Background: an optimization exercise with open tools, aiming at small area. Do not read the settings as production practice.
Where RTL was checked, it was by simulation tests only, not by an equivalence proof against the original.
The series may have gaps, and a smaller design here may also do less where the tests do not look.
The RTL of runs 2 to 4 was laid out without a check of its function.
Power and IR drop assume default switching activity.

File: flow/design.v
module cic3_clkdiv
    #(parameter DECIMATION_FACTOR = 256,  
    parameter CLOCK_WIDTH = $clog2(DECIMATION_FACTOR),
    parameter NUMBITS = 3*CLOCK_WIDTH+1)
    (output logic diff_en,  
    output logic out_en,  
    input logic clk,  
    input logic reset_n);  
logic [CLOCK_WIDTH-1:0] clock_counter;
always_comb begin : clock_assign
    diff_en = (clock_counter == {1'b1, {(CLOCK_WIDTH-1){1'b0}}}); 
    out_en = (clock_counter == {CLOCK_WIDTH{1'b0}}); 
end  
always_ff @ (posedge clk or negedge reset_n) begin
    if (!reset_n)
        clock_counter <= 'b0; 
    else 
        clock_counter <= clock_counter + 1'b1;
end  
endmodule
module cic3_echip65_noclk  
    #(parameter DECIMATION_FACTOR = 256,  
    parameter CLOCK_WIDTH = $clog2(DECIMATION_FACTOR),
    parameter NUMBITS = 3*CLOCK_WIDTH+1)
    (output logic [NUMBITS-1:0] out,  
    input logic in,  
    input logic clk,  
    input logic diff_en,  
    input logic out_en,  
    input logic reset_n);  
logic [NUMBITS-1:0] in_coded;  
logic [NUMBITS-1:0] acc1;
logic [NUMBITS-1:0] acc2;
logic [NUMBITS-1:0] acc3;
logic [NUMBITS-1:0] acc3_d;
logic [NUMBITS-1:0] diff1;
logic [NUMBITS-1:0] diff2;
logic [NUMBITS-1:0] diff3;
logic [NUMBITS-1:0] diff1_d;
logic [NUMBITS-1:0] diff2_d;
always_comb begin : coder
    if (in) 
        in_coded = 1;
    else
        in_coded = 0;
end  
always_ff @ (posedge clk or negedge reset_n) begin 
    if (!reset_n) begin 
        acc1 <= 'b0; 
        acc2 <= 'b0; 
        acc3 <= 'b0; 
    end 
    else begin
        acc1 <= acc1 + in_coded; 
        acc2 <= acc2 + acc1; 
        acc3 <= acc3 + acc2;  
    end
end  
always_ff @ (posedge clk or negedge reset_n) begin 
    if(!reset_n) begin
        acc3_d <= 'b0; 
        diff1_d <= 'b0; 
        diff2_d <= 'b0; 
        diff1 <= 'b0; 
        diff2 <= 'b0; 
        diff3 <= 'b0;
    end 
    else if (diff_en) begin 
        diff1 <= acc3 - acc3_d; 
        diff2 <= diff1 - diff1_d; 
        diff3 <= diff2 - diff2_d; 
        acc3_d <= acc3; 
        diff1_d <= diff1; 
        diff2_d <= diff2; 
    end
end  
always_ff @ (posedge clk or negedge reset_n) begin
    if (!reset_n) begin  
        out <= 'b0;
    end
    else if (out_en) begin  
        out <= diff3;
    end
end  
endmodule
module cic3_echip65_2x12Row 
#(
parameter NUM_FILTERS_SUBSECTION = 12,
parameter NUM_SUBSECTIONS = 2
)
( 
output logic [(25-1):0] out0, 
output logic [(25-1):0] out1,
output logic [(25-1):0] out2, 
output logic [(25-1):0] out3,
output logic [(25-1):0] out4, 
output logic [(25-1):0] out5,
output logic [(25-1):0] out6, 
output logic [(25-1):0] out7,
output logic [(25-1):0] out8, 
output logic [(25-1):0] out9,
output logic [(25-1):0] out10, 
output logic [(25-1):0] out11,
output logic [(25-1):0] out12, 
output logic [(25-1):0] out13,
output logic [(25-1):0] out14, 
output logic [(25-1):0] out15,
output logic [(25-1):0] out16, 
output logic [(25-1):0] out17,
output logic [(25-1):0] out18, 
output logic [(25-1):0] out19,
output logic [(25-1):0] out20, 
output logic [(25-1):0] out21,
output logic [(25-1):0] out22, 
output logic [(25-1):0] out23,
input logic [(24-1):0] in,  
input logic clk,  
input logic reset_n  
);
logic [(12-1):0] diff_en;  
logic [(12-1):0] out_en;
logic [(12-1):0] diff_enL;  
logic [(12-1):0] diff_enR;  
logic [(12-1):0] out_enL;
logic [(12-1):0] out_enR;
logic [(NUM_FILTERS_SUBSECTION-1):0] inR;  
logic [(NUM_FILTERS_SUBSECTION-1):0] inL;  
logic [(NUM_FILTERS_SUBSECTION*25-1):0] outR;  
logic [(NUM_FILTERS_SUBSECTION*25-1):0] outL;  
genvar k;
generate
    for (k=0; k<NUM_FILTERS_SUBSECTION; k=k+1) begin : FILTER_INPUTS
        assign inR[k] = in[k];
        assign inL[k] = in[k+NUM_FILTERS_SUBSECTION];
    end
endgenerate
assign out0 = outR[(25*1 -1):25*0];
assign out1 = outR[(25*2 -1):25*1];
assign out2 = outR[(25*3 -1):25*2];
assign out3 = outR[(25*4 -1):25*3];
assign out4 = outR[(25*5 -1):25*4];
assign out5 = outR[(25*6 -1):25*5];
assign out6 = outR[(25*7 -1):25*6];
assign out7 = outR[(25*8 -1):25*7];
assign out8 = outR[(25*9 -1):25*8];
assign out9 = outR[(25*10 -1):25*9];
assign out10 = outR[(25*11 -1):25*10];
assign out11 = outR[(25*12 -1):25*11];
assign out12 = outL[(25*1 -1):25*0];
assign out13 = outL[(25*2 -1):25*1];
assign out14 = outL[(25*3 -1):25*2];
assign out15 = outL[(25*4 -1):25*3];
assign out16 = outL[(25*5 -1):25*4];
assign out17 = outL[(25*6 -1):25*5];
assign out18 = outL[(25*7 -1):25*6];
assign out19 = outL[(25*8 -1):25*7];
assign out20 = outL[(25*9 -1):25*8];
assign out21 = outL[(25*10 -1):25*9];
assign out22 = outL[(25*11 -1):25*10];
assign out23 = outL[(25*12 -1):25*11];
genvar m;
generate
    for (m=0; m<12; m=m+1) begin : DIVIDED_CLKS
        cic3_clkdiv
            cic3_clkdiv (
                .diff_en                (diff_en[m]),
                .out_en                 (out_en[m]),
                .clk                    (clk),  
                .reset_n                (reset_n)
        );
    end
endgenerate
assign diff_enL = {diff_en[11],diff_en[11],diff_en[10],diff_en[10],
                    diff_en[9],diff_en[9],diff_en[8],diff_en[8],
                    diff_en[7],diff_en[7],diff_en[6],diff_en[6]
                    };
assign out_enL = {out_en[11],out_en[11],out_en[10],out_en[10],
                    out_en[9],out_en[9],out_en[8],out_en[8],
                    out_en[7],out_en[7],out_en[6],out_en[6]
                    };
genvar j;
generate
    for (j=0; j<NUM_FILTERS_SUBSECTION; j=j+1) begin : FILTERS_LEFT
        cic3_echip65_noclk
            cic3_echip65_noclk (
                .out                    (outL[(j+1)*25-1:j*25]),  
                .in                     (inL[j]),
                .clk                    (clk),
                .diff_en                (diff_enL[j]),
                .out_en                 (out_enL[j]),
                .reset_n                (reset_n)
            );
    end
endgenerate
assign diff_enR = {diff_en[5],diff_en[5],diff_en[4],diff_en[4],
                    diff_en[3],diff_en[3],diff_en[2],diff_en[2],
                    diff_en[1],diff_en[1],diff_en[0],diff_en[0]
                    };
assign out_enR = {out_en[5],out_en[5],out_en[4],out_en[4],
                    out_en[3],out_en[3],out_en[2],out_en[2],
                    out_en[1],out_en[1],out_en[0],out_en[0]
                    };
genvar i;
generate
    for (i=0; i<NUM_FILTERS_SUBSECTION; i=i+1) begin : FILTERS_RIGHT
        cic3_echip65_noclk
            cic3_echip65_noclk (
                .out                    (outR[(i+1)*25-1:i*25]),  
                .in                     (inR[i]),
                .clk                    (clk),
                .diff_en                (diff_enR[i]),
                .out_en                 (out_enR[i]),
                .reset_n                (reset_n)
            );
    end
endgenerate
endmodule
File: flow/run.sh
#!/bin/bash
# synth_recipe.tcl (not shown) runs the flow's synth.tcl, then flattens the netlist and writes it again
# the make line also repeats each setting of config.mk as NAME=value (left out here)
make -C /OpenROAD-flow-scripts/flow DESIGN_CONFIG=/design/flow/config.mk WORK_HOME=/design/flow/orfs CLKGATE_MAP_FILE= SYNTH_SCRIPT=/design/flow/synth_recipe.tcl finish
File: flow/config.mk
export PLATFORM = sky130hd
export DESIGN_NAME = cic3_echip65_2x12Row
export DESIGN_NICKNAME = cic3_echip65_2x12Row
export VERILOG_FILES = /design/flow/design.v
export SDC_FILE = /design/flow/constraint.sdc
export NUM_CORES = 8
export LEC_CHECK = 0
export CAP_MARGIN = 20
export CORE_MARGIN = 2
export CORE_UTILIZATION = 40
export SLEW_MARGIN = 20
File: flow/constraint.sdc
create_clock -name core_clock -period 10.0 [get_ports {clk}]
set_input_delay 2.0000 -clock core_clock [delete_from_list [all_inputs] [get_ports {clk}]]
set_output_delay 2.0000 -clock core_clock [all_outputs]
set_load 0.01 [all_outputs]
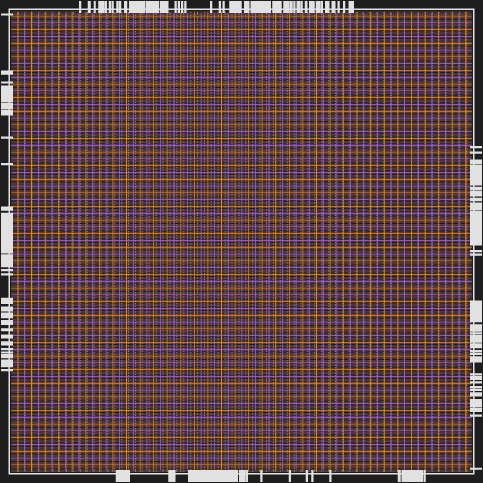
Run 1: power grid
(0.5 px per µm) Pins as bars on the die edge. Tap cells in gray.
orange -> VSS
purple -> VDD
met4 straps = 67
met1 rails = 339
signal pins = 626

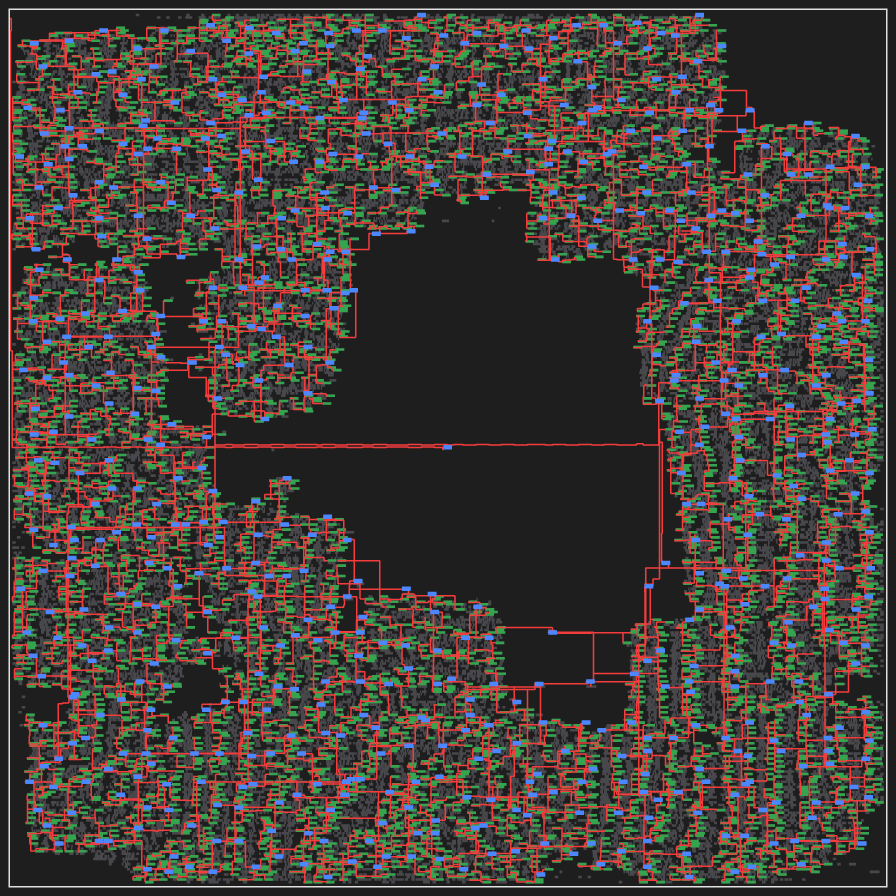
Run 1: clock wires, drivers and flops
green -> flip-flops  # count 6096
blue -> clock drivers  # count 696
red -> clock wires  # length 85.6 mm
flops lie = all over the die

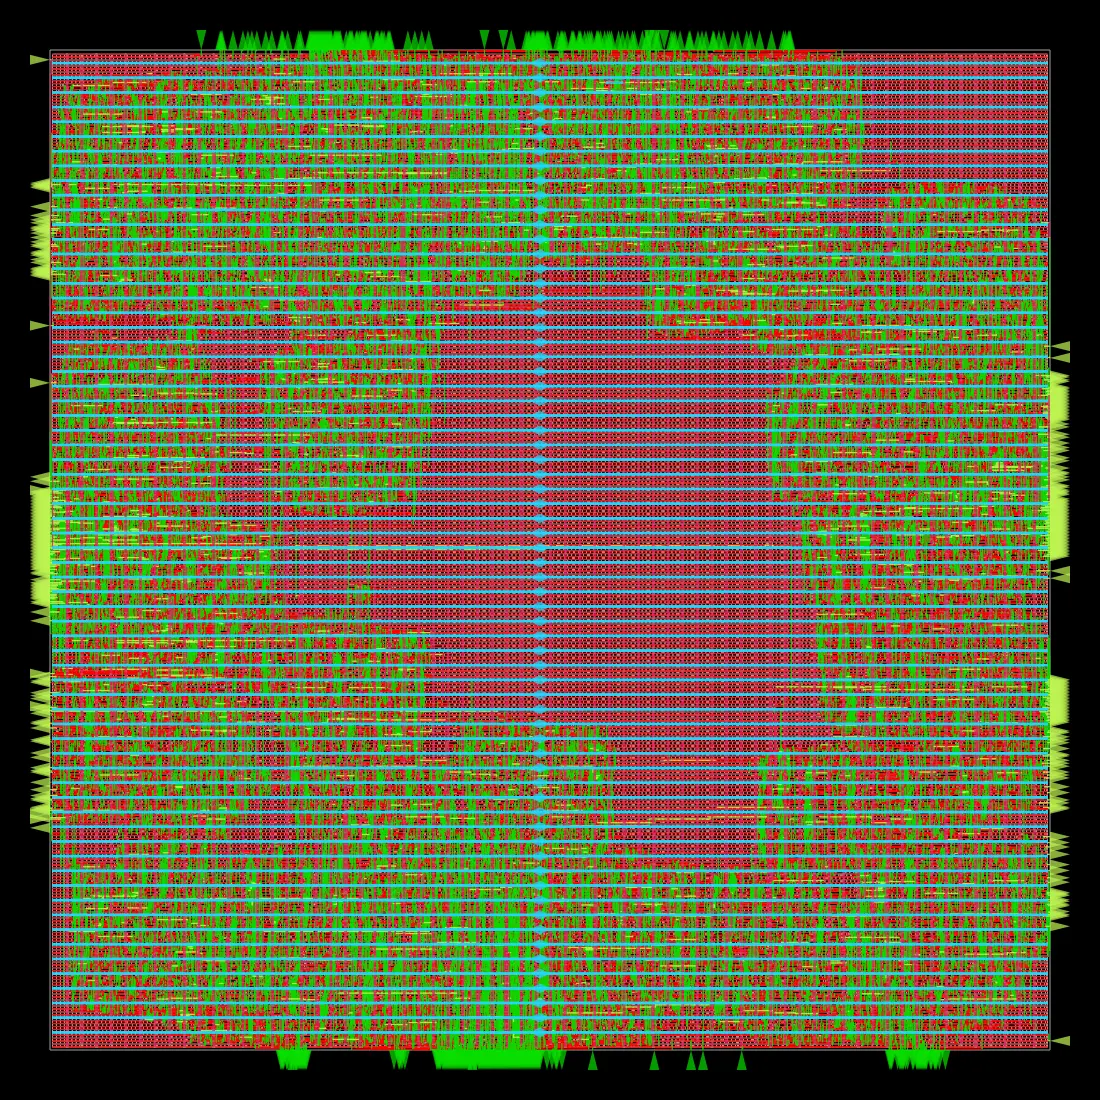
Run 1: final layout
die footprint: 858000 µm²
final WL: 699000 µm
Core Util, Final: 45.2%
Std-Cell Rows: 338

-- run 1: cell families after synthesis --
kind of cell	after synthesis	synth area share, %
flops	6096	44.9
mux	1233	4.08
buf+inv	3278	3.62
fa+ha+maj	3072	11.6
compound gates	9012	15.9
simple gates	8843	11.8
xor+xnor	3147	8.11
-- run 1: through the flow --
stage	setup WS, ns	cells	hold WS (ns)	utilization (%)
2_1_floorplan	6.27	34681	0.433	-
3_3_place_gp	5.22	45802	0.457	42.4
6_report	5.60	47090	0.458	45.2
4_1_cts	5.37	47078	0.452	45.2
3_5_place_dp	5.23	45802	0.458	42.4
5_1_grt	5.42	47084	0.483	45.2
-- run 1: cells in the final DEF (no fill, tap or decap), drive strengths merged, types with 66 or more instances in the layout --
cell type	instances
dfrtp	6096
nand2	4145
o21ai	3845
ha	2952
inv	2438
a21oi	2015
xnor2	1911
nor2	1348
xor2	1236
mux2	1219
clkbuf	1029
a21o	951
nand3	734
clkdlybuf4s50	624
nor3	536
nand2b	489
and3	428
nor2b	394
o21a	377
o21bai	304
o31ai	229
nand4	223
a31oi	177
clkinv	163
a211oi	151
or3	146
buf	136
and2	123
fa	120
or2	100
o211ai	90
a211o	86
a21boi	79
o41ai	73
a31o	66
==> summary.txt, run 1 <==
Floorplan
  – Initial Util: 40.1%
  – IO Pins: 626
  – CORE AREA: 847000 µm²
  – Die width: slightly above 900 µm

Final layout
  – Invs w/o clock: 2422
  – Antenna Cells: 9
  – Seq Cell Count: 6096
  – Multi-input gate area: 175000 µm²
  – Area grow syn2layout: 12.7%
  – Buffering overhead: 2.05%

STA
  – Max frequency: 227 MHz
  – Sum of negative setup slack: 0 ns
  – Slew @ Worst Pin: 1.11 ns
  – Tcrit/Tclk final: a little over two fifths
  – Final Max Slew Viols: 0
  – Worst slew margin: 26.3%
  – Final Hold Viols: 0

Synth
  – Synthesized area: between 300000 and 400000 µm²
  – Dominant synthesized flop cell: dfrtp_1
  – Top cells by area, synth: dfrtp_1, ha_1, o21ai_0
  – #FFs+latches synth: 6096
  – Post-synth EDFFs: 0
  – Top cell type by total area after synthesis: dfrtp_1
  – Asr flop ratio synth: 100%
  – Post-synthesis average cell area: 9.81 µm²

Worst setup path
  – Largest stage delay on the critical path: between 0.6 and 0.7 ns
  – Setup slack, reg-to-reg: 5.75 ns
  – Crit-path cells: clkdlybuf4s50_1
  – Setup crit end: out15[14]
  – Setup crit start: FILTERS_LEFT[3].cic3_echip65_noclk.out[14]
  – CP max stage cell: clkdlybuf4s50_1
  – Arrival @ worst endpoint: between 2 and 2.5 ns
  – Critical path class: reg -> out
  – CP max FO: 2
  – R2R Path Start: DIVIDED_CLKS[6].cic3_clkdiv.clock_counter[0]
  – CP required: 8.00 ns
  – Crit path depth: 1

Routing
  – Post-DR vias/cell: about 5.1
  – DRT Pass-1 Iters: 5
  – Post-DRT Antenna Nets: 0

Clocking
  – Root Buffer: clkbuf_16
  – Clk latency of the worst-skew pair: 1.15 ns
  – CTS Hold Bufs: 0
  – TritonCTS Buffers: ~700

Outcome
  – Status: no timing/DRC/antenna violations

Place
  – Placed cell areas: between 300000 and 400000 µm²
  – Gpl congestion: ~0.85
  – # port buffers: 625

Power and ir drop
  – Total net switching power: 0.0246 W
  – Sequential power share: a little under two fifths
  – Pwr per Cell Area: 201 nW/µm²
  – Switching share of power: 31.9%
  – Clock group: ~0.027 W
  – Logic power comb: 0.0219 W
  – Total leakage power: 182 nW
  – Clock Power Share: about a third
  – Pwr Total: 0.0769 W

GRT
  – Initial antenna violation count: 17
  – Grt total ovfl: 0
  – Largest net degree at the start of global routing: approximately 260
  – First-pass GRT wire length: approximately 1200000 µm
  – Vias in the first global route: ~240k
  – Total global-route track usage: 16.0%
  – Met1 Track Usage GR: roughly 22%

Flow run
  – Max Cap Viol: 0
==> run 1 -> run 2 <==
==> flow/design.v (replaced) <==
module cic3_clkdiv
    (output logic [15:0] wo,       
     output logic [15:0] wm,       
     output logic [15:0] wn,       
     output logic        bnd,      
     output logic        first,    
     output logic        out_ld,   
     output logic        xfer,     
     output logic        xclr,     
     input  logic        clk,
     input  logic        reset_n);
logic [7:0] q;       
logic       jv;      
always_comb begin
    bnd    = (q == 8'd0);
    first  = (q == 8'd130) & ~jv;      
    out_ld = (q == 8'd129) & jv;
    xfer   = (q >= 8'd130) & (q <= 8'd154) & jv;
    xclr   = (q >= 8'd130) & (q <= 8'd154) & ~jv;
end
always_ff @(posedge clk or negedge reset_n) begin
    if (!reset_n) begin
        q  <= 8'd129;
        jv <= 1'b0;
        wo <= 16'd8256;    
        wm <= 16'd49152;   
        wn <= 16'd8128;    
    end else begin
        q  <= q + 8'd1;
        if (q == 8'd128) jv <= 1'b1;
        wo <= (q == 8'd255) ? 16'd0     : wo + {8'd0, q};
        wn <= (q == 8'd255) ? 16'd32896 : wn + {8'd0, q} - 16'd256;
        wm <= (q == 8'd255) ? 16'd32640 : wm - {7'd0, q, 1'b0} + 16'd256;
    end
end
endmodule
module cic3_echip65_noclk
    (output logic [24:0] out,
     input  logic        in,
     input  logic        clk,
     input  logic        reset_n,
     input  logic [15:0] wo,
     input  logic [15:0] wm,
     input  logic [15:0] wn,
     input  logic        bnd,
     input  logic        first,
     input  logic        out_ld,
     input  logic        xfer,
     input  logic        xclr);
localparam int ROT = 15;    
logic        x;        
logic [21:0] acc_z;
logic [23:0] acc_y;
logic [24:0] acc_x;
logic [24:0] w3, w2, w1;
function automatic logic [24:0] radd(input logic [24:0] a, input logic [15:0] b);
    logic c;
    logic [24:0] bb;
    bb = {9'd0, b};
    c = 1'b0;
    for (int i = 0; i < 25; i++) begin
        radd[i] = a[i] ^ bb[i] ^ c;
        c = (a[i] & bb[i]) | (c & (a[i] ^ bb[i]));
    end
endfunction
logic [24:0] az_in, ay_in, ax_in;
logic [24:0] az_nx, ay_nx, ax_nx;
always_comb begin
    az_in = (bnd | first) ? 25'd0 : {3'd0, acc_z};
    ay_in = bnd ? {3'd0, acc_z} : (first ? 25'd0 : {1'b0, acc_y});
    ax_in = bnd ? {1'b0, acc_y} : (first ? 25'd0 : acc_x);
    az_nx = radd(az_in, wo & {16{x}});
    ay_nx = radd(ay_in, wm & {16{x}});
    ax_nx = radd(ax_in, wn & {16{x}});
end
always_ff @(posedge clk) begin
    x <= in;
    acc_z <= az_nx[21:0];
    acc_y <= ay_nx[23:0];
    acc_x <= ax_nx;
    w3 <= bnd ? acc_x : {w3[23:0], w3[24]};
    w2 <= {w2[23:0], xclr ? 1'b0 : (xfer ? w3[24] : w2[24])};
    w1 <= {w1[23:0], xclr ? 1'b0 : (xfer ? w2[24] : w1[24])};
end
always_ff @(posedge clk or negedge reset_n) begin
    if (!reset_n)
        out <= 25'd0;
    else if (out_ld)
        for (int i = 0; i < 25; i++) out[i] <= w1[(i + ROT) % 25];
end
endmodule
module cic3_echip65_2x12Row
(
output logic [(25-1):0] out0,
output logic [(25-1):0] out1,
output logic [(25-1):0] out2,
output logic [(25-1):0] out3,
output logic [(25-1):0] out4,
output logic [(25-1):0] out5,
output logic [(25-1):0] out6,
output logic [(25-1):0] out7,
output logic [(25-1):0] out8,
output logic [(25-1):0] out9,
output logic [(25-1):0] out10,
output logic [(25-1):0] out11,
output logic [(25-1):0] out12,
output logic [(25-1):0] out13,
output logic [(25-1):0] out14,
output logic [(25-1):0] out15,
output logic [(25-1):0] out16,
output logic [(25-1):0] out17,
output logic [(25-1):0] out18,
output logic [(25-1):0] out19,
output logic [(25-1):0] out20,
output logic [(25-1):0] out21,
output logic [(25-1):0] out22,
output logic [(25-1):0] out23,
input logic [(24-1):0] in,
input logic clk,
input logic reset_n
);
logic [15:0] wo, wm, wn;
logic bnd, first, out_ld, xfer, xclr;
logic [24:0] outs [24];
cic3_clkdiv ctrl (
    .wo(wo), .wm(wm), .wn(wn), .bnd(bnd), .first(first), .out_ld(out_ld),
    .xfer(xfer), .xclr(xclr), .clk(clk), .reset_n(reset_n));
genvar k;
generate
    for (k = 0; k < 24; k++) begin : FILTERS
        cic3_echip65_noclk ch (
            .out(outs[k]), .in(in[k]), .clk(clk), .reset_n(reset_n),
            .wo(wo), .wm(wm), .wn(wn), .bnd(bnd), .first(first),
            .out_ld(out_ld), .xfer(xfer), .xclr(xclr));
    end
endgenerate
assign out0  = outs[0];
assign out1  = outs[1];
assign out2  = outs[2];
assign out3  = outs[3];
assign out4  = outs[4];
assign out5  = outs[5];
assign out6  = outs[6];
assign out7  = outs[7];
assign out8  = outs[8];
assign out9  = outs[9];
assign out10 = outs[10];
assign out11 = outs[11];
assign out12 = outs[12];
assign out13 = outs[13];
assign out14 = outs[14];
assign out15 = outs[15];
assign out16 = outs[16];
assign out17 = outs[17];
assign out18 = outs[18];
assign out19 = outs[19];
assign out20 = outs[20];
assign out21 = outs[21];
assign out22 = outs[22];
assign out23 = outs[23];
endmodule
--- a/flow/config.mk
+++ b/flow/config.mk
@@ -9,3 +9,5 @@
 export CORE_MARGIN = 2
 export CORE_UTILIZATION = 40
+export CTS_BUF_LIST = sky130_fd_sc_hd__clkbuf_4 sky130_fd_sc_hd__clkbuf_8
+export CTS_CLUSTER_SIZE = 40
 export SLEW_MARGIN = 20
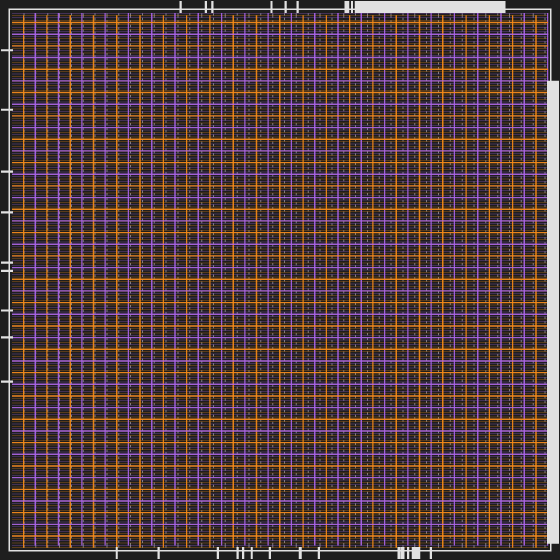
Run 2: power grid
Pins as bars on the die edge. Tap cells in gray.
purple -> VDD
orange -> VSS
signal pins = 626
met1 rails = 230
rows = 229

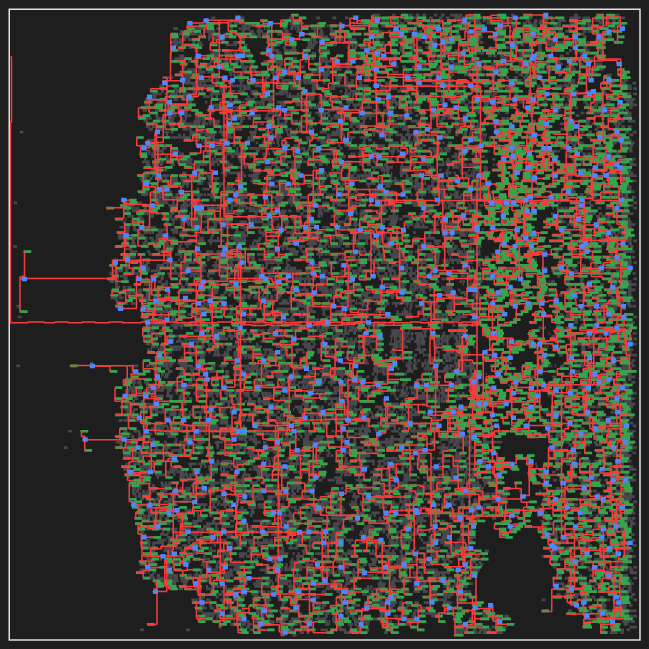
Run 2: clock wires, drivers and flops
(1 px per µm)
red -> clock wires  # length 54.0 mm
blue -> clock drivers  # count 690
green -> flip-flops  # count 4184
routed clock nets = 691

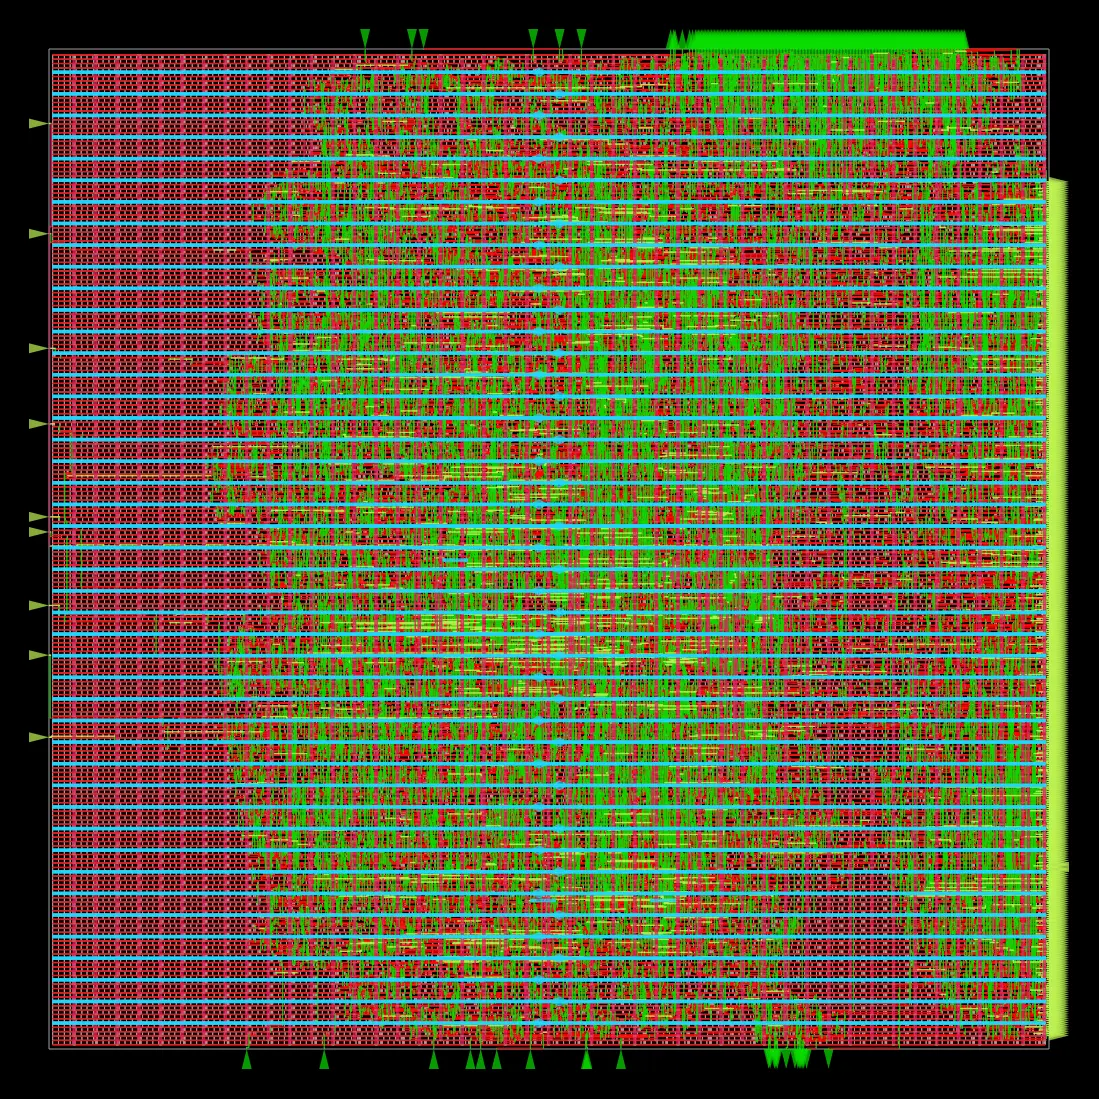
Run 2: final layout
Die Span Y: 629 µm
Std-Cell Rows: 229
die footprint: 396000 µm²

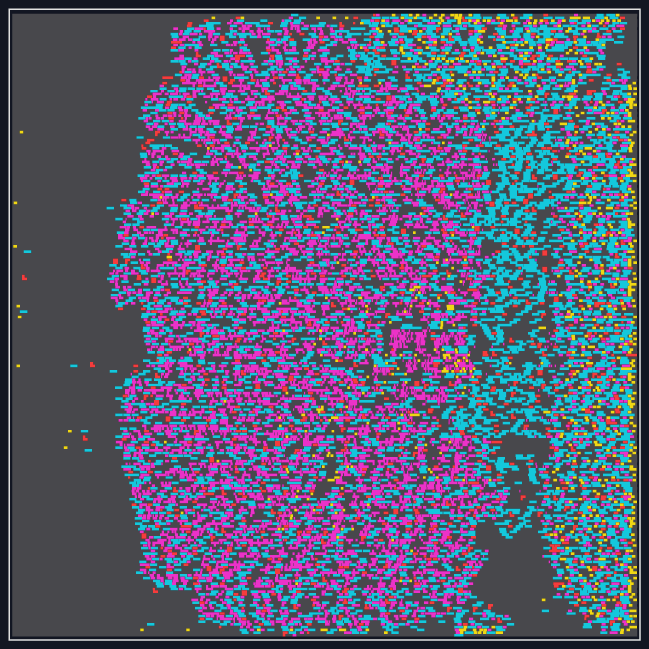
Run 2: cell classes on the final placement
(1 px per µm) Fill, decap, tap and diode cells in gray.
yellow -> other buffers and delay cells  # cells 822
magenta -> combinational and other logic  # cells 6414
cyan -> flops  # cells 4184
red -> clock drivers and dummy loads  # cells 1241

==> summary.txt, run 2 <==
Synth
  – #FFs+latches synth: 4184
  – Seq/Total Area, Yosys: a little under three fifths
  – Synthesized area: around 160000 µm²
  – Asr flop ratio synth: 15.7%
  – Synthesis Warnings: 4
  – Mux cell area share after synthesis: approximately 8.7%
  – Post-Synth Adder-Cell Area: 18.3%
  – Main combinational cell family by area after synthesis: adder cells
  – Post-synthesis average cell area: 13.9 µm²
  – Simple-gate area share of the yosys netlist: 7.22%
  – Dominant synthesized flop cell: dfxtp_1
  – Post-synthesis xor/xnor area fraction: 0.610%
  – Synth Area in Compound Gates: 6.63%
  – Cells after Synth: 11285
  – Unique cell type count in the Yosys netlist: 50
  – Post-synth EDFFs: 0
  – Top cells by area, synth: dfxtp_1, fa_1, dfrtp_1
  – Top cell type by total area after synthesis: dfxtp_1
  – Post-synth top area share: 45.2%
  – Count leader, synth: dfxtp_1
  – Synth top cells by count: dfxtp_1, and2_1, mux2_2

Power and ir drop
  – Worst vdd ir: 0.170 mV
  – Pwr per Cell Area: 243 nW/µm²
  – Pwr Total: 0.0446 W
  – Total leakage power: 80.6 nW

Worst setup path
  – CP max stage cell: fa_1
  – Arrival @ worst endpoint: ~11 ns
  – Reg2Reg Depth: 34
  – Largest stage delay on the critical path: 0.47 ns
  – Critical path class: reg -> reg
  – CP required: 11.06 ns
  – Top delay family on crit path: adder cells
  – Buffers plus inverters on the worst setup path: 6
  – Setup crit end: FILTERS[0].ch.acc_x[24]
  – R2R Path Start: ctrl.q[1]
  – Worst setup EP type: register
  – Setup slack, reg-to-reg: between 0.3 and 0.4 ns
  – Setup crit start: ctrl.q[1]
  – Reg2reg end: FILTERS[0].ch.acc_x[24]
  – Setup crit start kind: register
  – CP max FO: 15
  – Crit path depth: 34

Final layout
  – Most frequent cells in the layout: dfxtp_1, and2_1, mux2_2, a22o_1, clkbuf_8
  – Dominant kind of cell: sequential cells
  – Clock Network Area Fraction: 8.21%
  – Antenna Cells: 65
  – Filler instances: 34422
  – Area grow syn2layout: 17.2%
  – Final non-filler cell total: 17923
  – Core Util, Final: 47.1%
  – Non-clk bufs: approximately 820
  – Multi-input gate area: 65600 µm²
  – FF+latch area: 87100 µm²
  – Seq Cell Count: between 4000 and 5000
  – Clock buf count: 1118
  – Final net count: 13790
  – Count of multi-input gates: 6151
  – Share of layout cells above drive strength 1: 23.3%
  – Buffering overhead: 4.32%
  – Final instance area: 183000 µm²
  – Most common cell after layout, fill and taps aside: dfxtp_1
  – Fraction of area in multi-input gates: 35.8%
  – Fraction of area in registers: between 40 and 50%
  – Invs w/o clock: approximately 260

Worst hold path
  – Min-Delay Path Depth: 0
  – Hold EP: FILTERS[7].ch.w2[23]
  – Min-delay src: FILTERS[7].ch.w2[22]
  – HP Class: reg -> reg

Clocking
  – CTS Hold Bufs: 0
  – TritonCTS Buffers: 690
  – Clock Sinks: 4184
  – Max Root-Sink Buffers: 4
  – Clk latency of the worst-skew pair: 1.19 ns
  – Clock transition at the registers of the reported paths: 0.06 ns
  – H-Tree Depth: 6
  – Root Buffer: clkbuf_8
  – CTS tree: built

Place
  – Gpl congestion: 0.809
  – Placed cell areas: 167000 µm²
  – Detail Placement HPWL: between 200000 and 250000 µm
  – # port buffers: 625
  – Pre-CTS setup slack: -0.201 ns
  – Placed Instances: about 17000

GRT
  – Met1 Track Usage GR: 24.4%
  – Met3 usage: 2.94%
  – Initial antenna violation count: 51
  – Met2 usage: 30.2%
  – Grt total ovfl: 0
  – First-pass GRT wire length: 565000 µm
  – Largest net degree at the start of global routing: between 150 and 200
  – GR peak layer: met2
  – Total global-route track usage: 18.3%
  – Vias in the first global route: a little over 90000

STA
  – Final Hold Viols: 0
  – Final Max Slew Viols: 0
  – Slew @ Worst Pin: 1.37 ns
  – Max frequency: 103 MHz
  – Sum of negative setup slack: 0 ns
  – Minimum clock period after layout: 9.70 ns
  – Worst slew margin: about 8.5%
  – Tcrit/Tclk final: 97.0%
  – Clk_skew: 0.0934 ns
  – Setup WS post-layout: 0.305 ns
  – Finish-stage setup viols: 0
  – WHS: 0.302 ns

Routing
  – Initial DRC count: 4713
  – Post-DRT Antenna Nets: 0
  – Post-DR vias/cell: 4.84
  – Top Metal Used: met5
  – Metal2 WL: about 170000 µm
  – Final WL: 363000 µm
  – DRC viols: 0
  – Routed vias: 86661
  – M1 WL: roughly 160000 µm
  – Wire length per cell: about 20 µm
  – DRT Pass-1 Iters: 5
  – Routed met3 length: ~19000 µm

Outcome
  – Status: no timing/DRC/antenna violations

Floorplan
  – IO Pins: around 630
  – Well Taps: 5197
  – CORE AREA: 389000 µm²
  – Initial Util: 40.2%
  – Die width: roughly 630 µm

Flow run
  – Max Cap Viol: 0
run 2: cell count changes after synthesis, sizes merged, moves of 944 or more:
cell   previous run  this run
and2            123      1542
ha             2952       593
a21oi          2015        25
xor2           1236        19
dfxtp             0      3528
inv            2422       263
a22o             12      1032
o21ai          3845        74
dfrtp          6096       643
xnor2          1911        90
nand2          4145       312
a21o            951         7
nor2           1348        45
run 2: power breakdown:
part           switching, W  total (W)  internal [W]
clock               0.00693     0.0160       0.00908
sequential          0.00149     0.0212        0.0197
combinational       0.00340    0.00740       0.00400
total                0.0118     0.0446        0.0328
run 2: cell families after synthesis:
group,count (synthesis)
compound gates,1242
simple gates,1945
mux,1202
xor+xnor,109
fa+ha+maj,1652
buf+inv,951
flops,4184
run 2: timing repair:
| action | CTS | global route |
|---|---|---|
| endpoints found under the hold margin | 0 | 0 |
| gates cloned | 1 | 0 |
| setup buffers | 1 | 3 |
| gates resized for setup | 49 | 205 |
| endpoints found under the setup margin | 54 | 135 |
| pin swaps | 1 | 4 |
==> run 2 -> run 3 <==
--- a/flow/config.mk
+++ b/flow/config.mk
@@ -9,5 +9,3 @@
 export CORE_MARGIN = 2
 export CORE_UTILIZATION = 40
-export CTS_BUF_LIST = sky130_fd_sc_hd__clkbuf_4 sky130_fd_sc_hd__clkbuf_8
-export CTS_CLUSTER_SIZE = 40
 export SLEW_MARGIN = 20
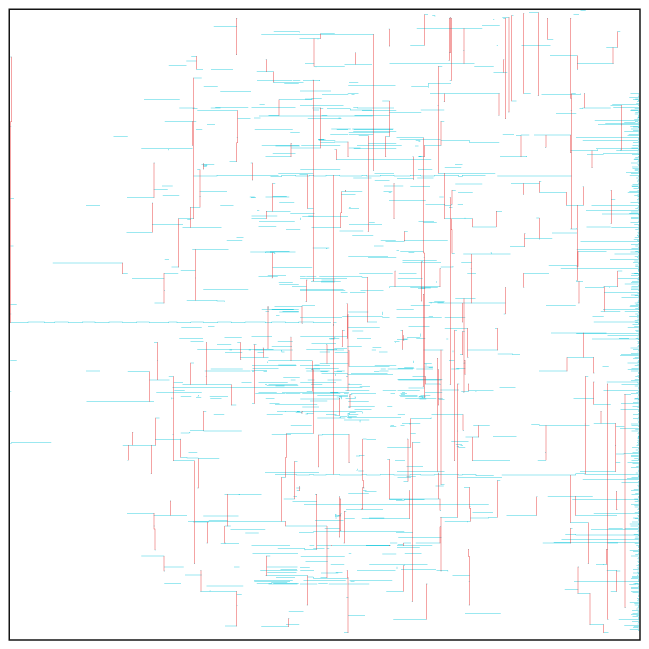
Run 3: metal layers overlaid
(1 px per µm) Only two layers are drawn.
cyan -> metal 3  # wire length 18300 µm
red -> metal 4  # wire length 8540 µm

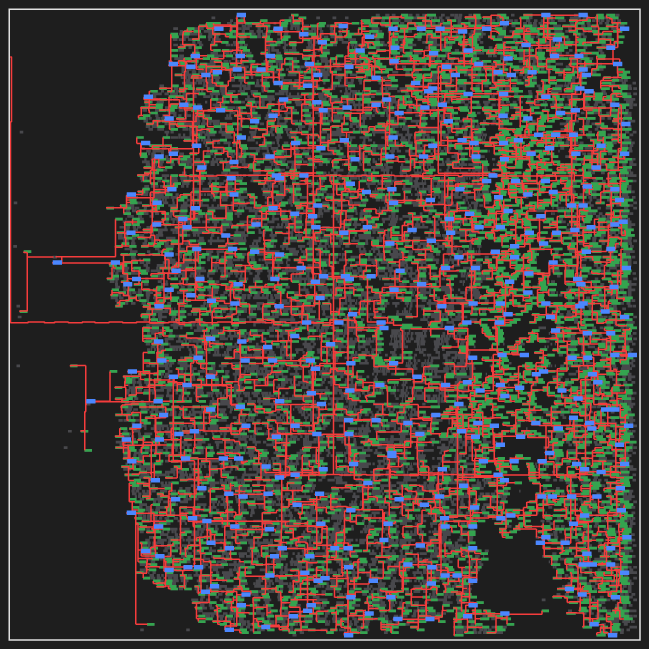
Run 3: clock wires, drivers and flops
(1 px per µm)
red -> clock wires  # length 50.3 mm
green -> flip-flops  # count 4184
blue -> clock drivers  # count 433
routed clock nets = 434

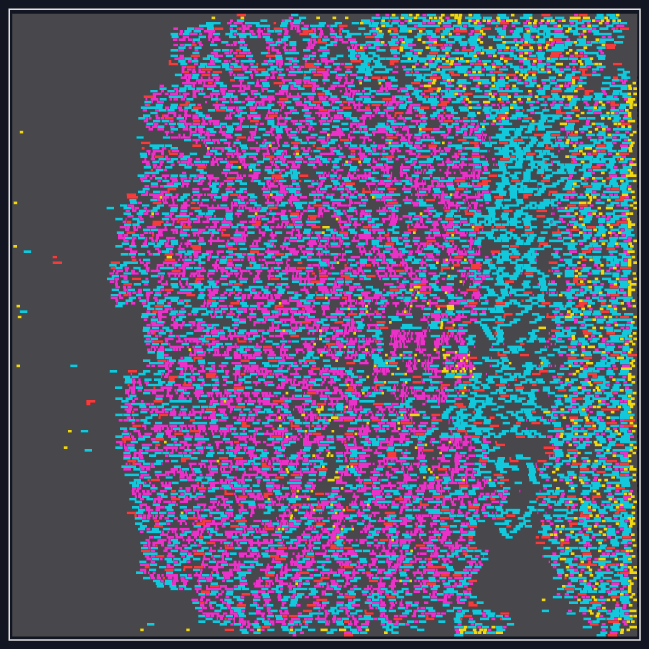
Run 3: cell classes on the final placement
(1 px per µm) Fill, decap, tap and diode cells in gray.
yellow -> other buffers and delay cells  # cells 820
cyan -> flops  # cells 4184
red -> clock drivers and dummy loads  # cells 796
magenta -> combinational and other logic  # cells 6414

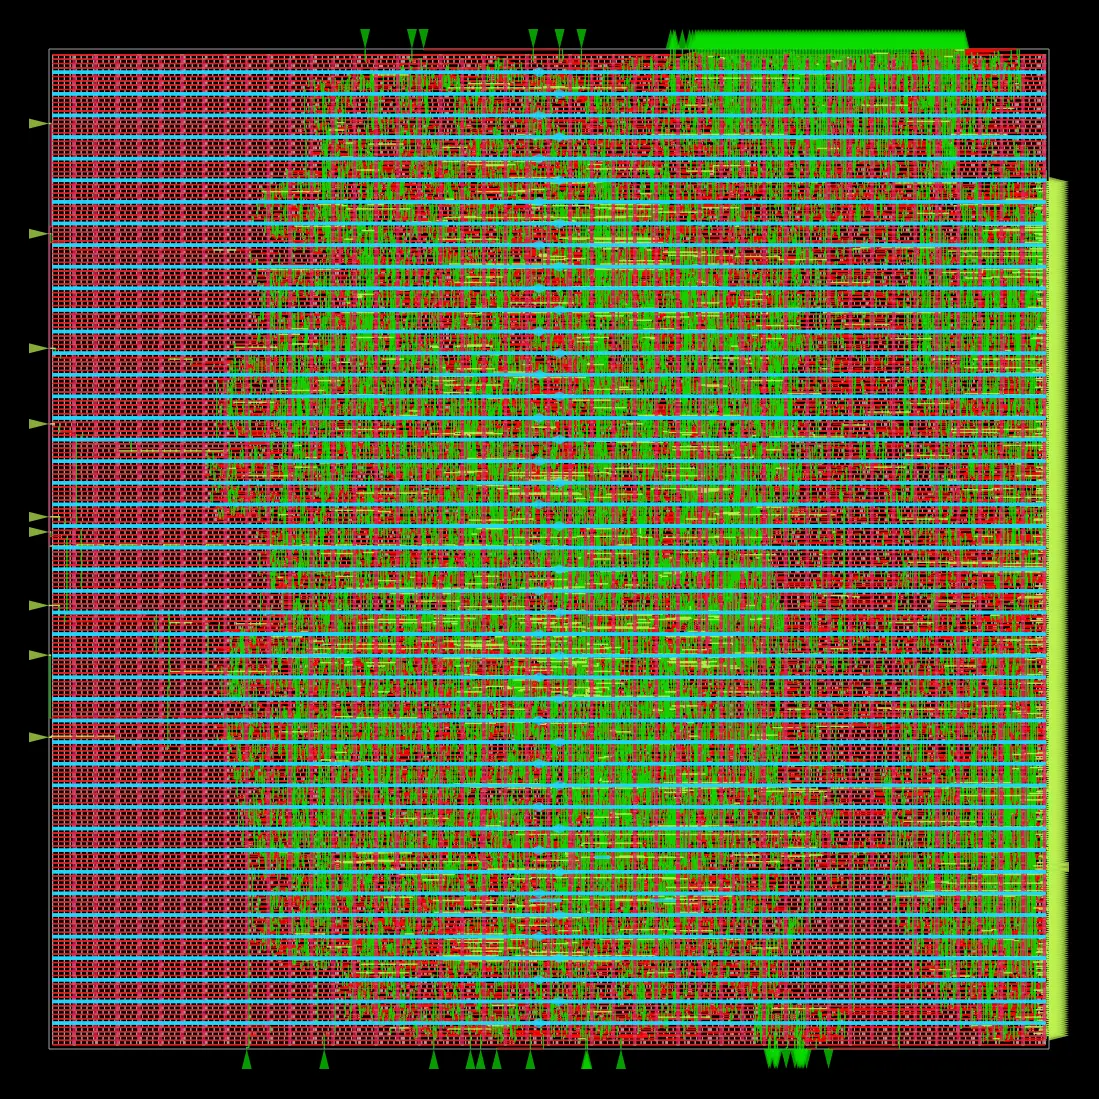
Run 3: final layout
die width: 629 µm
final WL: 359000 µm
IO Pins: 626
final non-filler cell total: 17497

==> summary.txt, run 3 <==
Outcome
  – Status: no timing/DRC/antenna violations

GRT
  – Initial antenna violation count: 51
  – Total global-route track usage: between 15 and 20%
  – Vias in the first global route: 90529
  – First-pass GRT wire length: 559000 µm
  – Largest net degree at the start of global routing: around 180

Synth
  – Mux cell area share after synthesis: 8.65%
  – Dominant synthesized flop cell: dfxtp_1
  – Cells after Synth: 11285
  – Count leader, synth: dfxtp_1
  – Post-synthesis xor/xnor area fraction: less than 1%
  – Unique cell type count in the Yosys netlist: 50
  – Asr flop ratio synth: 15.7%
  – #FFs+latches synth: approximately 4200
  – Simple-gate area share of the yosys netlist: 7.22%
  – Synth Area in Compound Gates: 6.63%
  – Top cells by area, synth: dfxtp_1, fa_1, dfrtp_1
  – Seq/Total Area, Yosys: 55.7%
  – Post-synthesis average cell area: 13.9 µm²
  – Synthesis Warnings: 4

STA
  – Setup WS post-layout: 0.321 ns
  – Worst slew margin: 16.5%
  – Minimum clock period after layout: 9.68 ns
  – Clk_skew: about 0.065 ns
  – Max frequency: 103 MHz
  – WHS: 0.283 ns
  – Slew @ Worst Pin: 1.25 ns

Place
  – Placed cell areas: 167000 µm²
  – # port buffers: between 600 and 700
  – Pre-CTS setup slack: -0.201 ns
  – Detail Placement HPWL: 229000 µm
  – Placed Instances: 16612
  – Gpl congestion: 0.809

Worst setup path
  – Arrival @ worst endpoint: 10.49 ns
  – Critical path class: reg -> reg
  – Setup crit start: ctrl.q[1]
  – R2R Path Start: ctrl.q[1]
  – Buffers plus inverters on the worst setup path: 4
  – Worst setup EP type: register
  – CP max FO: 15
  – Crit path depth: 33

Routing
  – DRT Pass-1 Iters: 5
  – Post-DR vias/cell: approximately 5
  – Wire length per cell: about 20 µm
  – Post-DRT Antenna Nets: 0
  – DRC viols: 0

Clocking
  – Clock Sinks: ~4200
  – Post_cts resized: 28
  – CTS tree: built
  – CTS Hold Bufs: 0
  – TritonCTS Buffers: 433
  – Clk latency of the worst-skew pair: 0.97 ns
  – Post-CTS setup buffers: 1
  – Max Root-Sink Buffers: 4

Floorplan
  – Initial Util: 40.2%
  – Std-Cell Rows: 229
  – Die footprint: 396000 µm²

Final layout
  – Filler instances: between 30000 and 40000
  – Most frequent cells in the layout: dfxtp_1, and2_1, mux2_2, a22o_1, fa_1
  – Final instance area: roughly 180000 µm²
  – Final net count: 13531

Power and ir drop
  – Total leakage power: 79.9 nW
  – Worst vdd ir: 0.152 mV
  – Pwr per Cell Area: around 250 nW/µm²

Worst hold path
  – HP Class: reg -> reg
  – Min-delay src: FILTERS[0].ch.w2[6]
  – Min-Delay Path Depth: 0

Flow run
  – Max Cap Viol: 0
==> run 3: where the power goes <==
part | internal (W) | leakage [nW] | switching [W]
registers | 0.0197 | 37.9 | 0.00149
clock network | 0.00984 | 7.29 | 0.00672
logic | 0.00399 | 34.7 | 0.00339
==> run 3: final cells by class <==
cell class	instances	area [µm²]	share of cell area (%)
diodes	86	215	0.118
multi-input cells	6151	65500	35.8
well taps	5197	6500	3.55
clock buffers	645	12900	7.04
flip-flops and latches	4184	87100	47.6
clock inverters	151	1920	1.05
inverters	263	987	0.539
repair buffers	820	7920	4.32
==> run 3: worst paths after layout <==
path	slack (ns)	endpoint
min	0.28	FILTERS[0].ch.w2[7]
max	0.32	FILTERS[0].ch.acc_x[24]
min reg2reg	0.28	FILTERS[0].ch.w2[7]
max reg2reg	0.32	FILTERS[0].ch.acc_x[24]
min in group asynchronous	1.10	FILTERS[14].ch.out[21]
max in group asynchronous	6.80	FILTERS[7].ch.out[12]
==> run 3: metal layers <==
layer / vias to the layer above / wire, µm / track usage [%]
met5: - / 38 / 0
met4: 6 / 8540 / 5.14
met3: 504 / 18300 / 2.82
met2: 1933 / 173000 / 30.2
met1: 43638 / 159000 / 24.4
li1: 39169 / - / -
==> run 3 -> run 4 <==
--- a/flow/design.v
+++ b/flow/design.v
@@ -10,26 +10,26 @@
      input  logic        clk,
      input  logic        reset_n);
-logic [7:0] q;       
+logic [7:0] p;       
 logic       jv;      
 always_comb begin
-    bnd    = (q == 8'd0);
-    first  = (q == 8'd130) & ~jv;      
-    out_ld = (q == 8'd129) & jv;
-    xfer   = (q >= 8'd130) & (q <= 8'd154) & jv;
-    xclr   = (q >= 8'd130) & (q <= 8'd154) & ~jv;
+    bnd    = (p == 8'd0);
+    first  = (p == 8'd130) & ~jv;
+    out_ld = (p == 8'd130) & jv;
+    xfer   = (p >= 8'd131) & (p <= 8'd155) & jv;
+    xclr   = (p >= 8'd131) & (p <= 8'd155) & ~jv;
 end
 always_ff @(posedge clk or negedge reset_n) begin
     if (!reset_n) begin
-        q  <= 8'd129;
+        p  <= 8'd130;
         jv <= 1'b0;
-        wo <= 16'd8256;    
-        wm <= 16'd49152;   
-        wn <= 16'd8128;    
+        wo <= 16'd8385;    
+        wm <= 16'd49150;   
+        wn <= 16'd8001;    
     end else begin
-        q  <= q + 8'd1;
-        if (q == 8'd128) jv <= 1'b1;
-        wo <= (q == 8'd255) ? 16'd0     : wo + {8'd0, q};
-        wn <= (q == 8'd255) ? 16'd32896 : wn + {8'd0, q} - 16'd256;
-        wm <= (q == 8'd255) ? 16'd32640 : wm - {7'd0, q, 1'b0} + 16'd256;
+        p  <= p + 8'd1;
+        if (p == 8'd129) jv <= 1'b1;
+        wo <= (p == 8'd255) ? 16'd0     : wo + {8'd0, p};
+        wn <= (p == 8'd255) ? 16'd32896 : wn + {8'd0, p} - 16'd256;
+        wm <= (p == 8'd255) ? 16'd32640 : wm - {7'd0, p, 1'b0} + 16'd256;
     end
 end
@@ -48,6 +48,5 @@
      input  logic        xfer,
      input  logic        xclr);
-localparam int ROT = 15;    
-logic        x;        
+localparam int ROT = 16;    
 logic [21:0] acc_z;
 logic [23:0] acc_y;
@@ -70,10 +69,9 @@
     ay_in = bnd ? {3'd0, acc_z} : (first ? 25'd0 : {1'b0, acc_y});
     ax_in = bnd ? {1'b0, acc_y} : (first ? 25'd0 : acc_x);
-    az_nx = radd(az_in, wo & {16{x}});
-    ay_nx = radd(ay_in, wm & {16{x}});
-    ax_nx = radd(ax_in, wn & {16{x}});
+    az_nx = radd(az_in, wo & {16{in}});
+    ay_nx = radd(ay_in, wm & {16{in}});
+    ax_nx = radd(ax_in, wn & {16{in}});
 end
 always_ff @(posedge clk) begin
-    x <= in;
     acc_z <= az_nx[21:0];
     acc_y <= ay_nx[23:0];
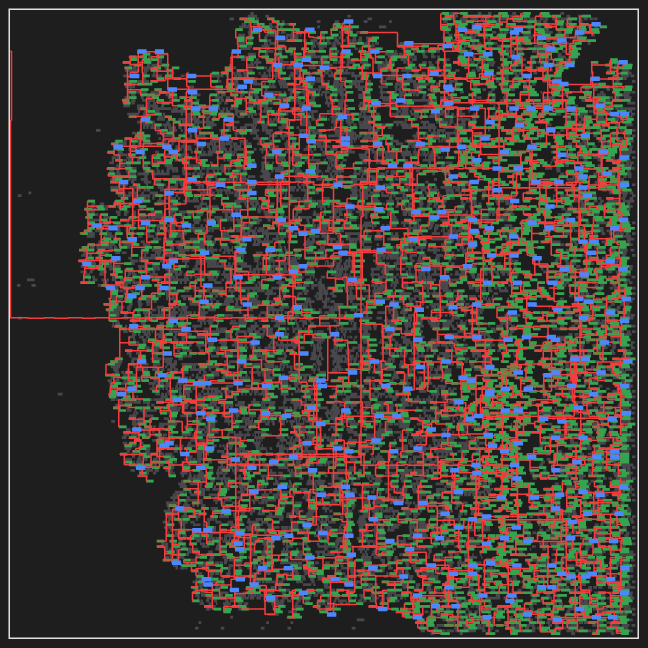
Run 4: clock wires, drivers and flops
(1 px per µm)
blue -> clock drivers  # count 417
green -> flip-flops  # count 4160
red -> clock wires  # length 49.6 mm
routed clock nets = 418
flops lie = all over the die

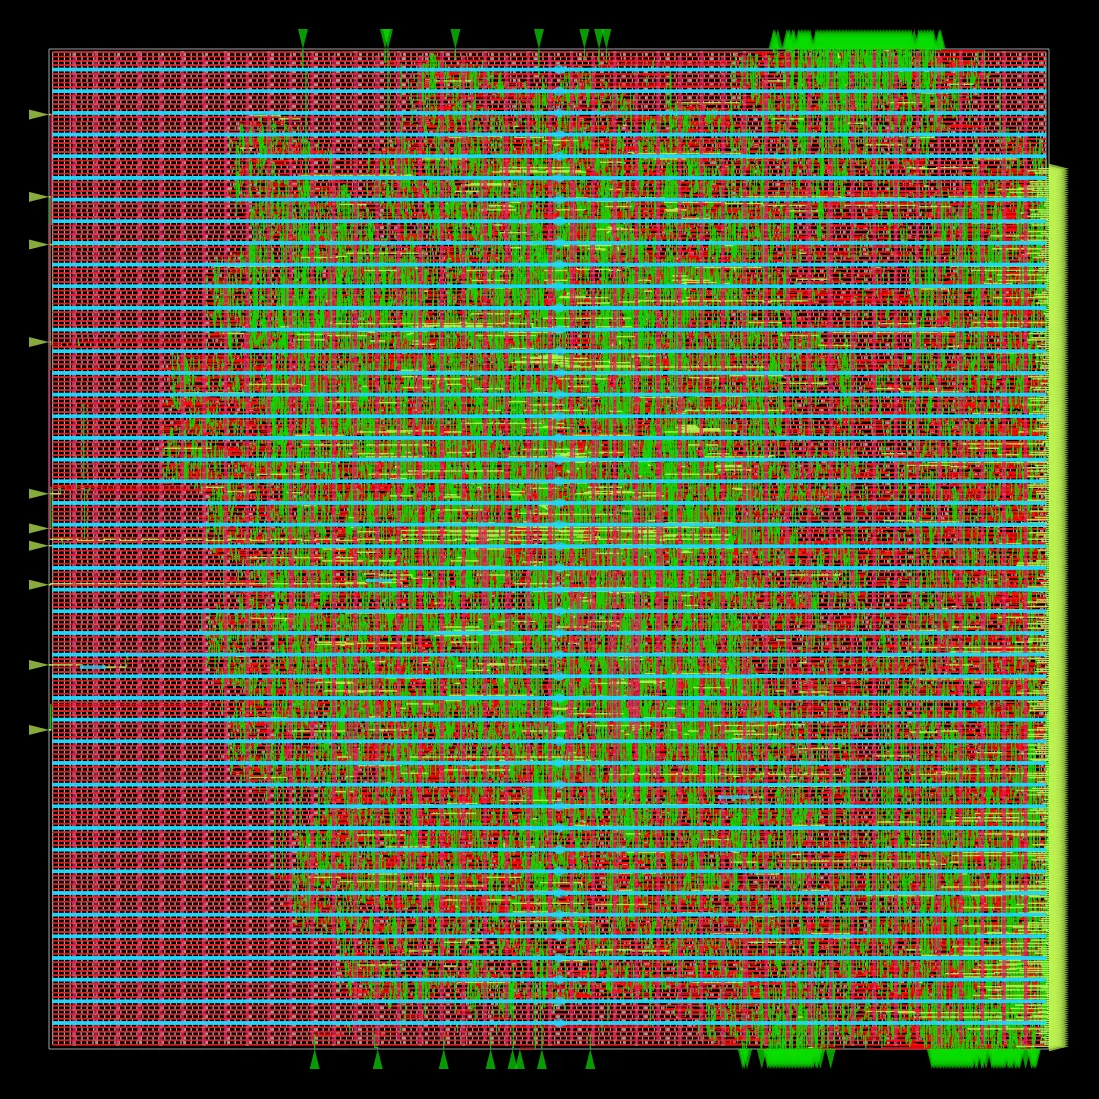
Run 4: final layout
final WL: 352000 µm
die width: 628 µm
die footprint: 394000 µm²
final non-filler cell total: 17477
Core Util, Final: 47.2%

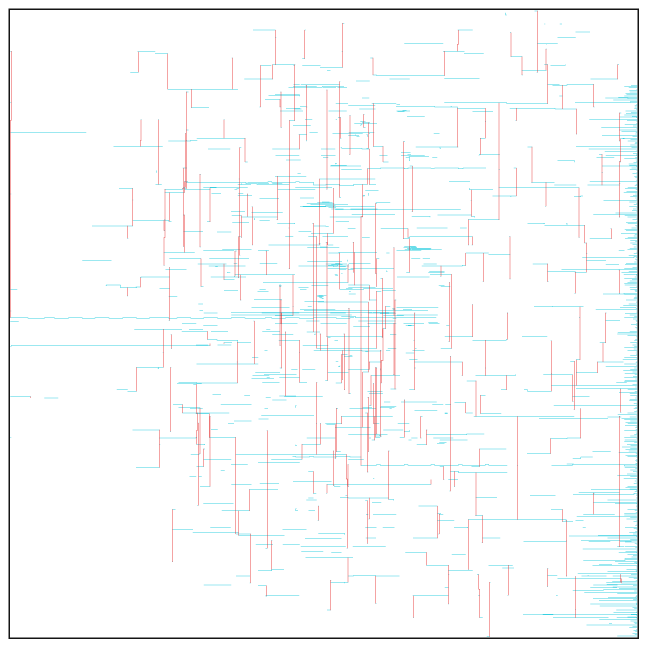
Run 4: metal layers overlaid
(1 px per µm) Only two layers are drawn.
red -> metal 4  # wire length 9450 µm
cyan -> metal 3  # wire length 17700 µm

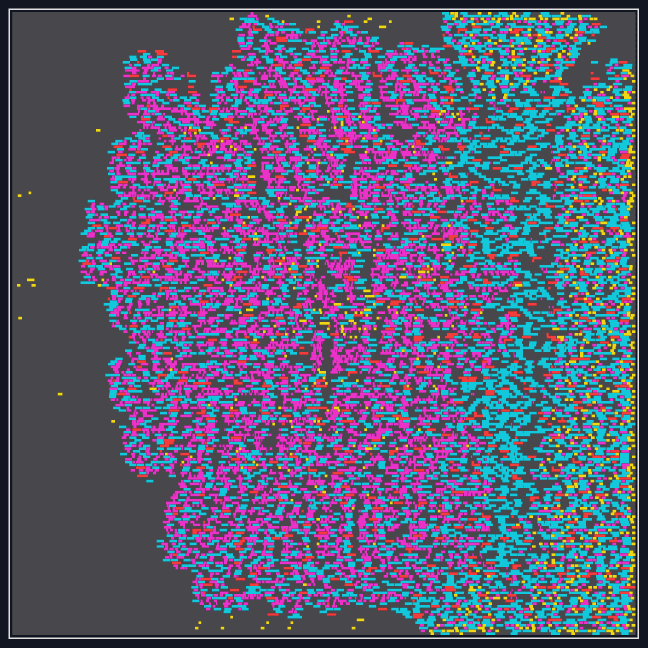
Run 4: cell classes on the final placement
(1 px per µm) Fill, decap, tap and diode cells in gray.
yellow -> other buffers and delay cells  # cells 881
magenta -> combinational and other logic  # cells 6444
cyan -> flops  # cells 4160
red -> clock drivers and dummy loads  # cells 774

==> summary.txt, run 4 <==
Final layout
  – Antenna Cells: 21
  – Multi-input gate area: 66000 µm²
  – Dominant kind of cell: sequential cells
  – Clock Network Area Fraction: 7.97%
  – Buffering overhead: 4.62%
  – Filler instances: around 34000
  – Fraction of area in registers: about 47%
  – Count of multi-input gates: 6179
  – Area grow syn2layout: 17.8%
  – Share of layout cells above drive strength 1: 19.4%
  – Final net count: 13582
  – Seq Cell Count: approximately 4200
  – FF+latch area: 86600 µm²
  – Non-clk bufs: roughly 880
  – Clock buf count: roughly 600
  – Fraction of area in multi-input gates: 36.0%
  – Most common cell after layout, fill and taps aside: dfxtp_1
  – Invs w/o clock: about 270
  – Most frequent cells in the layout: dfxtp_1, and2_1, a22o_1, mux2_2, fa_1
  – Final instance area: 183000 µm²

Power and ir drop
  – Pwr Total: 0.0450 W
  – Worst vdd ir: 0.177 mV
  – Total leakage power: 79.3 nW
  – Pwr per Cell Area: 245 nW/µm²

Synth
  – Synthesis Warnings: 4
  – #FFs+latches synth: about 4200
  – Post-synthesis average cell area: 13.8 µm²
  – Post-synthesis xor/xnor area fraction: 0.524%
  – Top cell type by total area after synthesis: dfxtp_1
  – Post-Synth Adder-Cell Area: 18.4%
  – Synth top cells by count: dfxtp_1, and2_1, fa_1
  – Main combinational cell family by area after synthesis: adder cells
  – Simple-gate area share of the yosys netlist: 7.34%
  – Synthesized area: 156000 µm²
  – Synth Area in Compound Gates: 6.75%
  – Unique cell type count in the Yosys netlist: 54
  – Top cells by area, synth: dfxtp_1, fa_1, dfrtp_1
  – Asr flop ratio synth: about 16%
  – Cells after Synth: 11299
  – Count leader, synth: dfxtp_1
  – Post-synth EDFFs: 0
  – Dominant synthesized flop cell: dfxtp_1
  – Mux cell area share after synthesis: 8.76%
  – Seq/Total Area, Yosys: 55.7%
  – Post-synth top area share: 45.1%

STA
  – Slew @ Worst Pin: around 1.2 ns
  – Minimum clock period after layout: 9.83 ns
  – Setup WS post-layout: 0.167 ns
  – Finish-stage setup viols: 0
  – Worst slew margin: approximately 22%
  – Final Hold Viols: 0
  – Clk_skew: between 0.05 and 0.06 ns
  – Max frequency: 102 MHz
  – Final Max Slew Viols: 0
  – Tcrit/Tclk final: 98.3%

Clocking
  – H-Tree Depth: 5
  – Root Buffer: clkbuf_16
  – Clk latency of the worst-skew pair: around 0.96 ns
  – Clock Sinks: 4160
  – CTS tree: built
  – TritonCTS Buffers: 417
  – Max Root-Sink Buffers: 4
  – Clock transition at the registers of the reported paths: 0.06 ns

Worst setup path
  – Setup crit start kind: input port
  – Setup crit start: in[22]
  – Crit path depth: 31
  – Setup slack, reg-to-reg: 0.33 ns
  – Arrival @ worst endpoint: 10.64 ns
  – CP max stage cell: fa_1
  – R2R Path Start: ctrl.p[1]
  – Critical path class: in -> reg
  – CP max FO: 8
  – Largest stage delay on the critical path: 0.45 ns
  – CP required: approximately 11 ns
  – Setup crit end: FILTERS[22].ch.acc_x[24]
  – Reg2reg end: FILTERS[20].ch.acc_z[21]
  – Worst setup EP type: register
  – Reg2Reg Depth: 30
  – Critical Path Most Common Cell: fa_1
  – Buffers plus inverters on the worst setup path: 5
  – Top delay family on crit path: adder cells

Worst hold path
  – HP Class: reg -> reg
  – Hold EP: FILTERS[20].ch.w2[7]
  – Min-Delay Path Depth: 0
  – Min-delay src: FILTERS[20].ch.w2[6]

Routing
  – Top Metal Used: met5
  – Routed vias: between 80000 and 90000
  – Metal2 WL: 167000 µm
  – Routed met3 length: roughly 18000 µm
  – Initial DRC count: around 4500
  – DRC viols: 0
  – DRT Pass-1 Iters: 5
  – Post-DR vias/cell: 4.87
  – M1 WL: approximately 160000 µm
  – Wire length per cell: 20.1 µm
  – Post-DRT Antenna Nets: 0

Outcome
  – Status: no timing/DRC/antenna violations

GRT
  – Met3 usage: 2.90%
  – Met1 Track Usage GR: around a quarter
  – Initial antenna violation count: 41
  – Vias in the first global route: 90959
  – GR peak layer: met2
  – Total global-route track usage: 17.8%
  – Largest net degree at the start of global routing: 168
  – Grt total ovfl: 0
  – Met2 usage: 29.7%
  – First-pass GRT wire length: 549000 µm

Place
  – Placed Instances: 16677
  – # port buffers: 625
  – Pre-CTS setup slack: -0.902 ns
  – Gpl congestion: 0.823
  – Detail Placement HPWL: 230000 µm
  – Placed cell areas: 168000 µm²

Floorplan
  – IO Pins: 626
  – CORE AREA: slightly below 400000 µm²
  – Std-Cell Rows: 229
  – Well Taps: 5197
  – Initial Util: around two fifths

Flow run
  – Max Cap Viol: 0
-- run 4: worst reg2reg max path: cells and delay by family, from the launching register on --
kind                     cells  cell delay, ns
AND/OR/NAND/NOR              3            0.40
buffers and inverters        3            0.33
AO/OA/AOI/OAI                1            0.18
adder cells (fa/ha/maj)     22            7.97
XOR/XNOR                     1            0.12
flip-flops                   1            0.55
-- run 4: logic make-up after synthesis --
group / count (synthesis)
simple gates: 1968
buf+inv: 960
mux: 1211
flops: 4160
xor+xnor: 93
fa+ha+maj: 1652
compound gates: 1255
-- run 4: stage by stage --
| stage | hold WS, ns | TNS [ns] |
|---|---|---|
| after floorplan | 0.310 | -0.00946 |
| after global placement | 0.310 | -108.41 |
| after detailed placement | 0.312 | -127.14 |
| final | 0.295 | 0 |
| after CTS | 0.290 | 0 |
| after global routing | 0.300 | -0.00102 |
-- run 4: report_power, final --
group / internal [W] / switching [W]
registers: 0.0196 / 0.00148
clock network: 0.00981 / 0.00659
logic: 0.00404 / 0.00340
-- run 4: repair_timing --
item | CTS | global route
hold buffers | 0 | 0
endpoints found under the setup margin | 0 | 106
gates resized for setup | 0 | 37
setup buffers | 0 | 5
==> run 4 -> run 5 <==
--- a/flow/design.v
+++ b/flow/design.v
@@ -10,26 +10,35 @@
      input  logic        clk,
      input  logic        reset_n);
-logic [7:0] p;       
+logic [7:0] q;       
 logic       jv;      
+logic [7:0] qn;
+logic       jvn;
 always_comb begin
-    bnd    = (p == 8'd0);
-    first  = (p == 8'd130) & ~jv;
-    out_ld = (p == 8'd130) & jv;
-    xfer   = (p >= 8'd131) & (p <= 8'd155) & jv;
-    xclr   = (p >= 8'd131) & (p <= 8'd155) & ~jv;
+    qn  = q + 8'd1;
+    jvn = jv | (q == 8'd128);
 end
 always_ff @(posedge clk or negedge reset_n) begin
     if (!reset_n) begin
-        p  <= 8'd130;
+        q  <= 8'd129;
         jv <= 1'b0;
-        wo <= 16'd8385;    
-        wm <= 16'd49150;   
-        wn <= 16'd8001;    
+        bnd    <= 1'b0;
+        first  <= 1'b0;
+        out_ld <= 1'b0;
+        xfer   <= 1'b0;
+        xclr   <= 1'b0;
+        wo <= 16'd8256;    
+        wm <= 16'd49152;   
+        wn <= 16'd8128;    
     end else begin
-        p  <= p + 8'd1;
-        if (p == 8'd129) jv <= 1'b1;
-        wo <= (p == 8'd255) ? 16'd0     : wo + {8'd0, p};
-        wn <= (p == 8'd255) ? 16'd32896 : wn + {8'd0, p} - 16'd256;
-        wm <= (p == 8'd255) ? 16'd32640 : wm - {7'd0, p, 1'b0} + 16'd256;
+        q  <= qn;
+        jv <= jvn;
+        bnd    <= (qn == 8'd0);
+        first  <= (qn == 8'd130) & ~jvn;      
+        out_ld <= (qn == 8'd129) & jvn;
+        xfer   <= (qn >= 8'd130) & (qn <= 8'd154) & jvn;
+        xclr   <= (qn >= 8'd130) & (qn <= 8'd154) & ~jvn;
+        wo <= (q == 8'd255) ? 16'd0     : wo + {8'd0, q};
+        wn <= (q == 8'd255) ? 16'd32896 : wn + {8'd0, q} - 16'd256;
+        wm <= (q == 8'd255) ? 16'd32640 : wm - {7'd0, q, 1'b0} + 16'd256;
     end
 end
@@ -48,34 +57,52 @@
      input  logic        xfer,
      input  logic        xclr);
-localparam int ROT = 16;    
-logic [21:0] acc_z;
-logic [23:0] acc_y;
-logic [24:0] acc_x;
+localparam int ROT = 15;    
+logic        x;                         
+logic [15:0] lo_z, lo_y, lo_x;          
+logic [5:0]  hi_z;                      
+logic [7:0]  hi_y;
+logic [8:0]  hi_x;
+logic        c_z, c_y, c_x;             
 logic [24:0] w3, w2, w1;
-function automatic logic [24:0] radd(input logic [24:0] a, input logic [15:0] b);
+function automatic logic [16:0] radd16(input logic [15:0] a, input logic [15:0] b);
     logic c;
-    logic [24:0] bb;
-    bb = {9'd0, b};
     c = 1'b0;
-    for (int i = 0; i < 25; i++) begin
-        radd[i] = a[i] ^ bb[i] ^ c;
-        c = (a[i] & bb[i]) | (c & (a[i] ^ bb[i]));
+    for (int i = 0; i < 16; i++) begin
+        radd16[i] = a[i] ^ b[i] ^ c;
+        c = (a[i] & b[i]) | (c & (a[i] ^ b[i]));
+    end
+    radd16[16] = c;
+endfunction
+function automatic logic [8:0] rinc9(input logic [8:0] a, input logic ci);
+    logic c;
+    c = ci;
+    for (int i = 0; i < 9; i++) begin
+        rinc9[i] = a[i] ^ c;
+        c = a[i] & c;
     end
 endfunction
-logic [24:0] az_in, ay_in, ax_in;
-logic [24:0] az_nx, ay_nx, ax_nx;
+logic [15:0] lz_in, ly_in, lx_in;
+logic [16:0] lz_nx, ly_nx, lx_nx;
+logic [8:0]  hz_inc, hy_inc, hx_inc;
 always_comb begin
-    az_in = (bnd | first) ? 25'd0 : {3'd0, acc_z};
-    ay_in = bnd ? {3'd0, acc_z} : (first ? 25'd0 : {1'b0, acc_y});
-    ax_in = bnd ? {1'b0, acc_y} : (first ? 25'd0 : acc_x);
-    az_nx = radd(az_in, wo & {16{in}});
-    ay_nx = radd(ay_in, wm & {16{in}});
-    ax_nx = radd(ax_in, wn & {16{in}});
+    hz_inc = rinc9({3'd0, hi_z}, c_z);
+    hy_inc = rinc9({1'b0, hi_y}, c_y);
+    hx_inc = rinc9(hi_x, c_x);
+    lz_in = (bnd | first) ? 16'd0 : lo_z;
+    ly_in = bnd ? lo_z : (first ? 16'd0 : lo_y);
+    lx_in = bnd ? lo_y : (first ? 16'd0 : lo_x);
+    lz_nx = radd16(lz_in, wo & {16{x}});
+    ly_nx = radd16(ly_in, wm & {16{x}});
+    lx_nx = radd16(lx_in, wn & {16{x}});
 end
 always_ff @(posedge clk) begin
-    acc_z <= az_nx[21:0];
-    acc_y <= ay_nx[23:0];
-    acc_x <= ax_nx;
-    w3 <= bnd ? acc_x : {w3[23:0], w3[24]};
+    x <= in;
+    {c_z, lo_z} <= lz_nx;
+    {c_y, lo_y} <= ly_nx;
+    {c_x, lo_x} <= lx_nx;
+    hi_z <= (bnd | first) ? 6'd0 : hz_inc[5:0];
+    hi_y <= bnd ? {2'd0, hz_inc[5:0]} : (first ? 8'd0 : hy_inc[7:0]);
+    hi_x <= bnd ? {1'b0, hy_inc[7:0]} : (first ? 9'd0 : hx_inc);
+    w3 <= bnd ? {hx_inc, lo_x} : {w3[23:0], w3[24]};
     w2 <= {w2[23:0], xclr ? 1'b0 : (xfer ? w3[24] : w2[24])};
     w1 <= {w1[23:0], xclr ? 1'b0 : (xfer ? w2[24] : w1[24])};
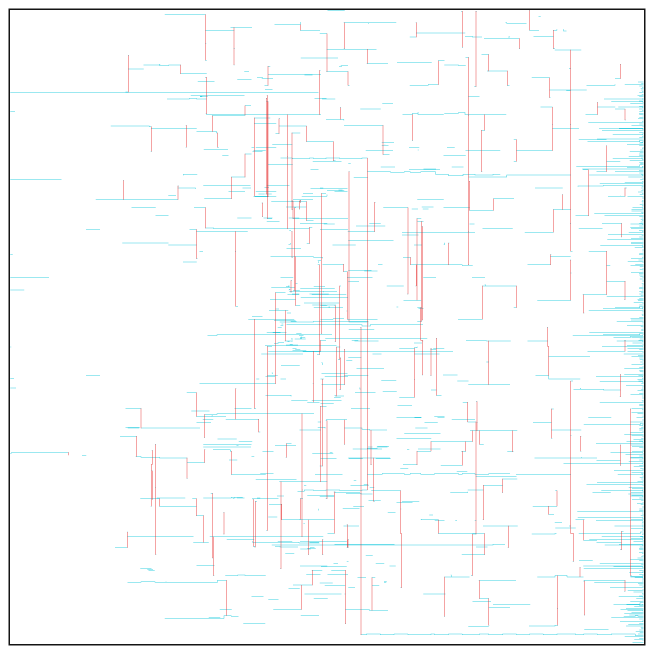
Run 5: metal layers overlaid
(1 px per µm) Only two layers are drawn.
red -> metal 4  # wire length 7980 µm
cyan -> metal 3  # wire length 17200 µm

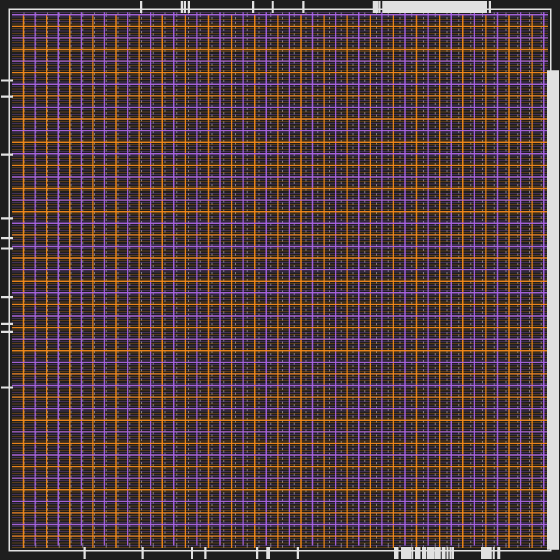
Run 5: power grid
Pins as bars on the die edge. Tap cells in gray.
purple -> VDD
orange -> VSS
met4 straps = 46
rows = 231
signal pins = 626
tap cells = 5242
met5 straps = 46

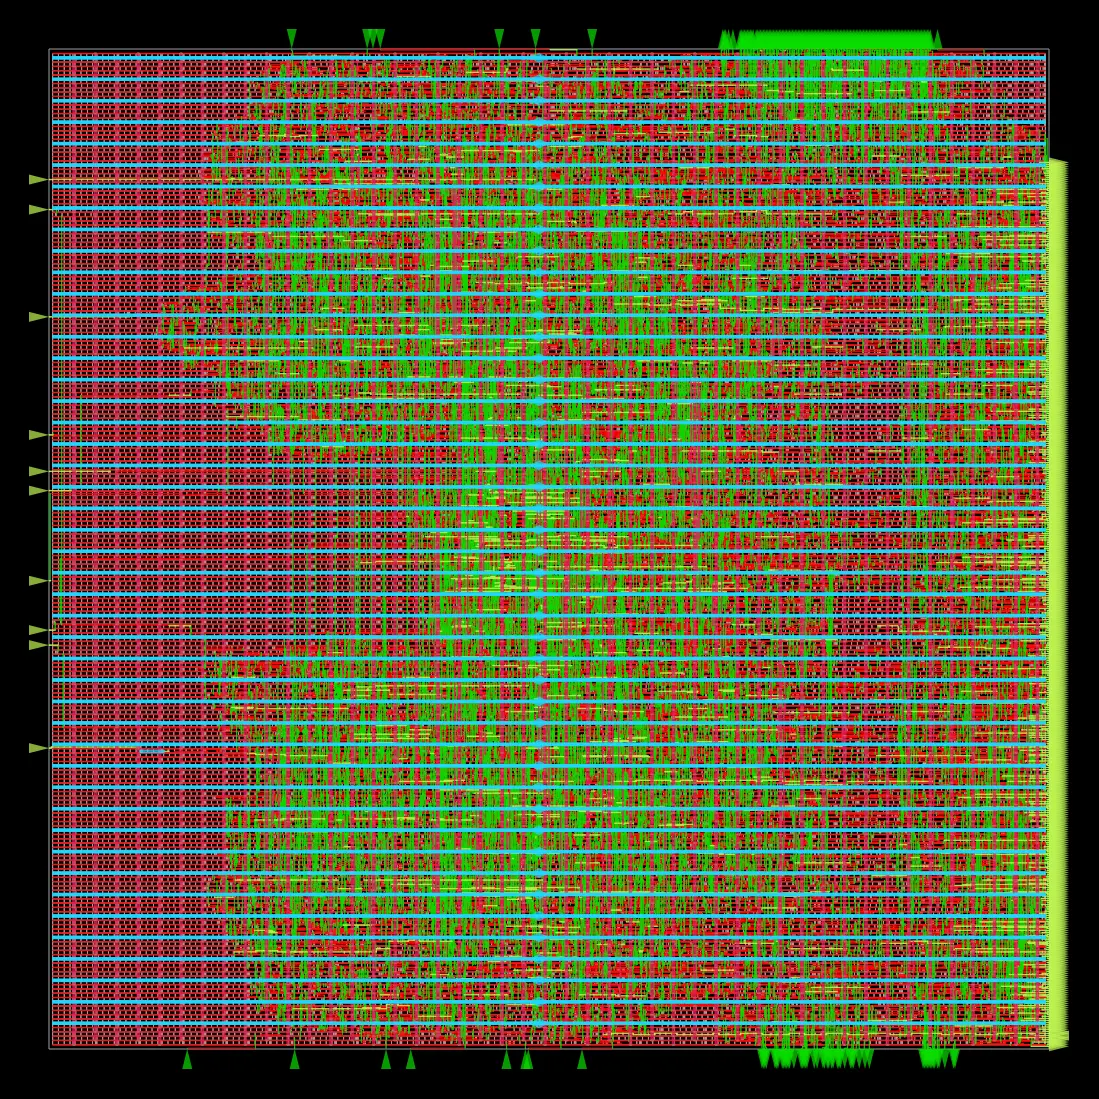
Run 5: final layout
final WL: 355000 µm
final non-filler cell total: 18076
final instance area: 185000 µm²

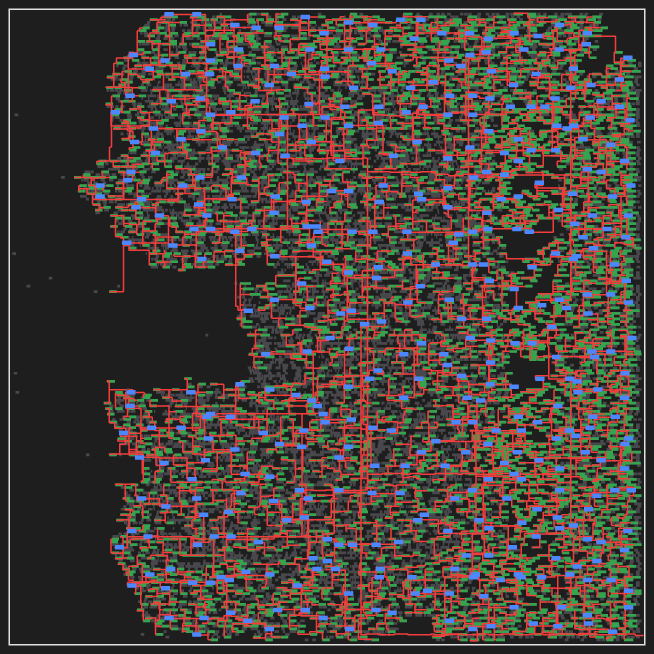
Run 5: clock wires, drivers and flops
(1 px per µm)
blue -> clock drivers  # count 429
green -> flip-flops  # count 4261
red -> clock wires  # length 50.8 mm
routed clock nets = 430

==> summary.txt, run 5 <==
Clocking
  – Clock Sinks: 4261
  – Clk latency of the worst-skew pair: 0.97 ns
  – Max Root-Sink Buffers: 4
  – Clock transition at the registers of the reported paths: ~0.060 ns
  – CTS tree: built
  – H-Tree Depth: 5
  – Post-CTS setup buffers: 0
  – Post_cts resized: 0
  – TritonCTS Buffers: ~430
  – CTS Hold Bufs: 0
  – Root Buffer: clkbuf_16

Worst setup path
  – R2R Path Start: ctrl.bnd
  – Top delay family on crit path: adder cells
  – Crit path depth: 26
  – Arrival @ worst endpoint: 9.24 ns
  – Reg2reg end: FILTERS[18].ch.lo_x[15]
  – Setup crit end: FILTERS[18].ch.lo_x[15]
  – Setup crit start kind: register
  – CP max stage cell: dfrtp_4
  – Critical path class: reg -> reg
  – CP max FO: between 60 and 70
  – Reg2Reg Depth: 26
  – Largest stage delay on the critical path: 0.81 ns
  – Critical Path Most Common Cell: fa_1
  – CP required: approximately 11 ns
  – Worst setup EP type: register
  – Setup crit start: ctrl.bnd
  – Buffers plus inverters on the worst setup path: 8
  – Setup slack, reg-to-reg: 1.62 ns

Floorplan
  – Die footprint: roughly 400000 µm²
  – Well Taps: 5242
  – CORE AREA: 395000 µm²
  – Die Span Y: 634 µm
  – Std-Cell Rows: 231
  – Die width: 634 µm
  – Initial Util: 40.1%
  – IO Pins: 626

Final layout
  – Multi-input gate area: approximately 64000 µm²
  – Antenna Cells: 7
  – Seq Cell Count: roughly 4300
  – Count of multi-input gates: 6175
  – FF+latch area: slightly below 90000 µm²
  – Most common cell after layout, fill and taps aside: dfxtp_1
  – Dominant kind of cell: sequential cells
  – Clock Network Area Fraction: 8.13%
  – Area grow syn2layout: 16.8%
  – Non-clk bufs: between 700 and 800
  – Invs w/o clock: approximately 800
  – Clock buf count: approximately 660
  – Filler instances: 35262
  – Fraction of area in registers: between 40% and 50%
  – Share of layout cells above drive strength 1: 16.3%
  – Final net count: 14156
  – Most frequent cells in the layout: dfxtp_1, and2_1, mux2_2, fa_1, a22o_1
  – Buffering overhead: 4.08%
  – Fraction of area in multi-input gates: a little over a third

Outcome
  – Status: no timing/DRC/antenna violations

Place
  – Detail Placement HPWL: 224000 µm
  – Gpl congestion: approximately 0.77
  – # port buffers: 625
  – Pre-CTS setup slack: around 1.7 ns

Routing
  – Routed vias: 86485
  – Top Metal Used: met5
  – Routed met3 length: 17200 µm
  – Wire length per cell: 19.6 µm
  – Post-DR vias/cell: 4.78
  – DRT Pass-1 Iters: 5
  – Post-DRT Antenna Nets: 0
  – DRC viols: 0
  – Initial DRC count: 4730
  – Metal2 WL: 170000 µm
  – M1 WL: roughly 160000 µm

STA
  – Tcrit/Tclk final: 83.8%
  – Setup WS post-layout: 1.62 ns
  – RSZ-0062 raised after global routing: no
  – Slew @ Worst Pin: 1.33 ns
  – Final Hold Viols: 0
  – Max frequency: between 100 and 150 MHz
  – Clk_skew: 0.0551 ns
  – Final Max Slew Viols: 0
  – Worst slew margin: 11.1%
  – Minimum clock period after layout: 8.38 ns
  – Sum of negative setup slack: 0 ns
  – Finish-stage setup viols: 0

Synth
  – Synth top cells by count: dfxtp_1, and2_1, mux2_2
  – Dominant synthesized flop cell: dfxtp_1
  – Post-synthesis xor/xnor area fraction: less than 1%
  – Seq/Total Area, Yosys: a little under three fifths
  – Synth Area in Compound Gates: 6.31%
  – Synthesis Warnings: 4
  – Main combinational cell family by area after synthesis: adder cells
  – Top cells by area, synth: dfxtp_1, fa_1, dfrtp_1
  – #FFs+latches synth: 4261
  – Top cell type by total area after synthesis: dfxtp_1
  – Post-synth EDFFs: 0
  – Synthesized area: 159000 µm²
  – Simple-gate area share of the yosys netlist: around 6.6%
  – Unique cell type count in the Yosys netlist: 57
  – Asr flop ratio synth: 15.5%
  – Post-synth top area share: around 45%
  – Post-Synth Adder-Cell Area: 18.3%
  – Count leader, synth: dfxtp_1
  – Post-synthesis average cell area: 13.3 µm²
  – Cells after Synth: 11929
  – Mux cell area share after synthesis: ~8.7%

Power and ir drop
  – Switching share of power: 26.3%
  – Worst vdd ir: 0.160 mV
  – Power Internal: 0.0342 W
  – Clock Power Share: 36.1%
  – Total net switching power: 0.0122 W
  – Pwr per Cell Area: ~250 nW/µm²
  – Logic pwr share: between 10% and 20%
  – Total leakage power: 84.9 nW
  – Sequential power share: 47.0%

Worst hold path
  – Min-Delay Path Depth: 0
  – Min-delay src: FILTERS[7].ch.w2[18]
  – HP Class: reg -> reg
  – Hold EP: FILTERS[7].ch.w2[19]

GRT
  – GR peak layer: met2
  – Largest net degree at the start of global routing: 219
  – Met2 usage: 29.8%
  – Total global-route track usage: 17.6%
  – Grt total ovfl: 0
  – Initial antenna violation count: 41
  – First-pass GRT wire length: 551000 µm
  – Met1 Track Usage GR: 23.7%
  – Met3 usage: 2.86%
  – Vias in the first global route: approximately 89000

Flow run
  – Max Cap Viol: 0
==> run 5: cell types whose count changed after synthesis, sizes merged, moves of 40 or more <==
cell	change
nand2	+181
xor2	+59
a22o	-170
inv	+555
o21ai	-56
nor2	+103
dfxtp	+96
and2	-313
xnor2	-42
buf	-254
a22oi	+169
mux2i	+40
clkbuf	+255
==> run 5: power by group through the flow <==
stage	sequential [W]	clock (W)	combinational (W)
2_1_floorplan	0.0215	0	0.00637
3_3_place_gp	0.0221	0	0.00763
3_5_place_dp	0.0221	0	0.00797
4_1_cts	0.0218	0.0172	0.00807
5_1_grt	0.0221	0.0179	0.00948
6_report	0.0218	0.0167	0.00785
==> run 5: stage by stage <==
step                hold slack, ns  std cells  cell area [µm²]  power, W  utilization [%]
floorplan                    0.310      11952           159000    0.0279                -
global placement             0.310      17265           170000    0.0298             43.1
detailed placement           0.312      17265           170000    0.0301             43.1
CTS                          0.317      18069           185000    0.0471             46.9
global route                 0.314      18072           185000    0.0495             46.9
finish                       0.305      18076           185000    0.0464             46.9
==> run 5 -> run 6 <==
--- a/flow/config.mk
+++ b/flow/config.mk
@@ -8,4 +8,4 @@
 export CAP_MARGIN = 20
 export CORE_MARGIN = 2
-export CORE_UTILIZATION = 40
+export CORE_UTILIZATION = 65
 export SLEW_MARGIN = 20
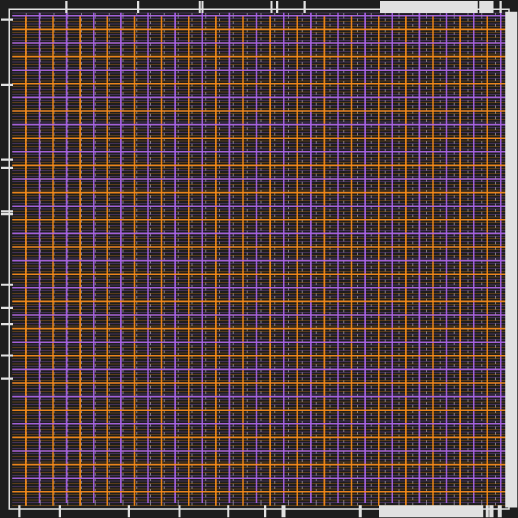
Run 6: power grid
(1 px per µm) Pins as bars on the die edge. Tap cells in gray.
purple -> VDD
orange -> VSS
met1 rails = 182
signal pins = 626
met5 straps = 36
tap cells = 3202

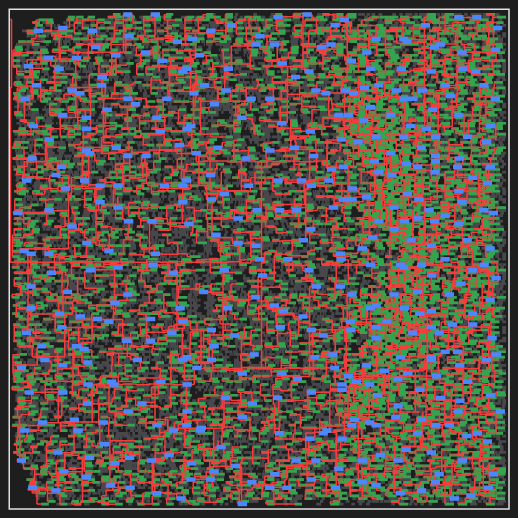
Run 6: clock wires, drivers and flops
(1 px per µm)
blue -> clock drivers  # count 421
red -> clock wires  # length 45.9 mm
green -> flip-flops  # count 4261
flops lie = all over the die

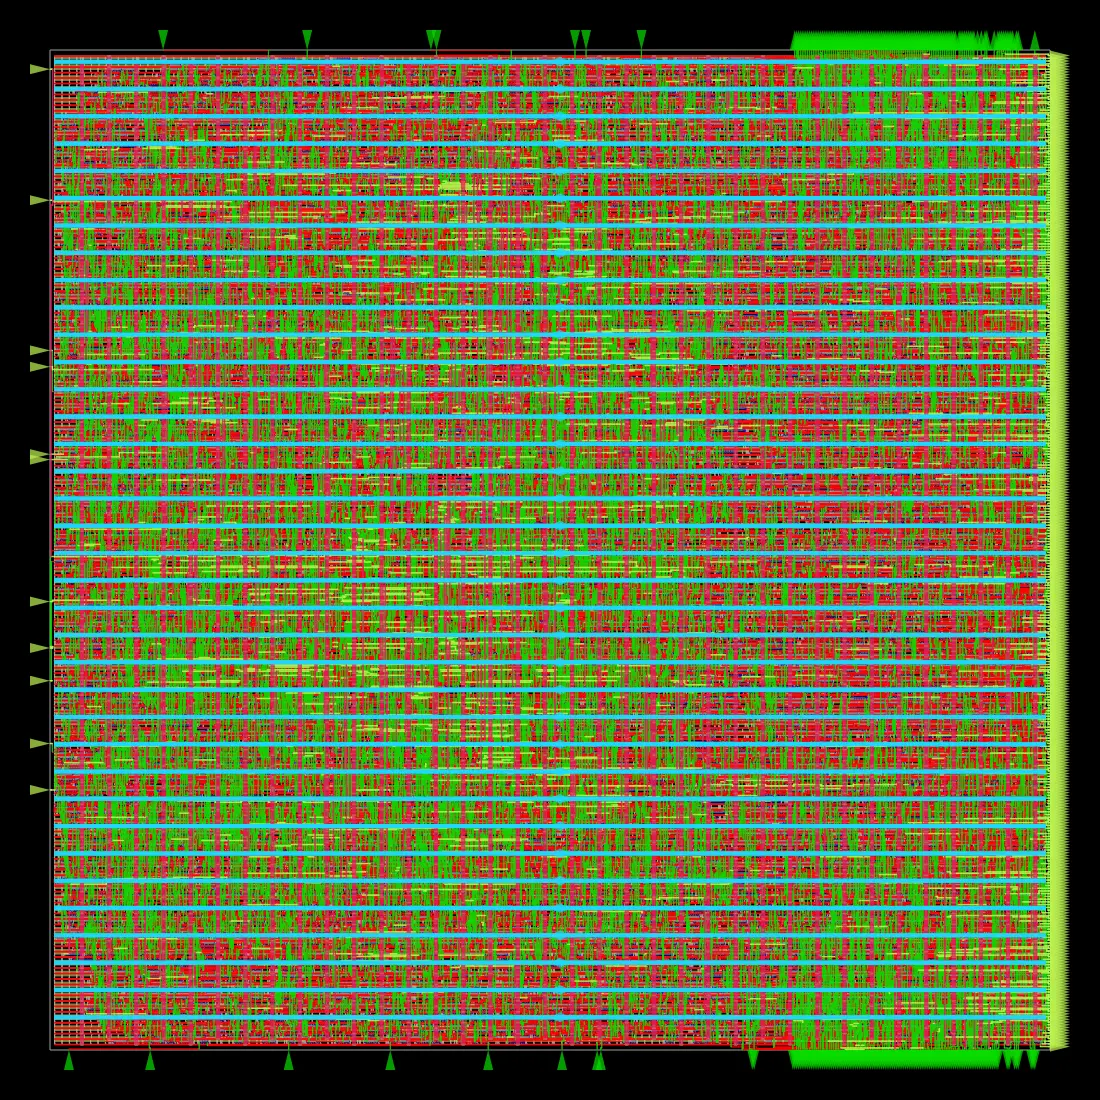
Run 6: final layout
die width: 498 µm
final instance area: 182000 µm²
final WL: 346000 µm

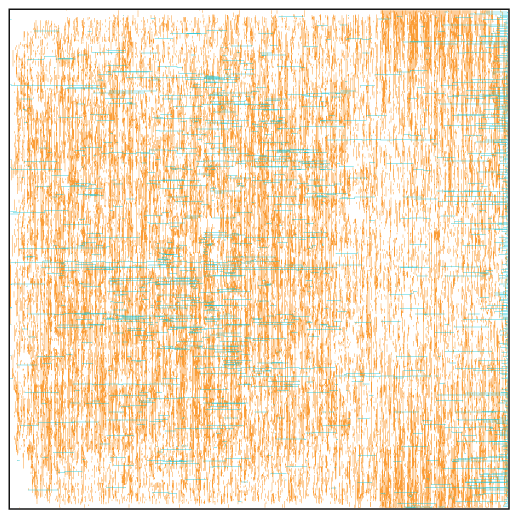
Run 6: metal layers overlaid
(1 px per µm) Only two layers are drawn.
cyan -> metal 3  # wire length 17600 µm
orange -> metal 2  # wire length 167 mm

==> summary.txt, run 6 <==
STA
  – Clk_skew: 0.102 ns
  – Max frequency: 119 MHz
  – WHS: 0.283 ns
  – Worst slew margin: 21.0%
  – RSZ-0062 raised after global routing: no
  – Tcrit/Tclk final: around 84%
  – Slew @ Worst Pin: 1.19 ns
  – Final Hold Viols: 0
  – Minimum clock period after layout: about 8.4 ns
  – Setup WS post-layout: between 1.5 and 2 ns
  – Finish-stage setup viols: 0

Synth
  – Main combinational cell family by area after synthesis: adder cells
  – Count leader, synth: dfxtp_1
  – Dominant synthesized flop cell: dfxtp_1
  – Synthesis Warnings: 4
  – Top cells by area, synth: dfxtp_1, fa_1, dfrtp_1
  – Top cell type by total area after synthesis: dfxtp_1
  – Asr flop ratio synth: 15.5%
  – Seq/Total Area, Yosys: roughly 56%
  – Post-Synth Adder-Cell Area: 18.3%
  – Synth top cells by count: dfxtp_1, and2_1, mux2_2
  – #FFs+latches synth: 4261
  – Post-synthesis xor/xnor area fraction: 0.607%
  – Post-synth top area share: 45.4%
  – Synth Area in Compound Gates: 6.31%
  – Mux cell area share after synthesis: under 10%
  – Post-synth EDFFs: 0
  – Simple-gate area share of the yosys netlist: 6.62%
  – Unique cell type count in the Yosys netlist: 57

Clocking
  – Clock Sinks: between 4000 and 5000
  – CTS tree: built
  – Post-CTS setup buffers: 0
  – Clock transition at the registers of the reported paths: 0.06 ns
  – Clk latency of the worst-skew pair: 1.03 ns
  – Post_cts resized: 0
  – CTS Hold Bufs: 0
  – Root Buffer: clkbuf_16
  – H-Tree Depth: 5

Worst setup path
  – Worst setup EP type: register
  – Arrival @ worst endpoint: 9.29 ns
  – Top delay family on crit path: adder cells
  – CP max stage cell: dfrtp_4
  – Buffers plus inverters on the worst setup path: 7
  – Largest stage delay on the critical path: between 1 and 1.5 ns
  – Critical path class: reg -> reg
  – R2R Path Start: ctrl.bnd
  – Setup crit start kind: register
  – Setup crit start: ctrl.bnd
  – CP required: 10.90 ns

Power and ir drop
  – Pwr per Cell Area: 254 nW/µm²
  – Clock Power Share: a little over a third
  – Power Internal: 0.0340 W
  – Seq. pwr: between 0.02 and 0.025 W
  – Sequential power share: 47.3%
  – Logic pwr share: 17.8%
  – Worst vdd ir: 0.248 mV
  – Clock group: 0.0161 W
  – Switching share of power: 26.3%
  – Total net switching power: 0.0122 W
  – Pwr top: registers

GRT
  – GR peak layer: met2
  – Largest net degree at the start of global routing: 189
  – Initial antenna violation count: 25
  – Total global-route track usage: between 20 and 30%
  – First-pass GRT wire length: 548000 µm
  – Met1 Track Usage GR: a little under two fifths
  – Vias in the first global route: 93329

Flow run
  – Max Cap Viol: 0

Routing
  – Routed vias: 88176
  – M1 WL: 149000 µm
  – DRC viols: 0
  – Metal2 WL: 167000 µm
  – Wire length per cell: 21.7 µm
  – Post-DRT Antenna Nets: 0
  – Top Metal Used: met4
  – Initial DRC count: 5260
  – DRT Pass-1 Iters: 6
  – Post-DR vias/cell: 5.52

Floorplan
  – Std-Cell Rows: 181
  – CORE AREA: 243000 µm²
  – IO Pins: 626
  – Initial Util: 65.3%

Final layout
  – Core Util, Final: roughly three quarters
  – Share of layout cells above drive strength 1: between 10% and 20%
  – Most frequent cells in the layout: dfxtp_1, and2_1, mux2_2, fa_1, a22o_1
  – Most common cell after layout, fill and taps aside: dfxtp_1
  – Filler instances: 15739
  – Final non-filler cell total: around 16000

Place
  – # port buffers: about 630
  – Pre-CTS setup slack: roughly 1.6 ns
  – Placed Instances: 15209
  – Gpl congestion: 0.824
  – Detail Placement HPWL: 222000 µm

Worst hold path
  – HP Class: reg -> reg
  – Min-delay src: FILTERS[14].ch.w2[7]

Outcome
  – Status: no timing/DRC/antenna violations
## run 6: area by class of cell
class / instances / area [µm²] / area share (%)
Antenna cell: 11 / 27.5 / 0.0151
Multi-Input combinational cell: 6175 / 64400 / 35.4
Inverter: 820 / 3080 / 1.69
Sequential cell: 4261 / 88700 / 48.8
Clock inverter: 143 / 1860 / 1.02
Timing Repair Buffer: 753 / 7400 / 4.07
Clock buffer: 607 / 12400 / 6.84
Tap cell: 3202 / 4010 / 2.20
## run 6: path summary, 6_finish.rpt
| kind | endpoint | slack (ns) | depth (start not counted) |
|---|---|---|---|
| worst min register to register | FILTERS[14].ch.w2[8] | 0.28 | 0 |
| max in group asynchronous | FILTERS[5].ch.out[19] | 6.90 | 4 |
| worst max register to register | FILTERS[17].ch.lo_x[15] | 1.61 | 24 |
| worst max-delay path | FILTERS[17].ch.lo_x[15] | 1.61 | 24 |
| min in group asynchronous | FILTERS[17].ch.out[14] | 0.95 | 1 |
| worst min-delay path | FILTERS[14].ch.w2[8] | 0.28 | 0 |
## run 6: stage by stage
stage	cell area [µm²]	power (W)
final	182000	0.0462
after global routing	182000	0.0489
after CTS	182000	0.0466
after detailed placement	168000	0.0303
after global placement	168000	0.0296
after floorplan	159000	0.0279
==> run 6 -> run 7 <==
--- a/flow/config.mk
+++ b/flow/config.mk
@@ -9,3 +9,5 @@
 export CORE_MARGIN = 2
 export CORE_UTILIZATION = 65
+export CTS_CLUSTER_DIAMETER = 50
+export CTS_CLUSTER_SIZE = 22
 export SLEW_MARGIN = 20
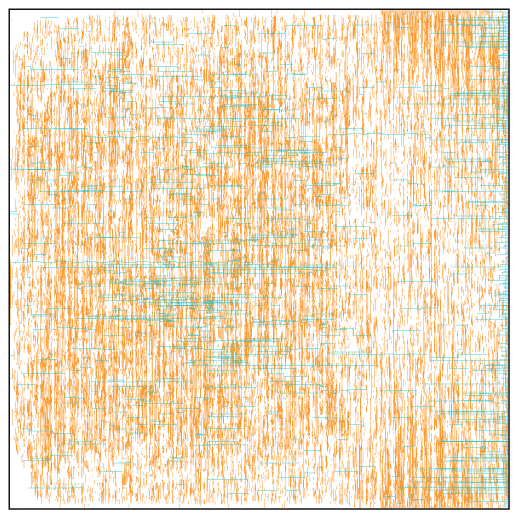
Run 7: metal layers overlaid
(1 px per µm) Only two layers are drawn.
orange -> metal 2  # wire length 166 mm
cyan -> metal 3  # wire length 18800 µm

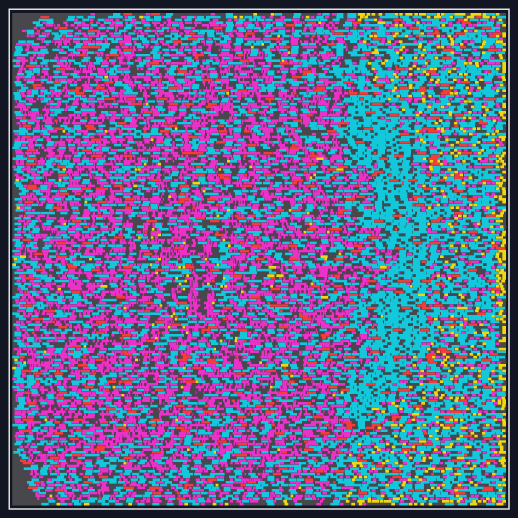
Run 7: cell classes on the final placement
(1 px per µm) Fill, decap, tap and diode cells in gray.
cyan -> flops  # cells 4261
red -> clock drivers and dummy loads  # cells 644
magenta -> combinational and other logic  # cells 6995
yellow -> other buffers and delay cells  # cells 753

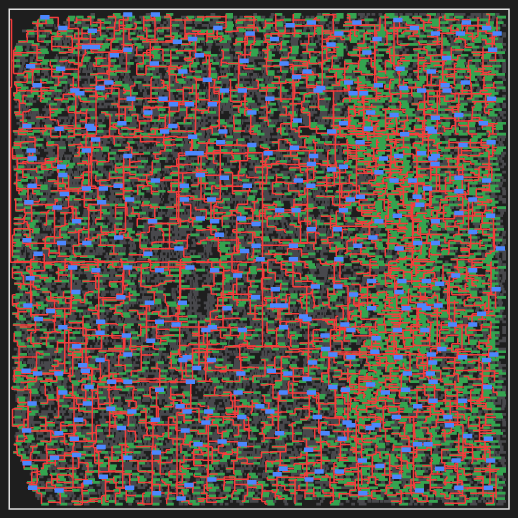
Run 7: clock wires, drivers and flops
(1 px per µm)
red -> clock wires  # length 44.3 mm
blue -> clock drivers  # count 359
green -> flip-flops  # count 4261
flops lie = all over the die

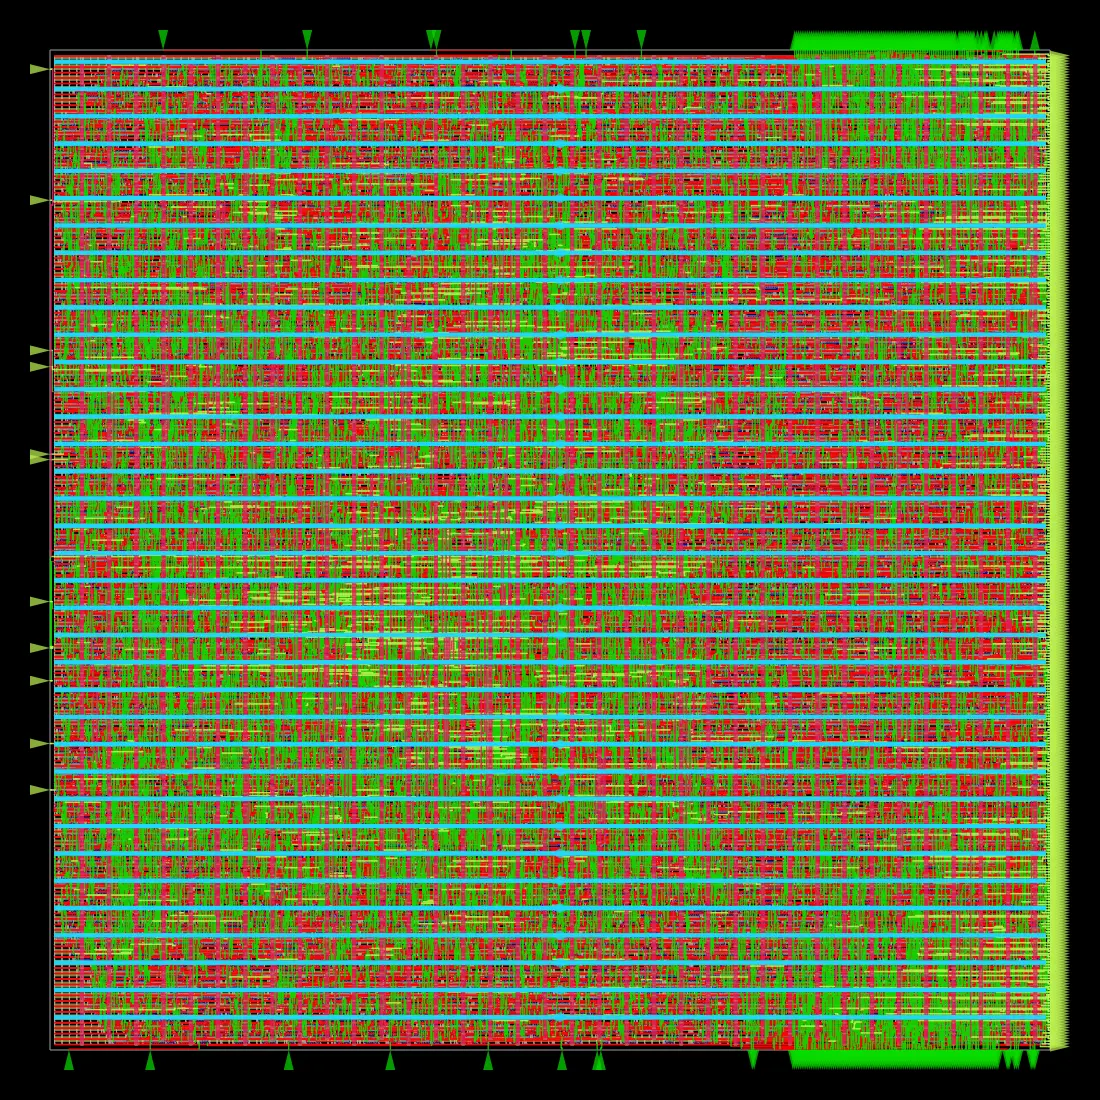
Run 7: final layout
Die Span Y: 498 µm
Core Util, Final: 74.1%

==> summary.txt, run 7 <==
Final layout
  – Multi-input gate area: 64400 µm²
  – Invs w/o clock: slightly above 800
  – Final non-filler cell total: 15866
  – Seq Cell Count: 4261
  – Clock Network Area Fraction: around 7%
  – Fraction of area in registers: between 40% and 50%
  – FF+latch area: 88700 µm²
  – Share of layout cells above drive strength 1: between 10% and 20%
  – Antenna Cells: 11
  – Most common cell after layout, fill and taps aside: dfxtp_1
  – Filler instances: 16017
  – Most frequent cells in the layout: dfxtp_1, and2_1, mux2_2, fa_1, a22o_1
  – Area grow syn2layout: 13.4%
  – Dominant kind of cell: sequential cells
  – Buffering overhead: 4.11%
  – Final net count: 14072
  – Non-clk bufs: 753
  – Clock buf count: 411
  – Count of multi-input gates: 6175
  – Fraction of area in multi-input gates: 35.8%

Synth
  – Post-synthesis xor/xnor area fraction: 0.607%
  – Synth Area in Compound Gates: 6.31%
  – Seq/Total Area, Yosys: 55.8%
  – Post-Synth Adder-Cell Area: 18.3%
  – Post-synthesis average cell area: 13.3 µm²
  – Main combinational cell family by area after synthesis: adder cells
  – Count leader, synth: dfxtp_1
  – Mux cell area share after synthesis: 8.65%
  – Simple-gate area share of the yosys netlist: under 10%
  – Post-synth EDFFs: 0
  – Synthesized area: 159000 µm²
  – Synth top cells by count: dfxtp_1, and2_1, mux2_2
  – Cells after Synth: 11929
  – Synthesis Warnings: 4
  – Top cells by area, synth: dfxtp_1, fa_1, dfrtp_1
  – Post-synth top area share: between 40% and 50%
  – Top cell type by total area after synthesis: dfxtp_1
  – Asr flop ratio synth: approximately 16%
  – #FFs+latches synth: 4261
  – Unique cell type count in the Yosys netlist: 57
  – Dominant synthesized flop cell: dfxtp_1

GRT
  – GR peak layer: met2
  – Largest net degree at the start of global routing: about 190
  – First-pass GRT wire length: around 540000 µm
  – Met2 usage: 46.1%
  – Vias in the first global route: 91816
  – Grt total ovfl: 0
  – Initial antenna violation count: 24
  – Total global-route track usage: 28.0%
  – Met1 Track Usage GR: 38.0%
  – Met3 usage: 4.80%

Place
  – Detail Placement HPWL: 222000 µm
  – # port buffers: 625
  – Placed Instances: roughly 15000
  – Gpl congestion: 0.824

STA
  – Tcrit/Tclk final: 83.6%
  – Finish-stage setup viols: 0
  – Minimum clock period after layout: 8.36 ns
  – Final Max Slew Viols: 0
  – RSZ-0062 raised after global routing: no
  – Clk_skew: 0.0604 ns
  – Sum of negative setup slack: 0 ns
  – WHS: 0.295 ns
  – Max frequency: 120 MHz
  – Slew @ Worst Pin: between 1 and 1.5 ns
  – Worst slew margin: 20.2%
  – Final Hold Viols: 0

Clocking
  – H-Tree Depth: 5
  – CTS Hold Bufs: 0
  – Clk latency of the worst-skew pair: 0.97 ns
  – Root Buffer: clkbuf_16
  – Max Root-Sink Buffers: 4
  – Clock transition at the registers of the reported paths: 0.09 ns
  – Clock Sinks: 4261
  – CTS tree: built
  – Post_cts resized: 0
  – TritonCTS Buffers: 359
  – Post-CTS setup buffers: 0

Routing
  – Initial DRC count: 5279
  – Top Metal Used: met4
  – Final WL: 343000 µm
  – DRC viols: 0
  – Post-DRT Antenna Nets: 0
  – M1 WL: 148000 µm
  – Routed met3 length: 18800 µm
  – DRT Pass-1 Iters: 5
  – Routed vias: 87382
  – Post-DR vias/cell: 5.51
  – Wire length per cell: 21.6 µm
  – Metal2 WL: 166000 µm

Worst setup path
  – Setup crit start kind: register
  – CP required: roughly 11 ns
  – Critical Path Most Common Cell: fa_1
  – CP max FO: 83
  – Setup slack, reg-to-reg: roughly 1.6 ns
  – Top delay family on crit path: adder cells
  – Arrival @ worst endpoint: 9.27 ns
  – Buffers plus inverters on the worst setup path: 7
  – Critical path class: reg -> reg
  – Crit-path cells: nor2_4 -> buf_12 -> buf_4 -> a22oi_1 -> fa_1 -> fa_1 -> fa_1 -> inv_1 -> fa_1 -> fa_1 -> fa_1 -> fa_1 -> fa_1 -> fa_1 -> fa_1 -> fa_1 -> fa_1 -> inv_1 -> fa_1 -> inv_1 -> fa_1 -> inv_1 -> fa_1 -> inv_1
  – CP max stage cell: dfrtp_4
  – Worst setup EP type: register
  – Largest stage delay on the critical path: between 1 and 1.5 ns

Floorplan
  – Well Taps: 3202
  – IO Pins: 626
  – Die width: 498 µm
  – Std-Cell Rows: 181
  – CORE AREA: 243000 µm²
  – Die footprint: roughly 250000 µm²
  – Initial Util: 65.3%

Power and ir drop
  – Worst vdd ir: ~0.2 mV
  – Total leakage power: 83.3 nW
  – Pwr per Cell Area: 248 nW/µm²

Worst hold path
  – HP Class: reg -> reg

Flow run
  – Max Cap Viol: 0

Outcome
  – Status: no timing/DRC/antenna violations
-- run 7: cell counts after synthesis --
Identical to the previous run, type by type.
-- run 7: metrics by stage --
step	setup WS, ns	area [µm²]	util, %	total power (W)
final	1.64	180000	74.1	0.0446
after global routing	1.23	180000	74.1	0.0473
after CTS	1.60	180000	74.0	0.0450
after detailed placement	1.60	168000	68.9	0.0303
after global placement	1.71	168000	68.9	0.0296
after floorplan	2.49	159000	-	0.0279
-- run 7: final timing paths --
kind                                            start                       to  depth (start not counted)
worst max-delay path                         ctrl.bnd  FILTERS[17].ch.lo_x[15]                         24
worst min-delay path            FILTERS[17].ch.w2[17]    FILTERS[17].ch.w2[18]                          0
worst max register to register               ctrl.bnd  FILTERS[17].ch.lo_x[15]                         24
worst min register to register  FILTERS[17].ch.w2[17]    FILTERS[17].ch.w2[18]                          0
max in group asynchronous                     reset_n     FILTERS[4].ch.out[1]                          4
min in group asynchronous                     reset_n   FILTERS[17].ch.out[14]                          1
-- run 7: power breakdown --
part	total [W]	internal, W	switching [W]
Clock	0.0145	0.00769	0.00686
Combinational	0.00821	0.00415	0.00406
Sequential	0.0218	0.0202	0.00158
==> run 7 -> run 8 <==
--- a/flow/config.mk
+++ b/flow/config.mk
@@ -9,5 +9,5 @@
 export CORE_MARGIN = 2
 export CORE_UTILIZATION = 65
-export CTS_CLUSTER_DIAMETER = 50
-export CTS_CLUSTER_SIZE = 22
+export CTS_CLUSTER_DIAMETER = 60
+export CTS_CLUSTER_SIZE = 28
 export SLEW_MARGIN = 20
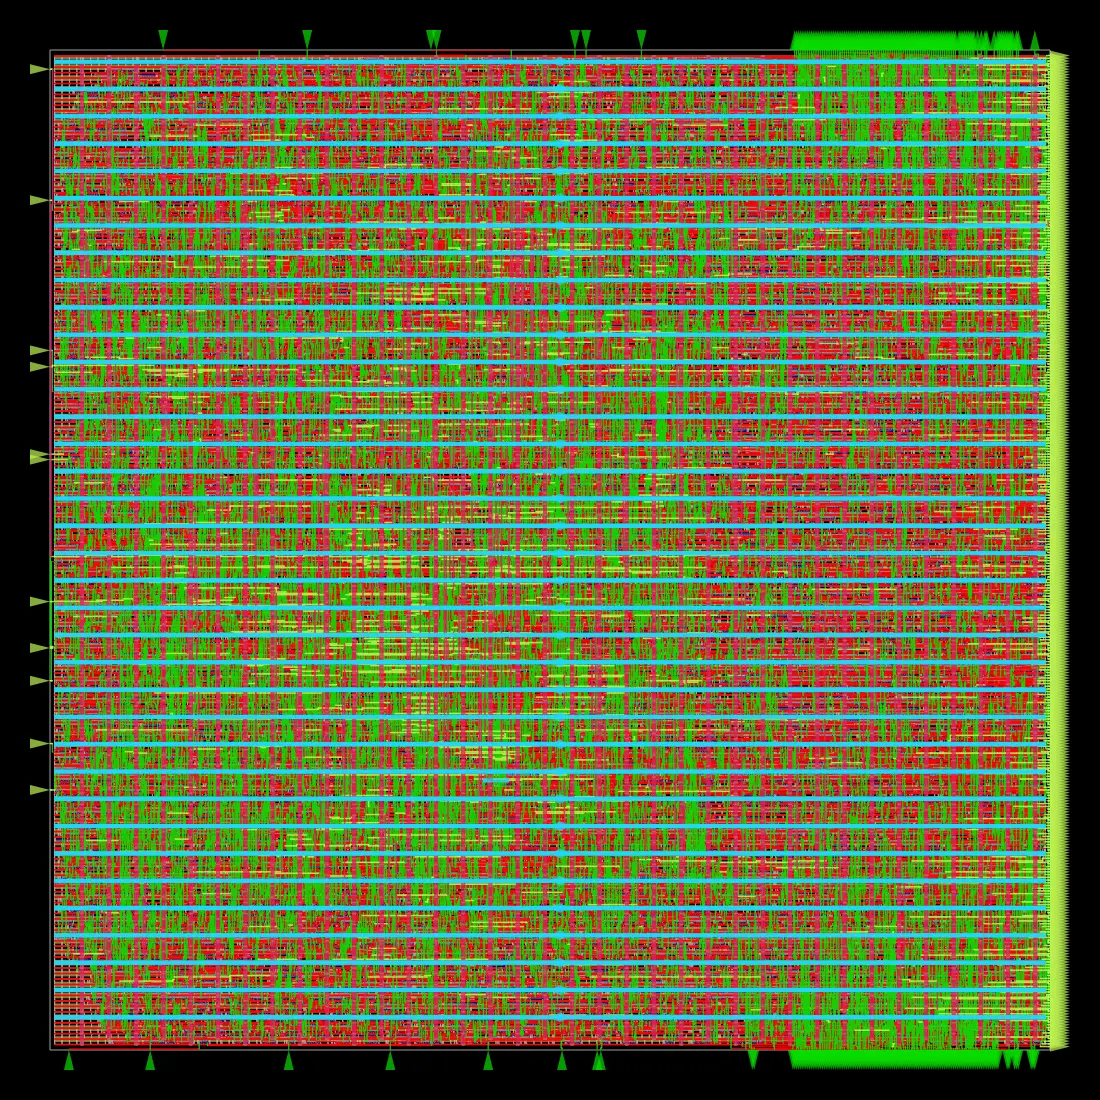
Run 8: final layout
die footprint: 248000 µm²
final non-filler cell total: 15608
final WL: 338000 µm

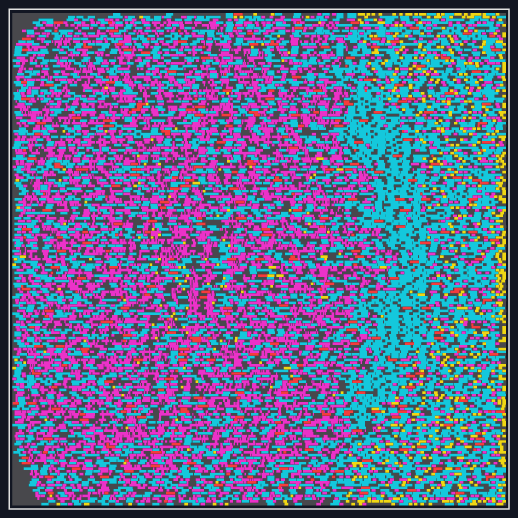
Run 8: cell classes on the final placement
(1 px per µm) Fill, decap, tap and diode cells in gray.
cyan -> flops  # cells 4261
yellow -> other buffers and delay cells  # cells 752
magenta -> combinational and other logic  # cells 6995
red -> clock drivers and dummy loads  # cells 389

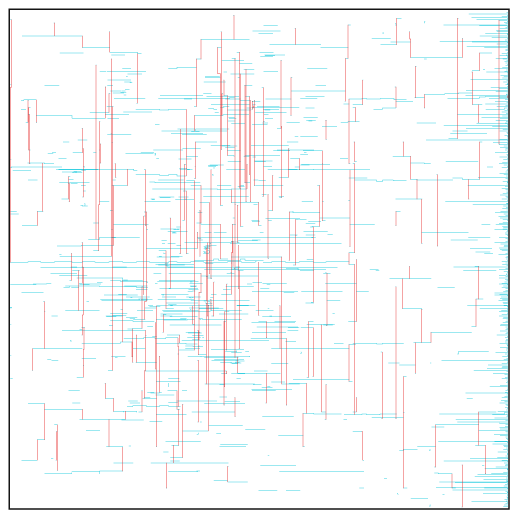
Run 8: metal layers overlaid
(1 px per µm) Only two layers are drawn.
cyan -> metal 3  # wire length 16100 µm
red -> metal 4  # wire length 10200 µm

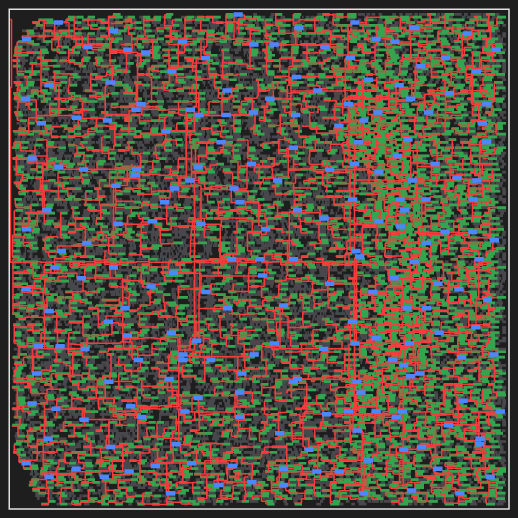
Run 8: clock wires, drivers and flops
(1 px per µm)
red -> clock wires  # length 41.0 mm
blue -> clock drivers  # count 210
green -> flip-flops  # count 4261
flops lie = all over the die
routed clock nets = 211

==> summary.txt, run 8 <==
STA
  – RSZ-0062 raised after global routing: no
  – Clk_skew: 0.0358 ns
  – Tcrit/Tclk final: 84.5%
  – Final Hold Viols: 0
  – Setup WS post-layout: about 1.6 ns
  – Worst slew margin: a little over a fifth
  – Finish-stage setup viols: 0
  – Max frequency: 118 MHz
  – Final Max Slew Viols: 0
  – Slew @ Worst Pin: 1.17 ns
  – Minimum clock period after layout: 8.45 ns
  – Sum of negative setup slack: 0 ns

Routing
  – Routed met3 length: 16100 µm
  – Post-DR vias/cell: about 5.5
  – Wire length per cell: 21.7 µm
  – M1 WL: 149000 µm
  – DRT Pass-1 Iters: 6
  – DRC viols: 0
  – Post-DRT Antenna Nets: 0
  – Top Metal Used: met5
  – Routed vias: about 86000
  – Initial DRC count: 5480
  – Metal2 WL: 163000 µm

Power and ir drop
  – Pwr Total: 0.0403 W
  – Total net switching power: approximately 0.012 W
  – Logic pwr share: 20.3%
  – Switching share of power: 28.6%
  – Sequential power share: a little over half
  – Logic power comb: 0.00818 W
  – Power Internal: slightly below 0.03 W
  – Worst vdd ir: around 0.19 mV
  – Clock Power Share: 25.7%
  – Pwr top: registers
  – Seq. pwr: between 0.02 and 0.025 W
  – Pwr per Cell Area: 231 nW/µm²

Place
  – Detail Placement HPWL: 222000 µm
  – # port buffers: between 600 and 700
  – Placed cell areas: 168000 µm²
  – Placed Instances: around 15000
  – Gpl congestion: 0.824
  – Pre-CTS setup slack: 1.60 ns

Worst hold path
  – Min-Delay Path Depth: 0
  – Hold EP: FILTERS[14].ch.w2[2]
  – HP Class: reg -> reg
  – Min-delay src: FILTERS[14].ch.w2[1]

Clocking
  – CTS Hold Bufs: 0
  – Post_cts resized: 0
  – CTS tree: built
  – Clk latency of the worst-skew pair: 0.91 ns
  – Clock transition at the registers of the reported paths: 0.10 ns
  – Clock Sinks: 4261
  – Max Root-Sink Buffers: 3
  – H-Tree Depth: 4
  – Post-CTS setup buffers: 0
  – TritonCTS Buffers: 210
  – Root Buffer: clkbuf_16

GRT
  – Initial antenna violation count: 28
  – Grt total ovfl: 0
  – Total global-route track usage: about 28%
  – Largest net degree at the start of global routing: 189
  – GR peak layer: met2
  – Met1 Track Usage GR: 38.0%
  – Met2 usage: 45.8%
  – Vias in the first global route: 90649
  – First-pass GRT wire length: 535000 µm
  – Met3 usage: 3.93%

Synth
  – Post-synth top area share: 45.4%
  – Unique cell type count in the Yosys netlist: 57
  – Synthesized area: roughly 160000 µm²
  – Synth top cells by count: dfxtp_1, and2_1, mux2_2
  – Cells after Synth: 11929
  – #FFs+latches synth: 4261
  – Synthesis Warnings: 4
  – Seq/Total Area, Yosys: approximately 56%
  – Asr flop ratio synth: 15.5%
  – Top cell type by total area after synthesis: dfxtp_1
  – Dominant synthesized flop cell: dfxtp_1
  – Count leader, synth: dfxtp_1
  – Post-synthesis average cell area: roughly 13 µm²

Worst setup path
  – Reg2reg end: FILTERS[17].ch.lo_x[15]
  – Worst setup EP type: register
  – Setup crit start kind: register
  – Largest stage delay on the critical path: 1.09 ns
  – Reg2Reg Depth: 24
  – Arrival @ worst endpoint: 9.30 ns
  – Buffers plus inverters on the worst setup path: 7
  – Top delay family on crit path: adder cells
  – CP required: around 11 ns
  – CP max FO: 83
  – Critical Path Most Common Cell: fa_1
  – CP max stage cell: dfrtp_4
  – Crit-path cells: nor2_4 -> buf_12 -> buf_4 -> a22oi_1 -> fa_1 -> fa_1 -> fa_1 -> inv_1 -> fa_1 -> fa_1 -> fa_1 -> fa_1 -> fa_1 -> fa_1 -> fa_1 -> fa_1 -> fa_1 -> inv_1 -> fa_1 -> inv_1 -> fa_1 -> inv_1 -> fa_1 -> inv_1
  – R2R Path Start: ctrl.bnd

Final layout
  – Share of layout cells above drive strength 1: around 14%
  – Area grow syn2layout: 10.2%
  – Core Util, Final: 72.0%
  – Filler instances: between 15000 and 20000
  – Most frequent cells in the layout: dfxtp_1, and2_1, mux2_2, fa_1, a22o_1
  – Final net count: 13922
  – Most common cell after layout, fill and taps aside: dfxtp_1
  – Final instance area: about 170000 µm²

Floorplan
  – Initial Util: about 65%
  – Die Span Y: 498 µm
  – IO Pins: 626
  – CORE AREA: approximately 240000 µm²
  – Die width: 498 µm
  – Std-Cell Rows: 181

Outcome
  – Status: no timing/DRC/antenna violations

Flow run
  – Max Cap Viol: 0
[run 8: cell counts after synthesis]
No cell type changed its count.
[run 8: cell type report]
type,instances,area [µm²],share of cell area [%]
antenna,9,22.5,0.0129
clock buffer,260,5680,3.25
clock inverter,129,1670,0.953
inverter,820,3080,1.76
multi-input combinational,6175,64400,36.8
sequential,4261,88700,50.7
tap,3202,4010,2.29
timing repair buffer,752,7380,4.22
[run 8: worst max path at each step]
stage / slack (ns) / cells past startpoint / from / to
finish: 1.55 / 24 / ctrl.bnd / FILTERS[17].ch.lo_x[15]
global route: 1.21 / 24 / ctrl.bnd / FILTERS[17].ch.lo_x[15]
CTS: 1.57 / 24 / ctrl.bnd / FILTERS[17].ch.lo_x[15]
detailed placement: 1.60 / 24 / ctrl.bnd / FILTERS[17].ch.lo_x[15]
global placement: 1.71 / 24 / ctrl.bnd / FILTERS[17].ch.lo_x[15]
floorplan: 2.49 / 27 / ctrl.bnd / FILTERS[10].ch.lo_x[15]
[run 8: cell families after synthesis]
group	count (synthesis)	synth area share [%]
xor+xnor	110	0.607
fa+ha+maj	1676	18.3
buf+inv	1516	3.64
mux	1225	8.65
simple gates	1931	6.62
other cells	1	0.00236
compound gates	1209	6.31
flops	4261	55.8

## Gallery

Cell classes on the final placement.
Plate I
Fill, decap, tap and diode cells in gray.
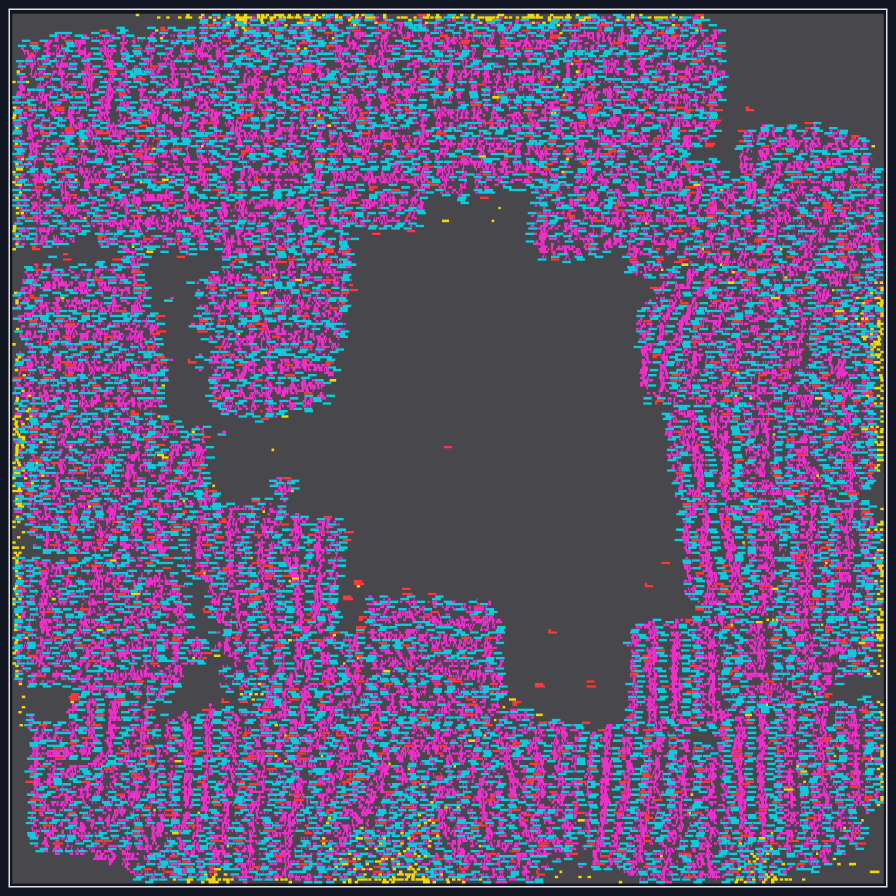
Plate II
(1 px per µm) Fill, decap, tap and diode cells in gray.
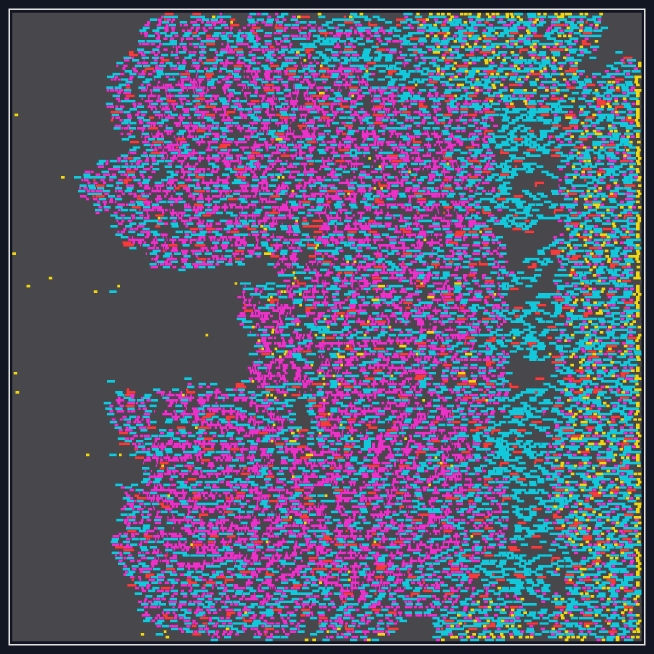
Plate III
(1 px per µm) Fill, decap, tap and diode cells in gray.
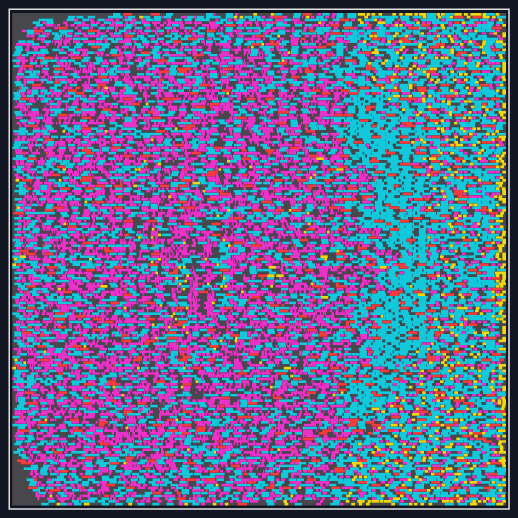
Of these, highest utilization: Plate III
Of these, most cells: Plate I
- run 1 = Plate I
- run 6 = Plate III
- run 5 = Plate II

Key to Plate III:
yellow -> other buffers and delay cells  # cells 753
magenta -> combinational and other logic  # cells 6995
red -> clock drivers and dummy loads  # cells 750
cyan -> flops  # cells 4261

==> port drivers added, routing unchanged <==
No port has a modelled driver above. Below, the same layouts with a new extraction and two added sets of constraints.
Step 1: set_driving_cell puts a clkbuf_16 on clk and a buf_2 on each other input, an assumption about the parent block.
Step 2, shift: input delay + t, output delay - t, t = (earliest + latest rising clock arrival at the registers) / 2. This alone moves slack from input paths to output paths.
Three values: ideal ports, drivers, drivers and shift; two values: the first two.
run | shift t [ns] | setup WS [ns] | clock arrival spread, ns
run 1 | 1.237 | 5.601 / 5.455 / 5.204 | 0.122 / 0.122
run 2 | 1.232 | 0.305 / 0.305 / 0.305 | 0.110 / 0.111
run 3 | 1.038 | 0.321 / 0.321 / 0.321 | 0.072 / 0.073
run 4 | 1.033 | 0.167 / 0.239 / -0.794 | 0.069 / 0.070
run 5 | 1.058 | 1.620 / 1.620 / 1.620 | 0.059 / 0.059
run 6 | 1.071 | 1.613 / 1.613 / 1.613 | 0.115 / 0.115
run 7 | 1.035 | 1.639 / 1.639 / 1.639 | 0.064 / 0.064
run 8 | 0.989 | 1.551 / 1.551 / 1.551 | 0.047 / 0.046
Met with ideal ports but missed after step 2: setup timing in run 4. For run 4, which loses most, drivers alone change the setup slack by +0.072 ns; drivers and shift together by -0.961 ns.
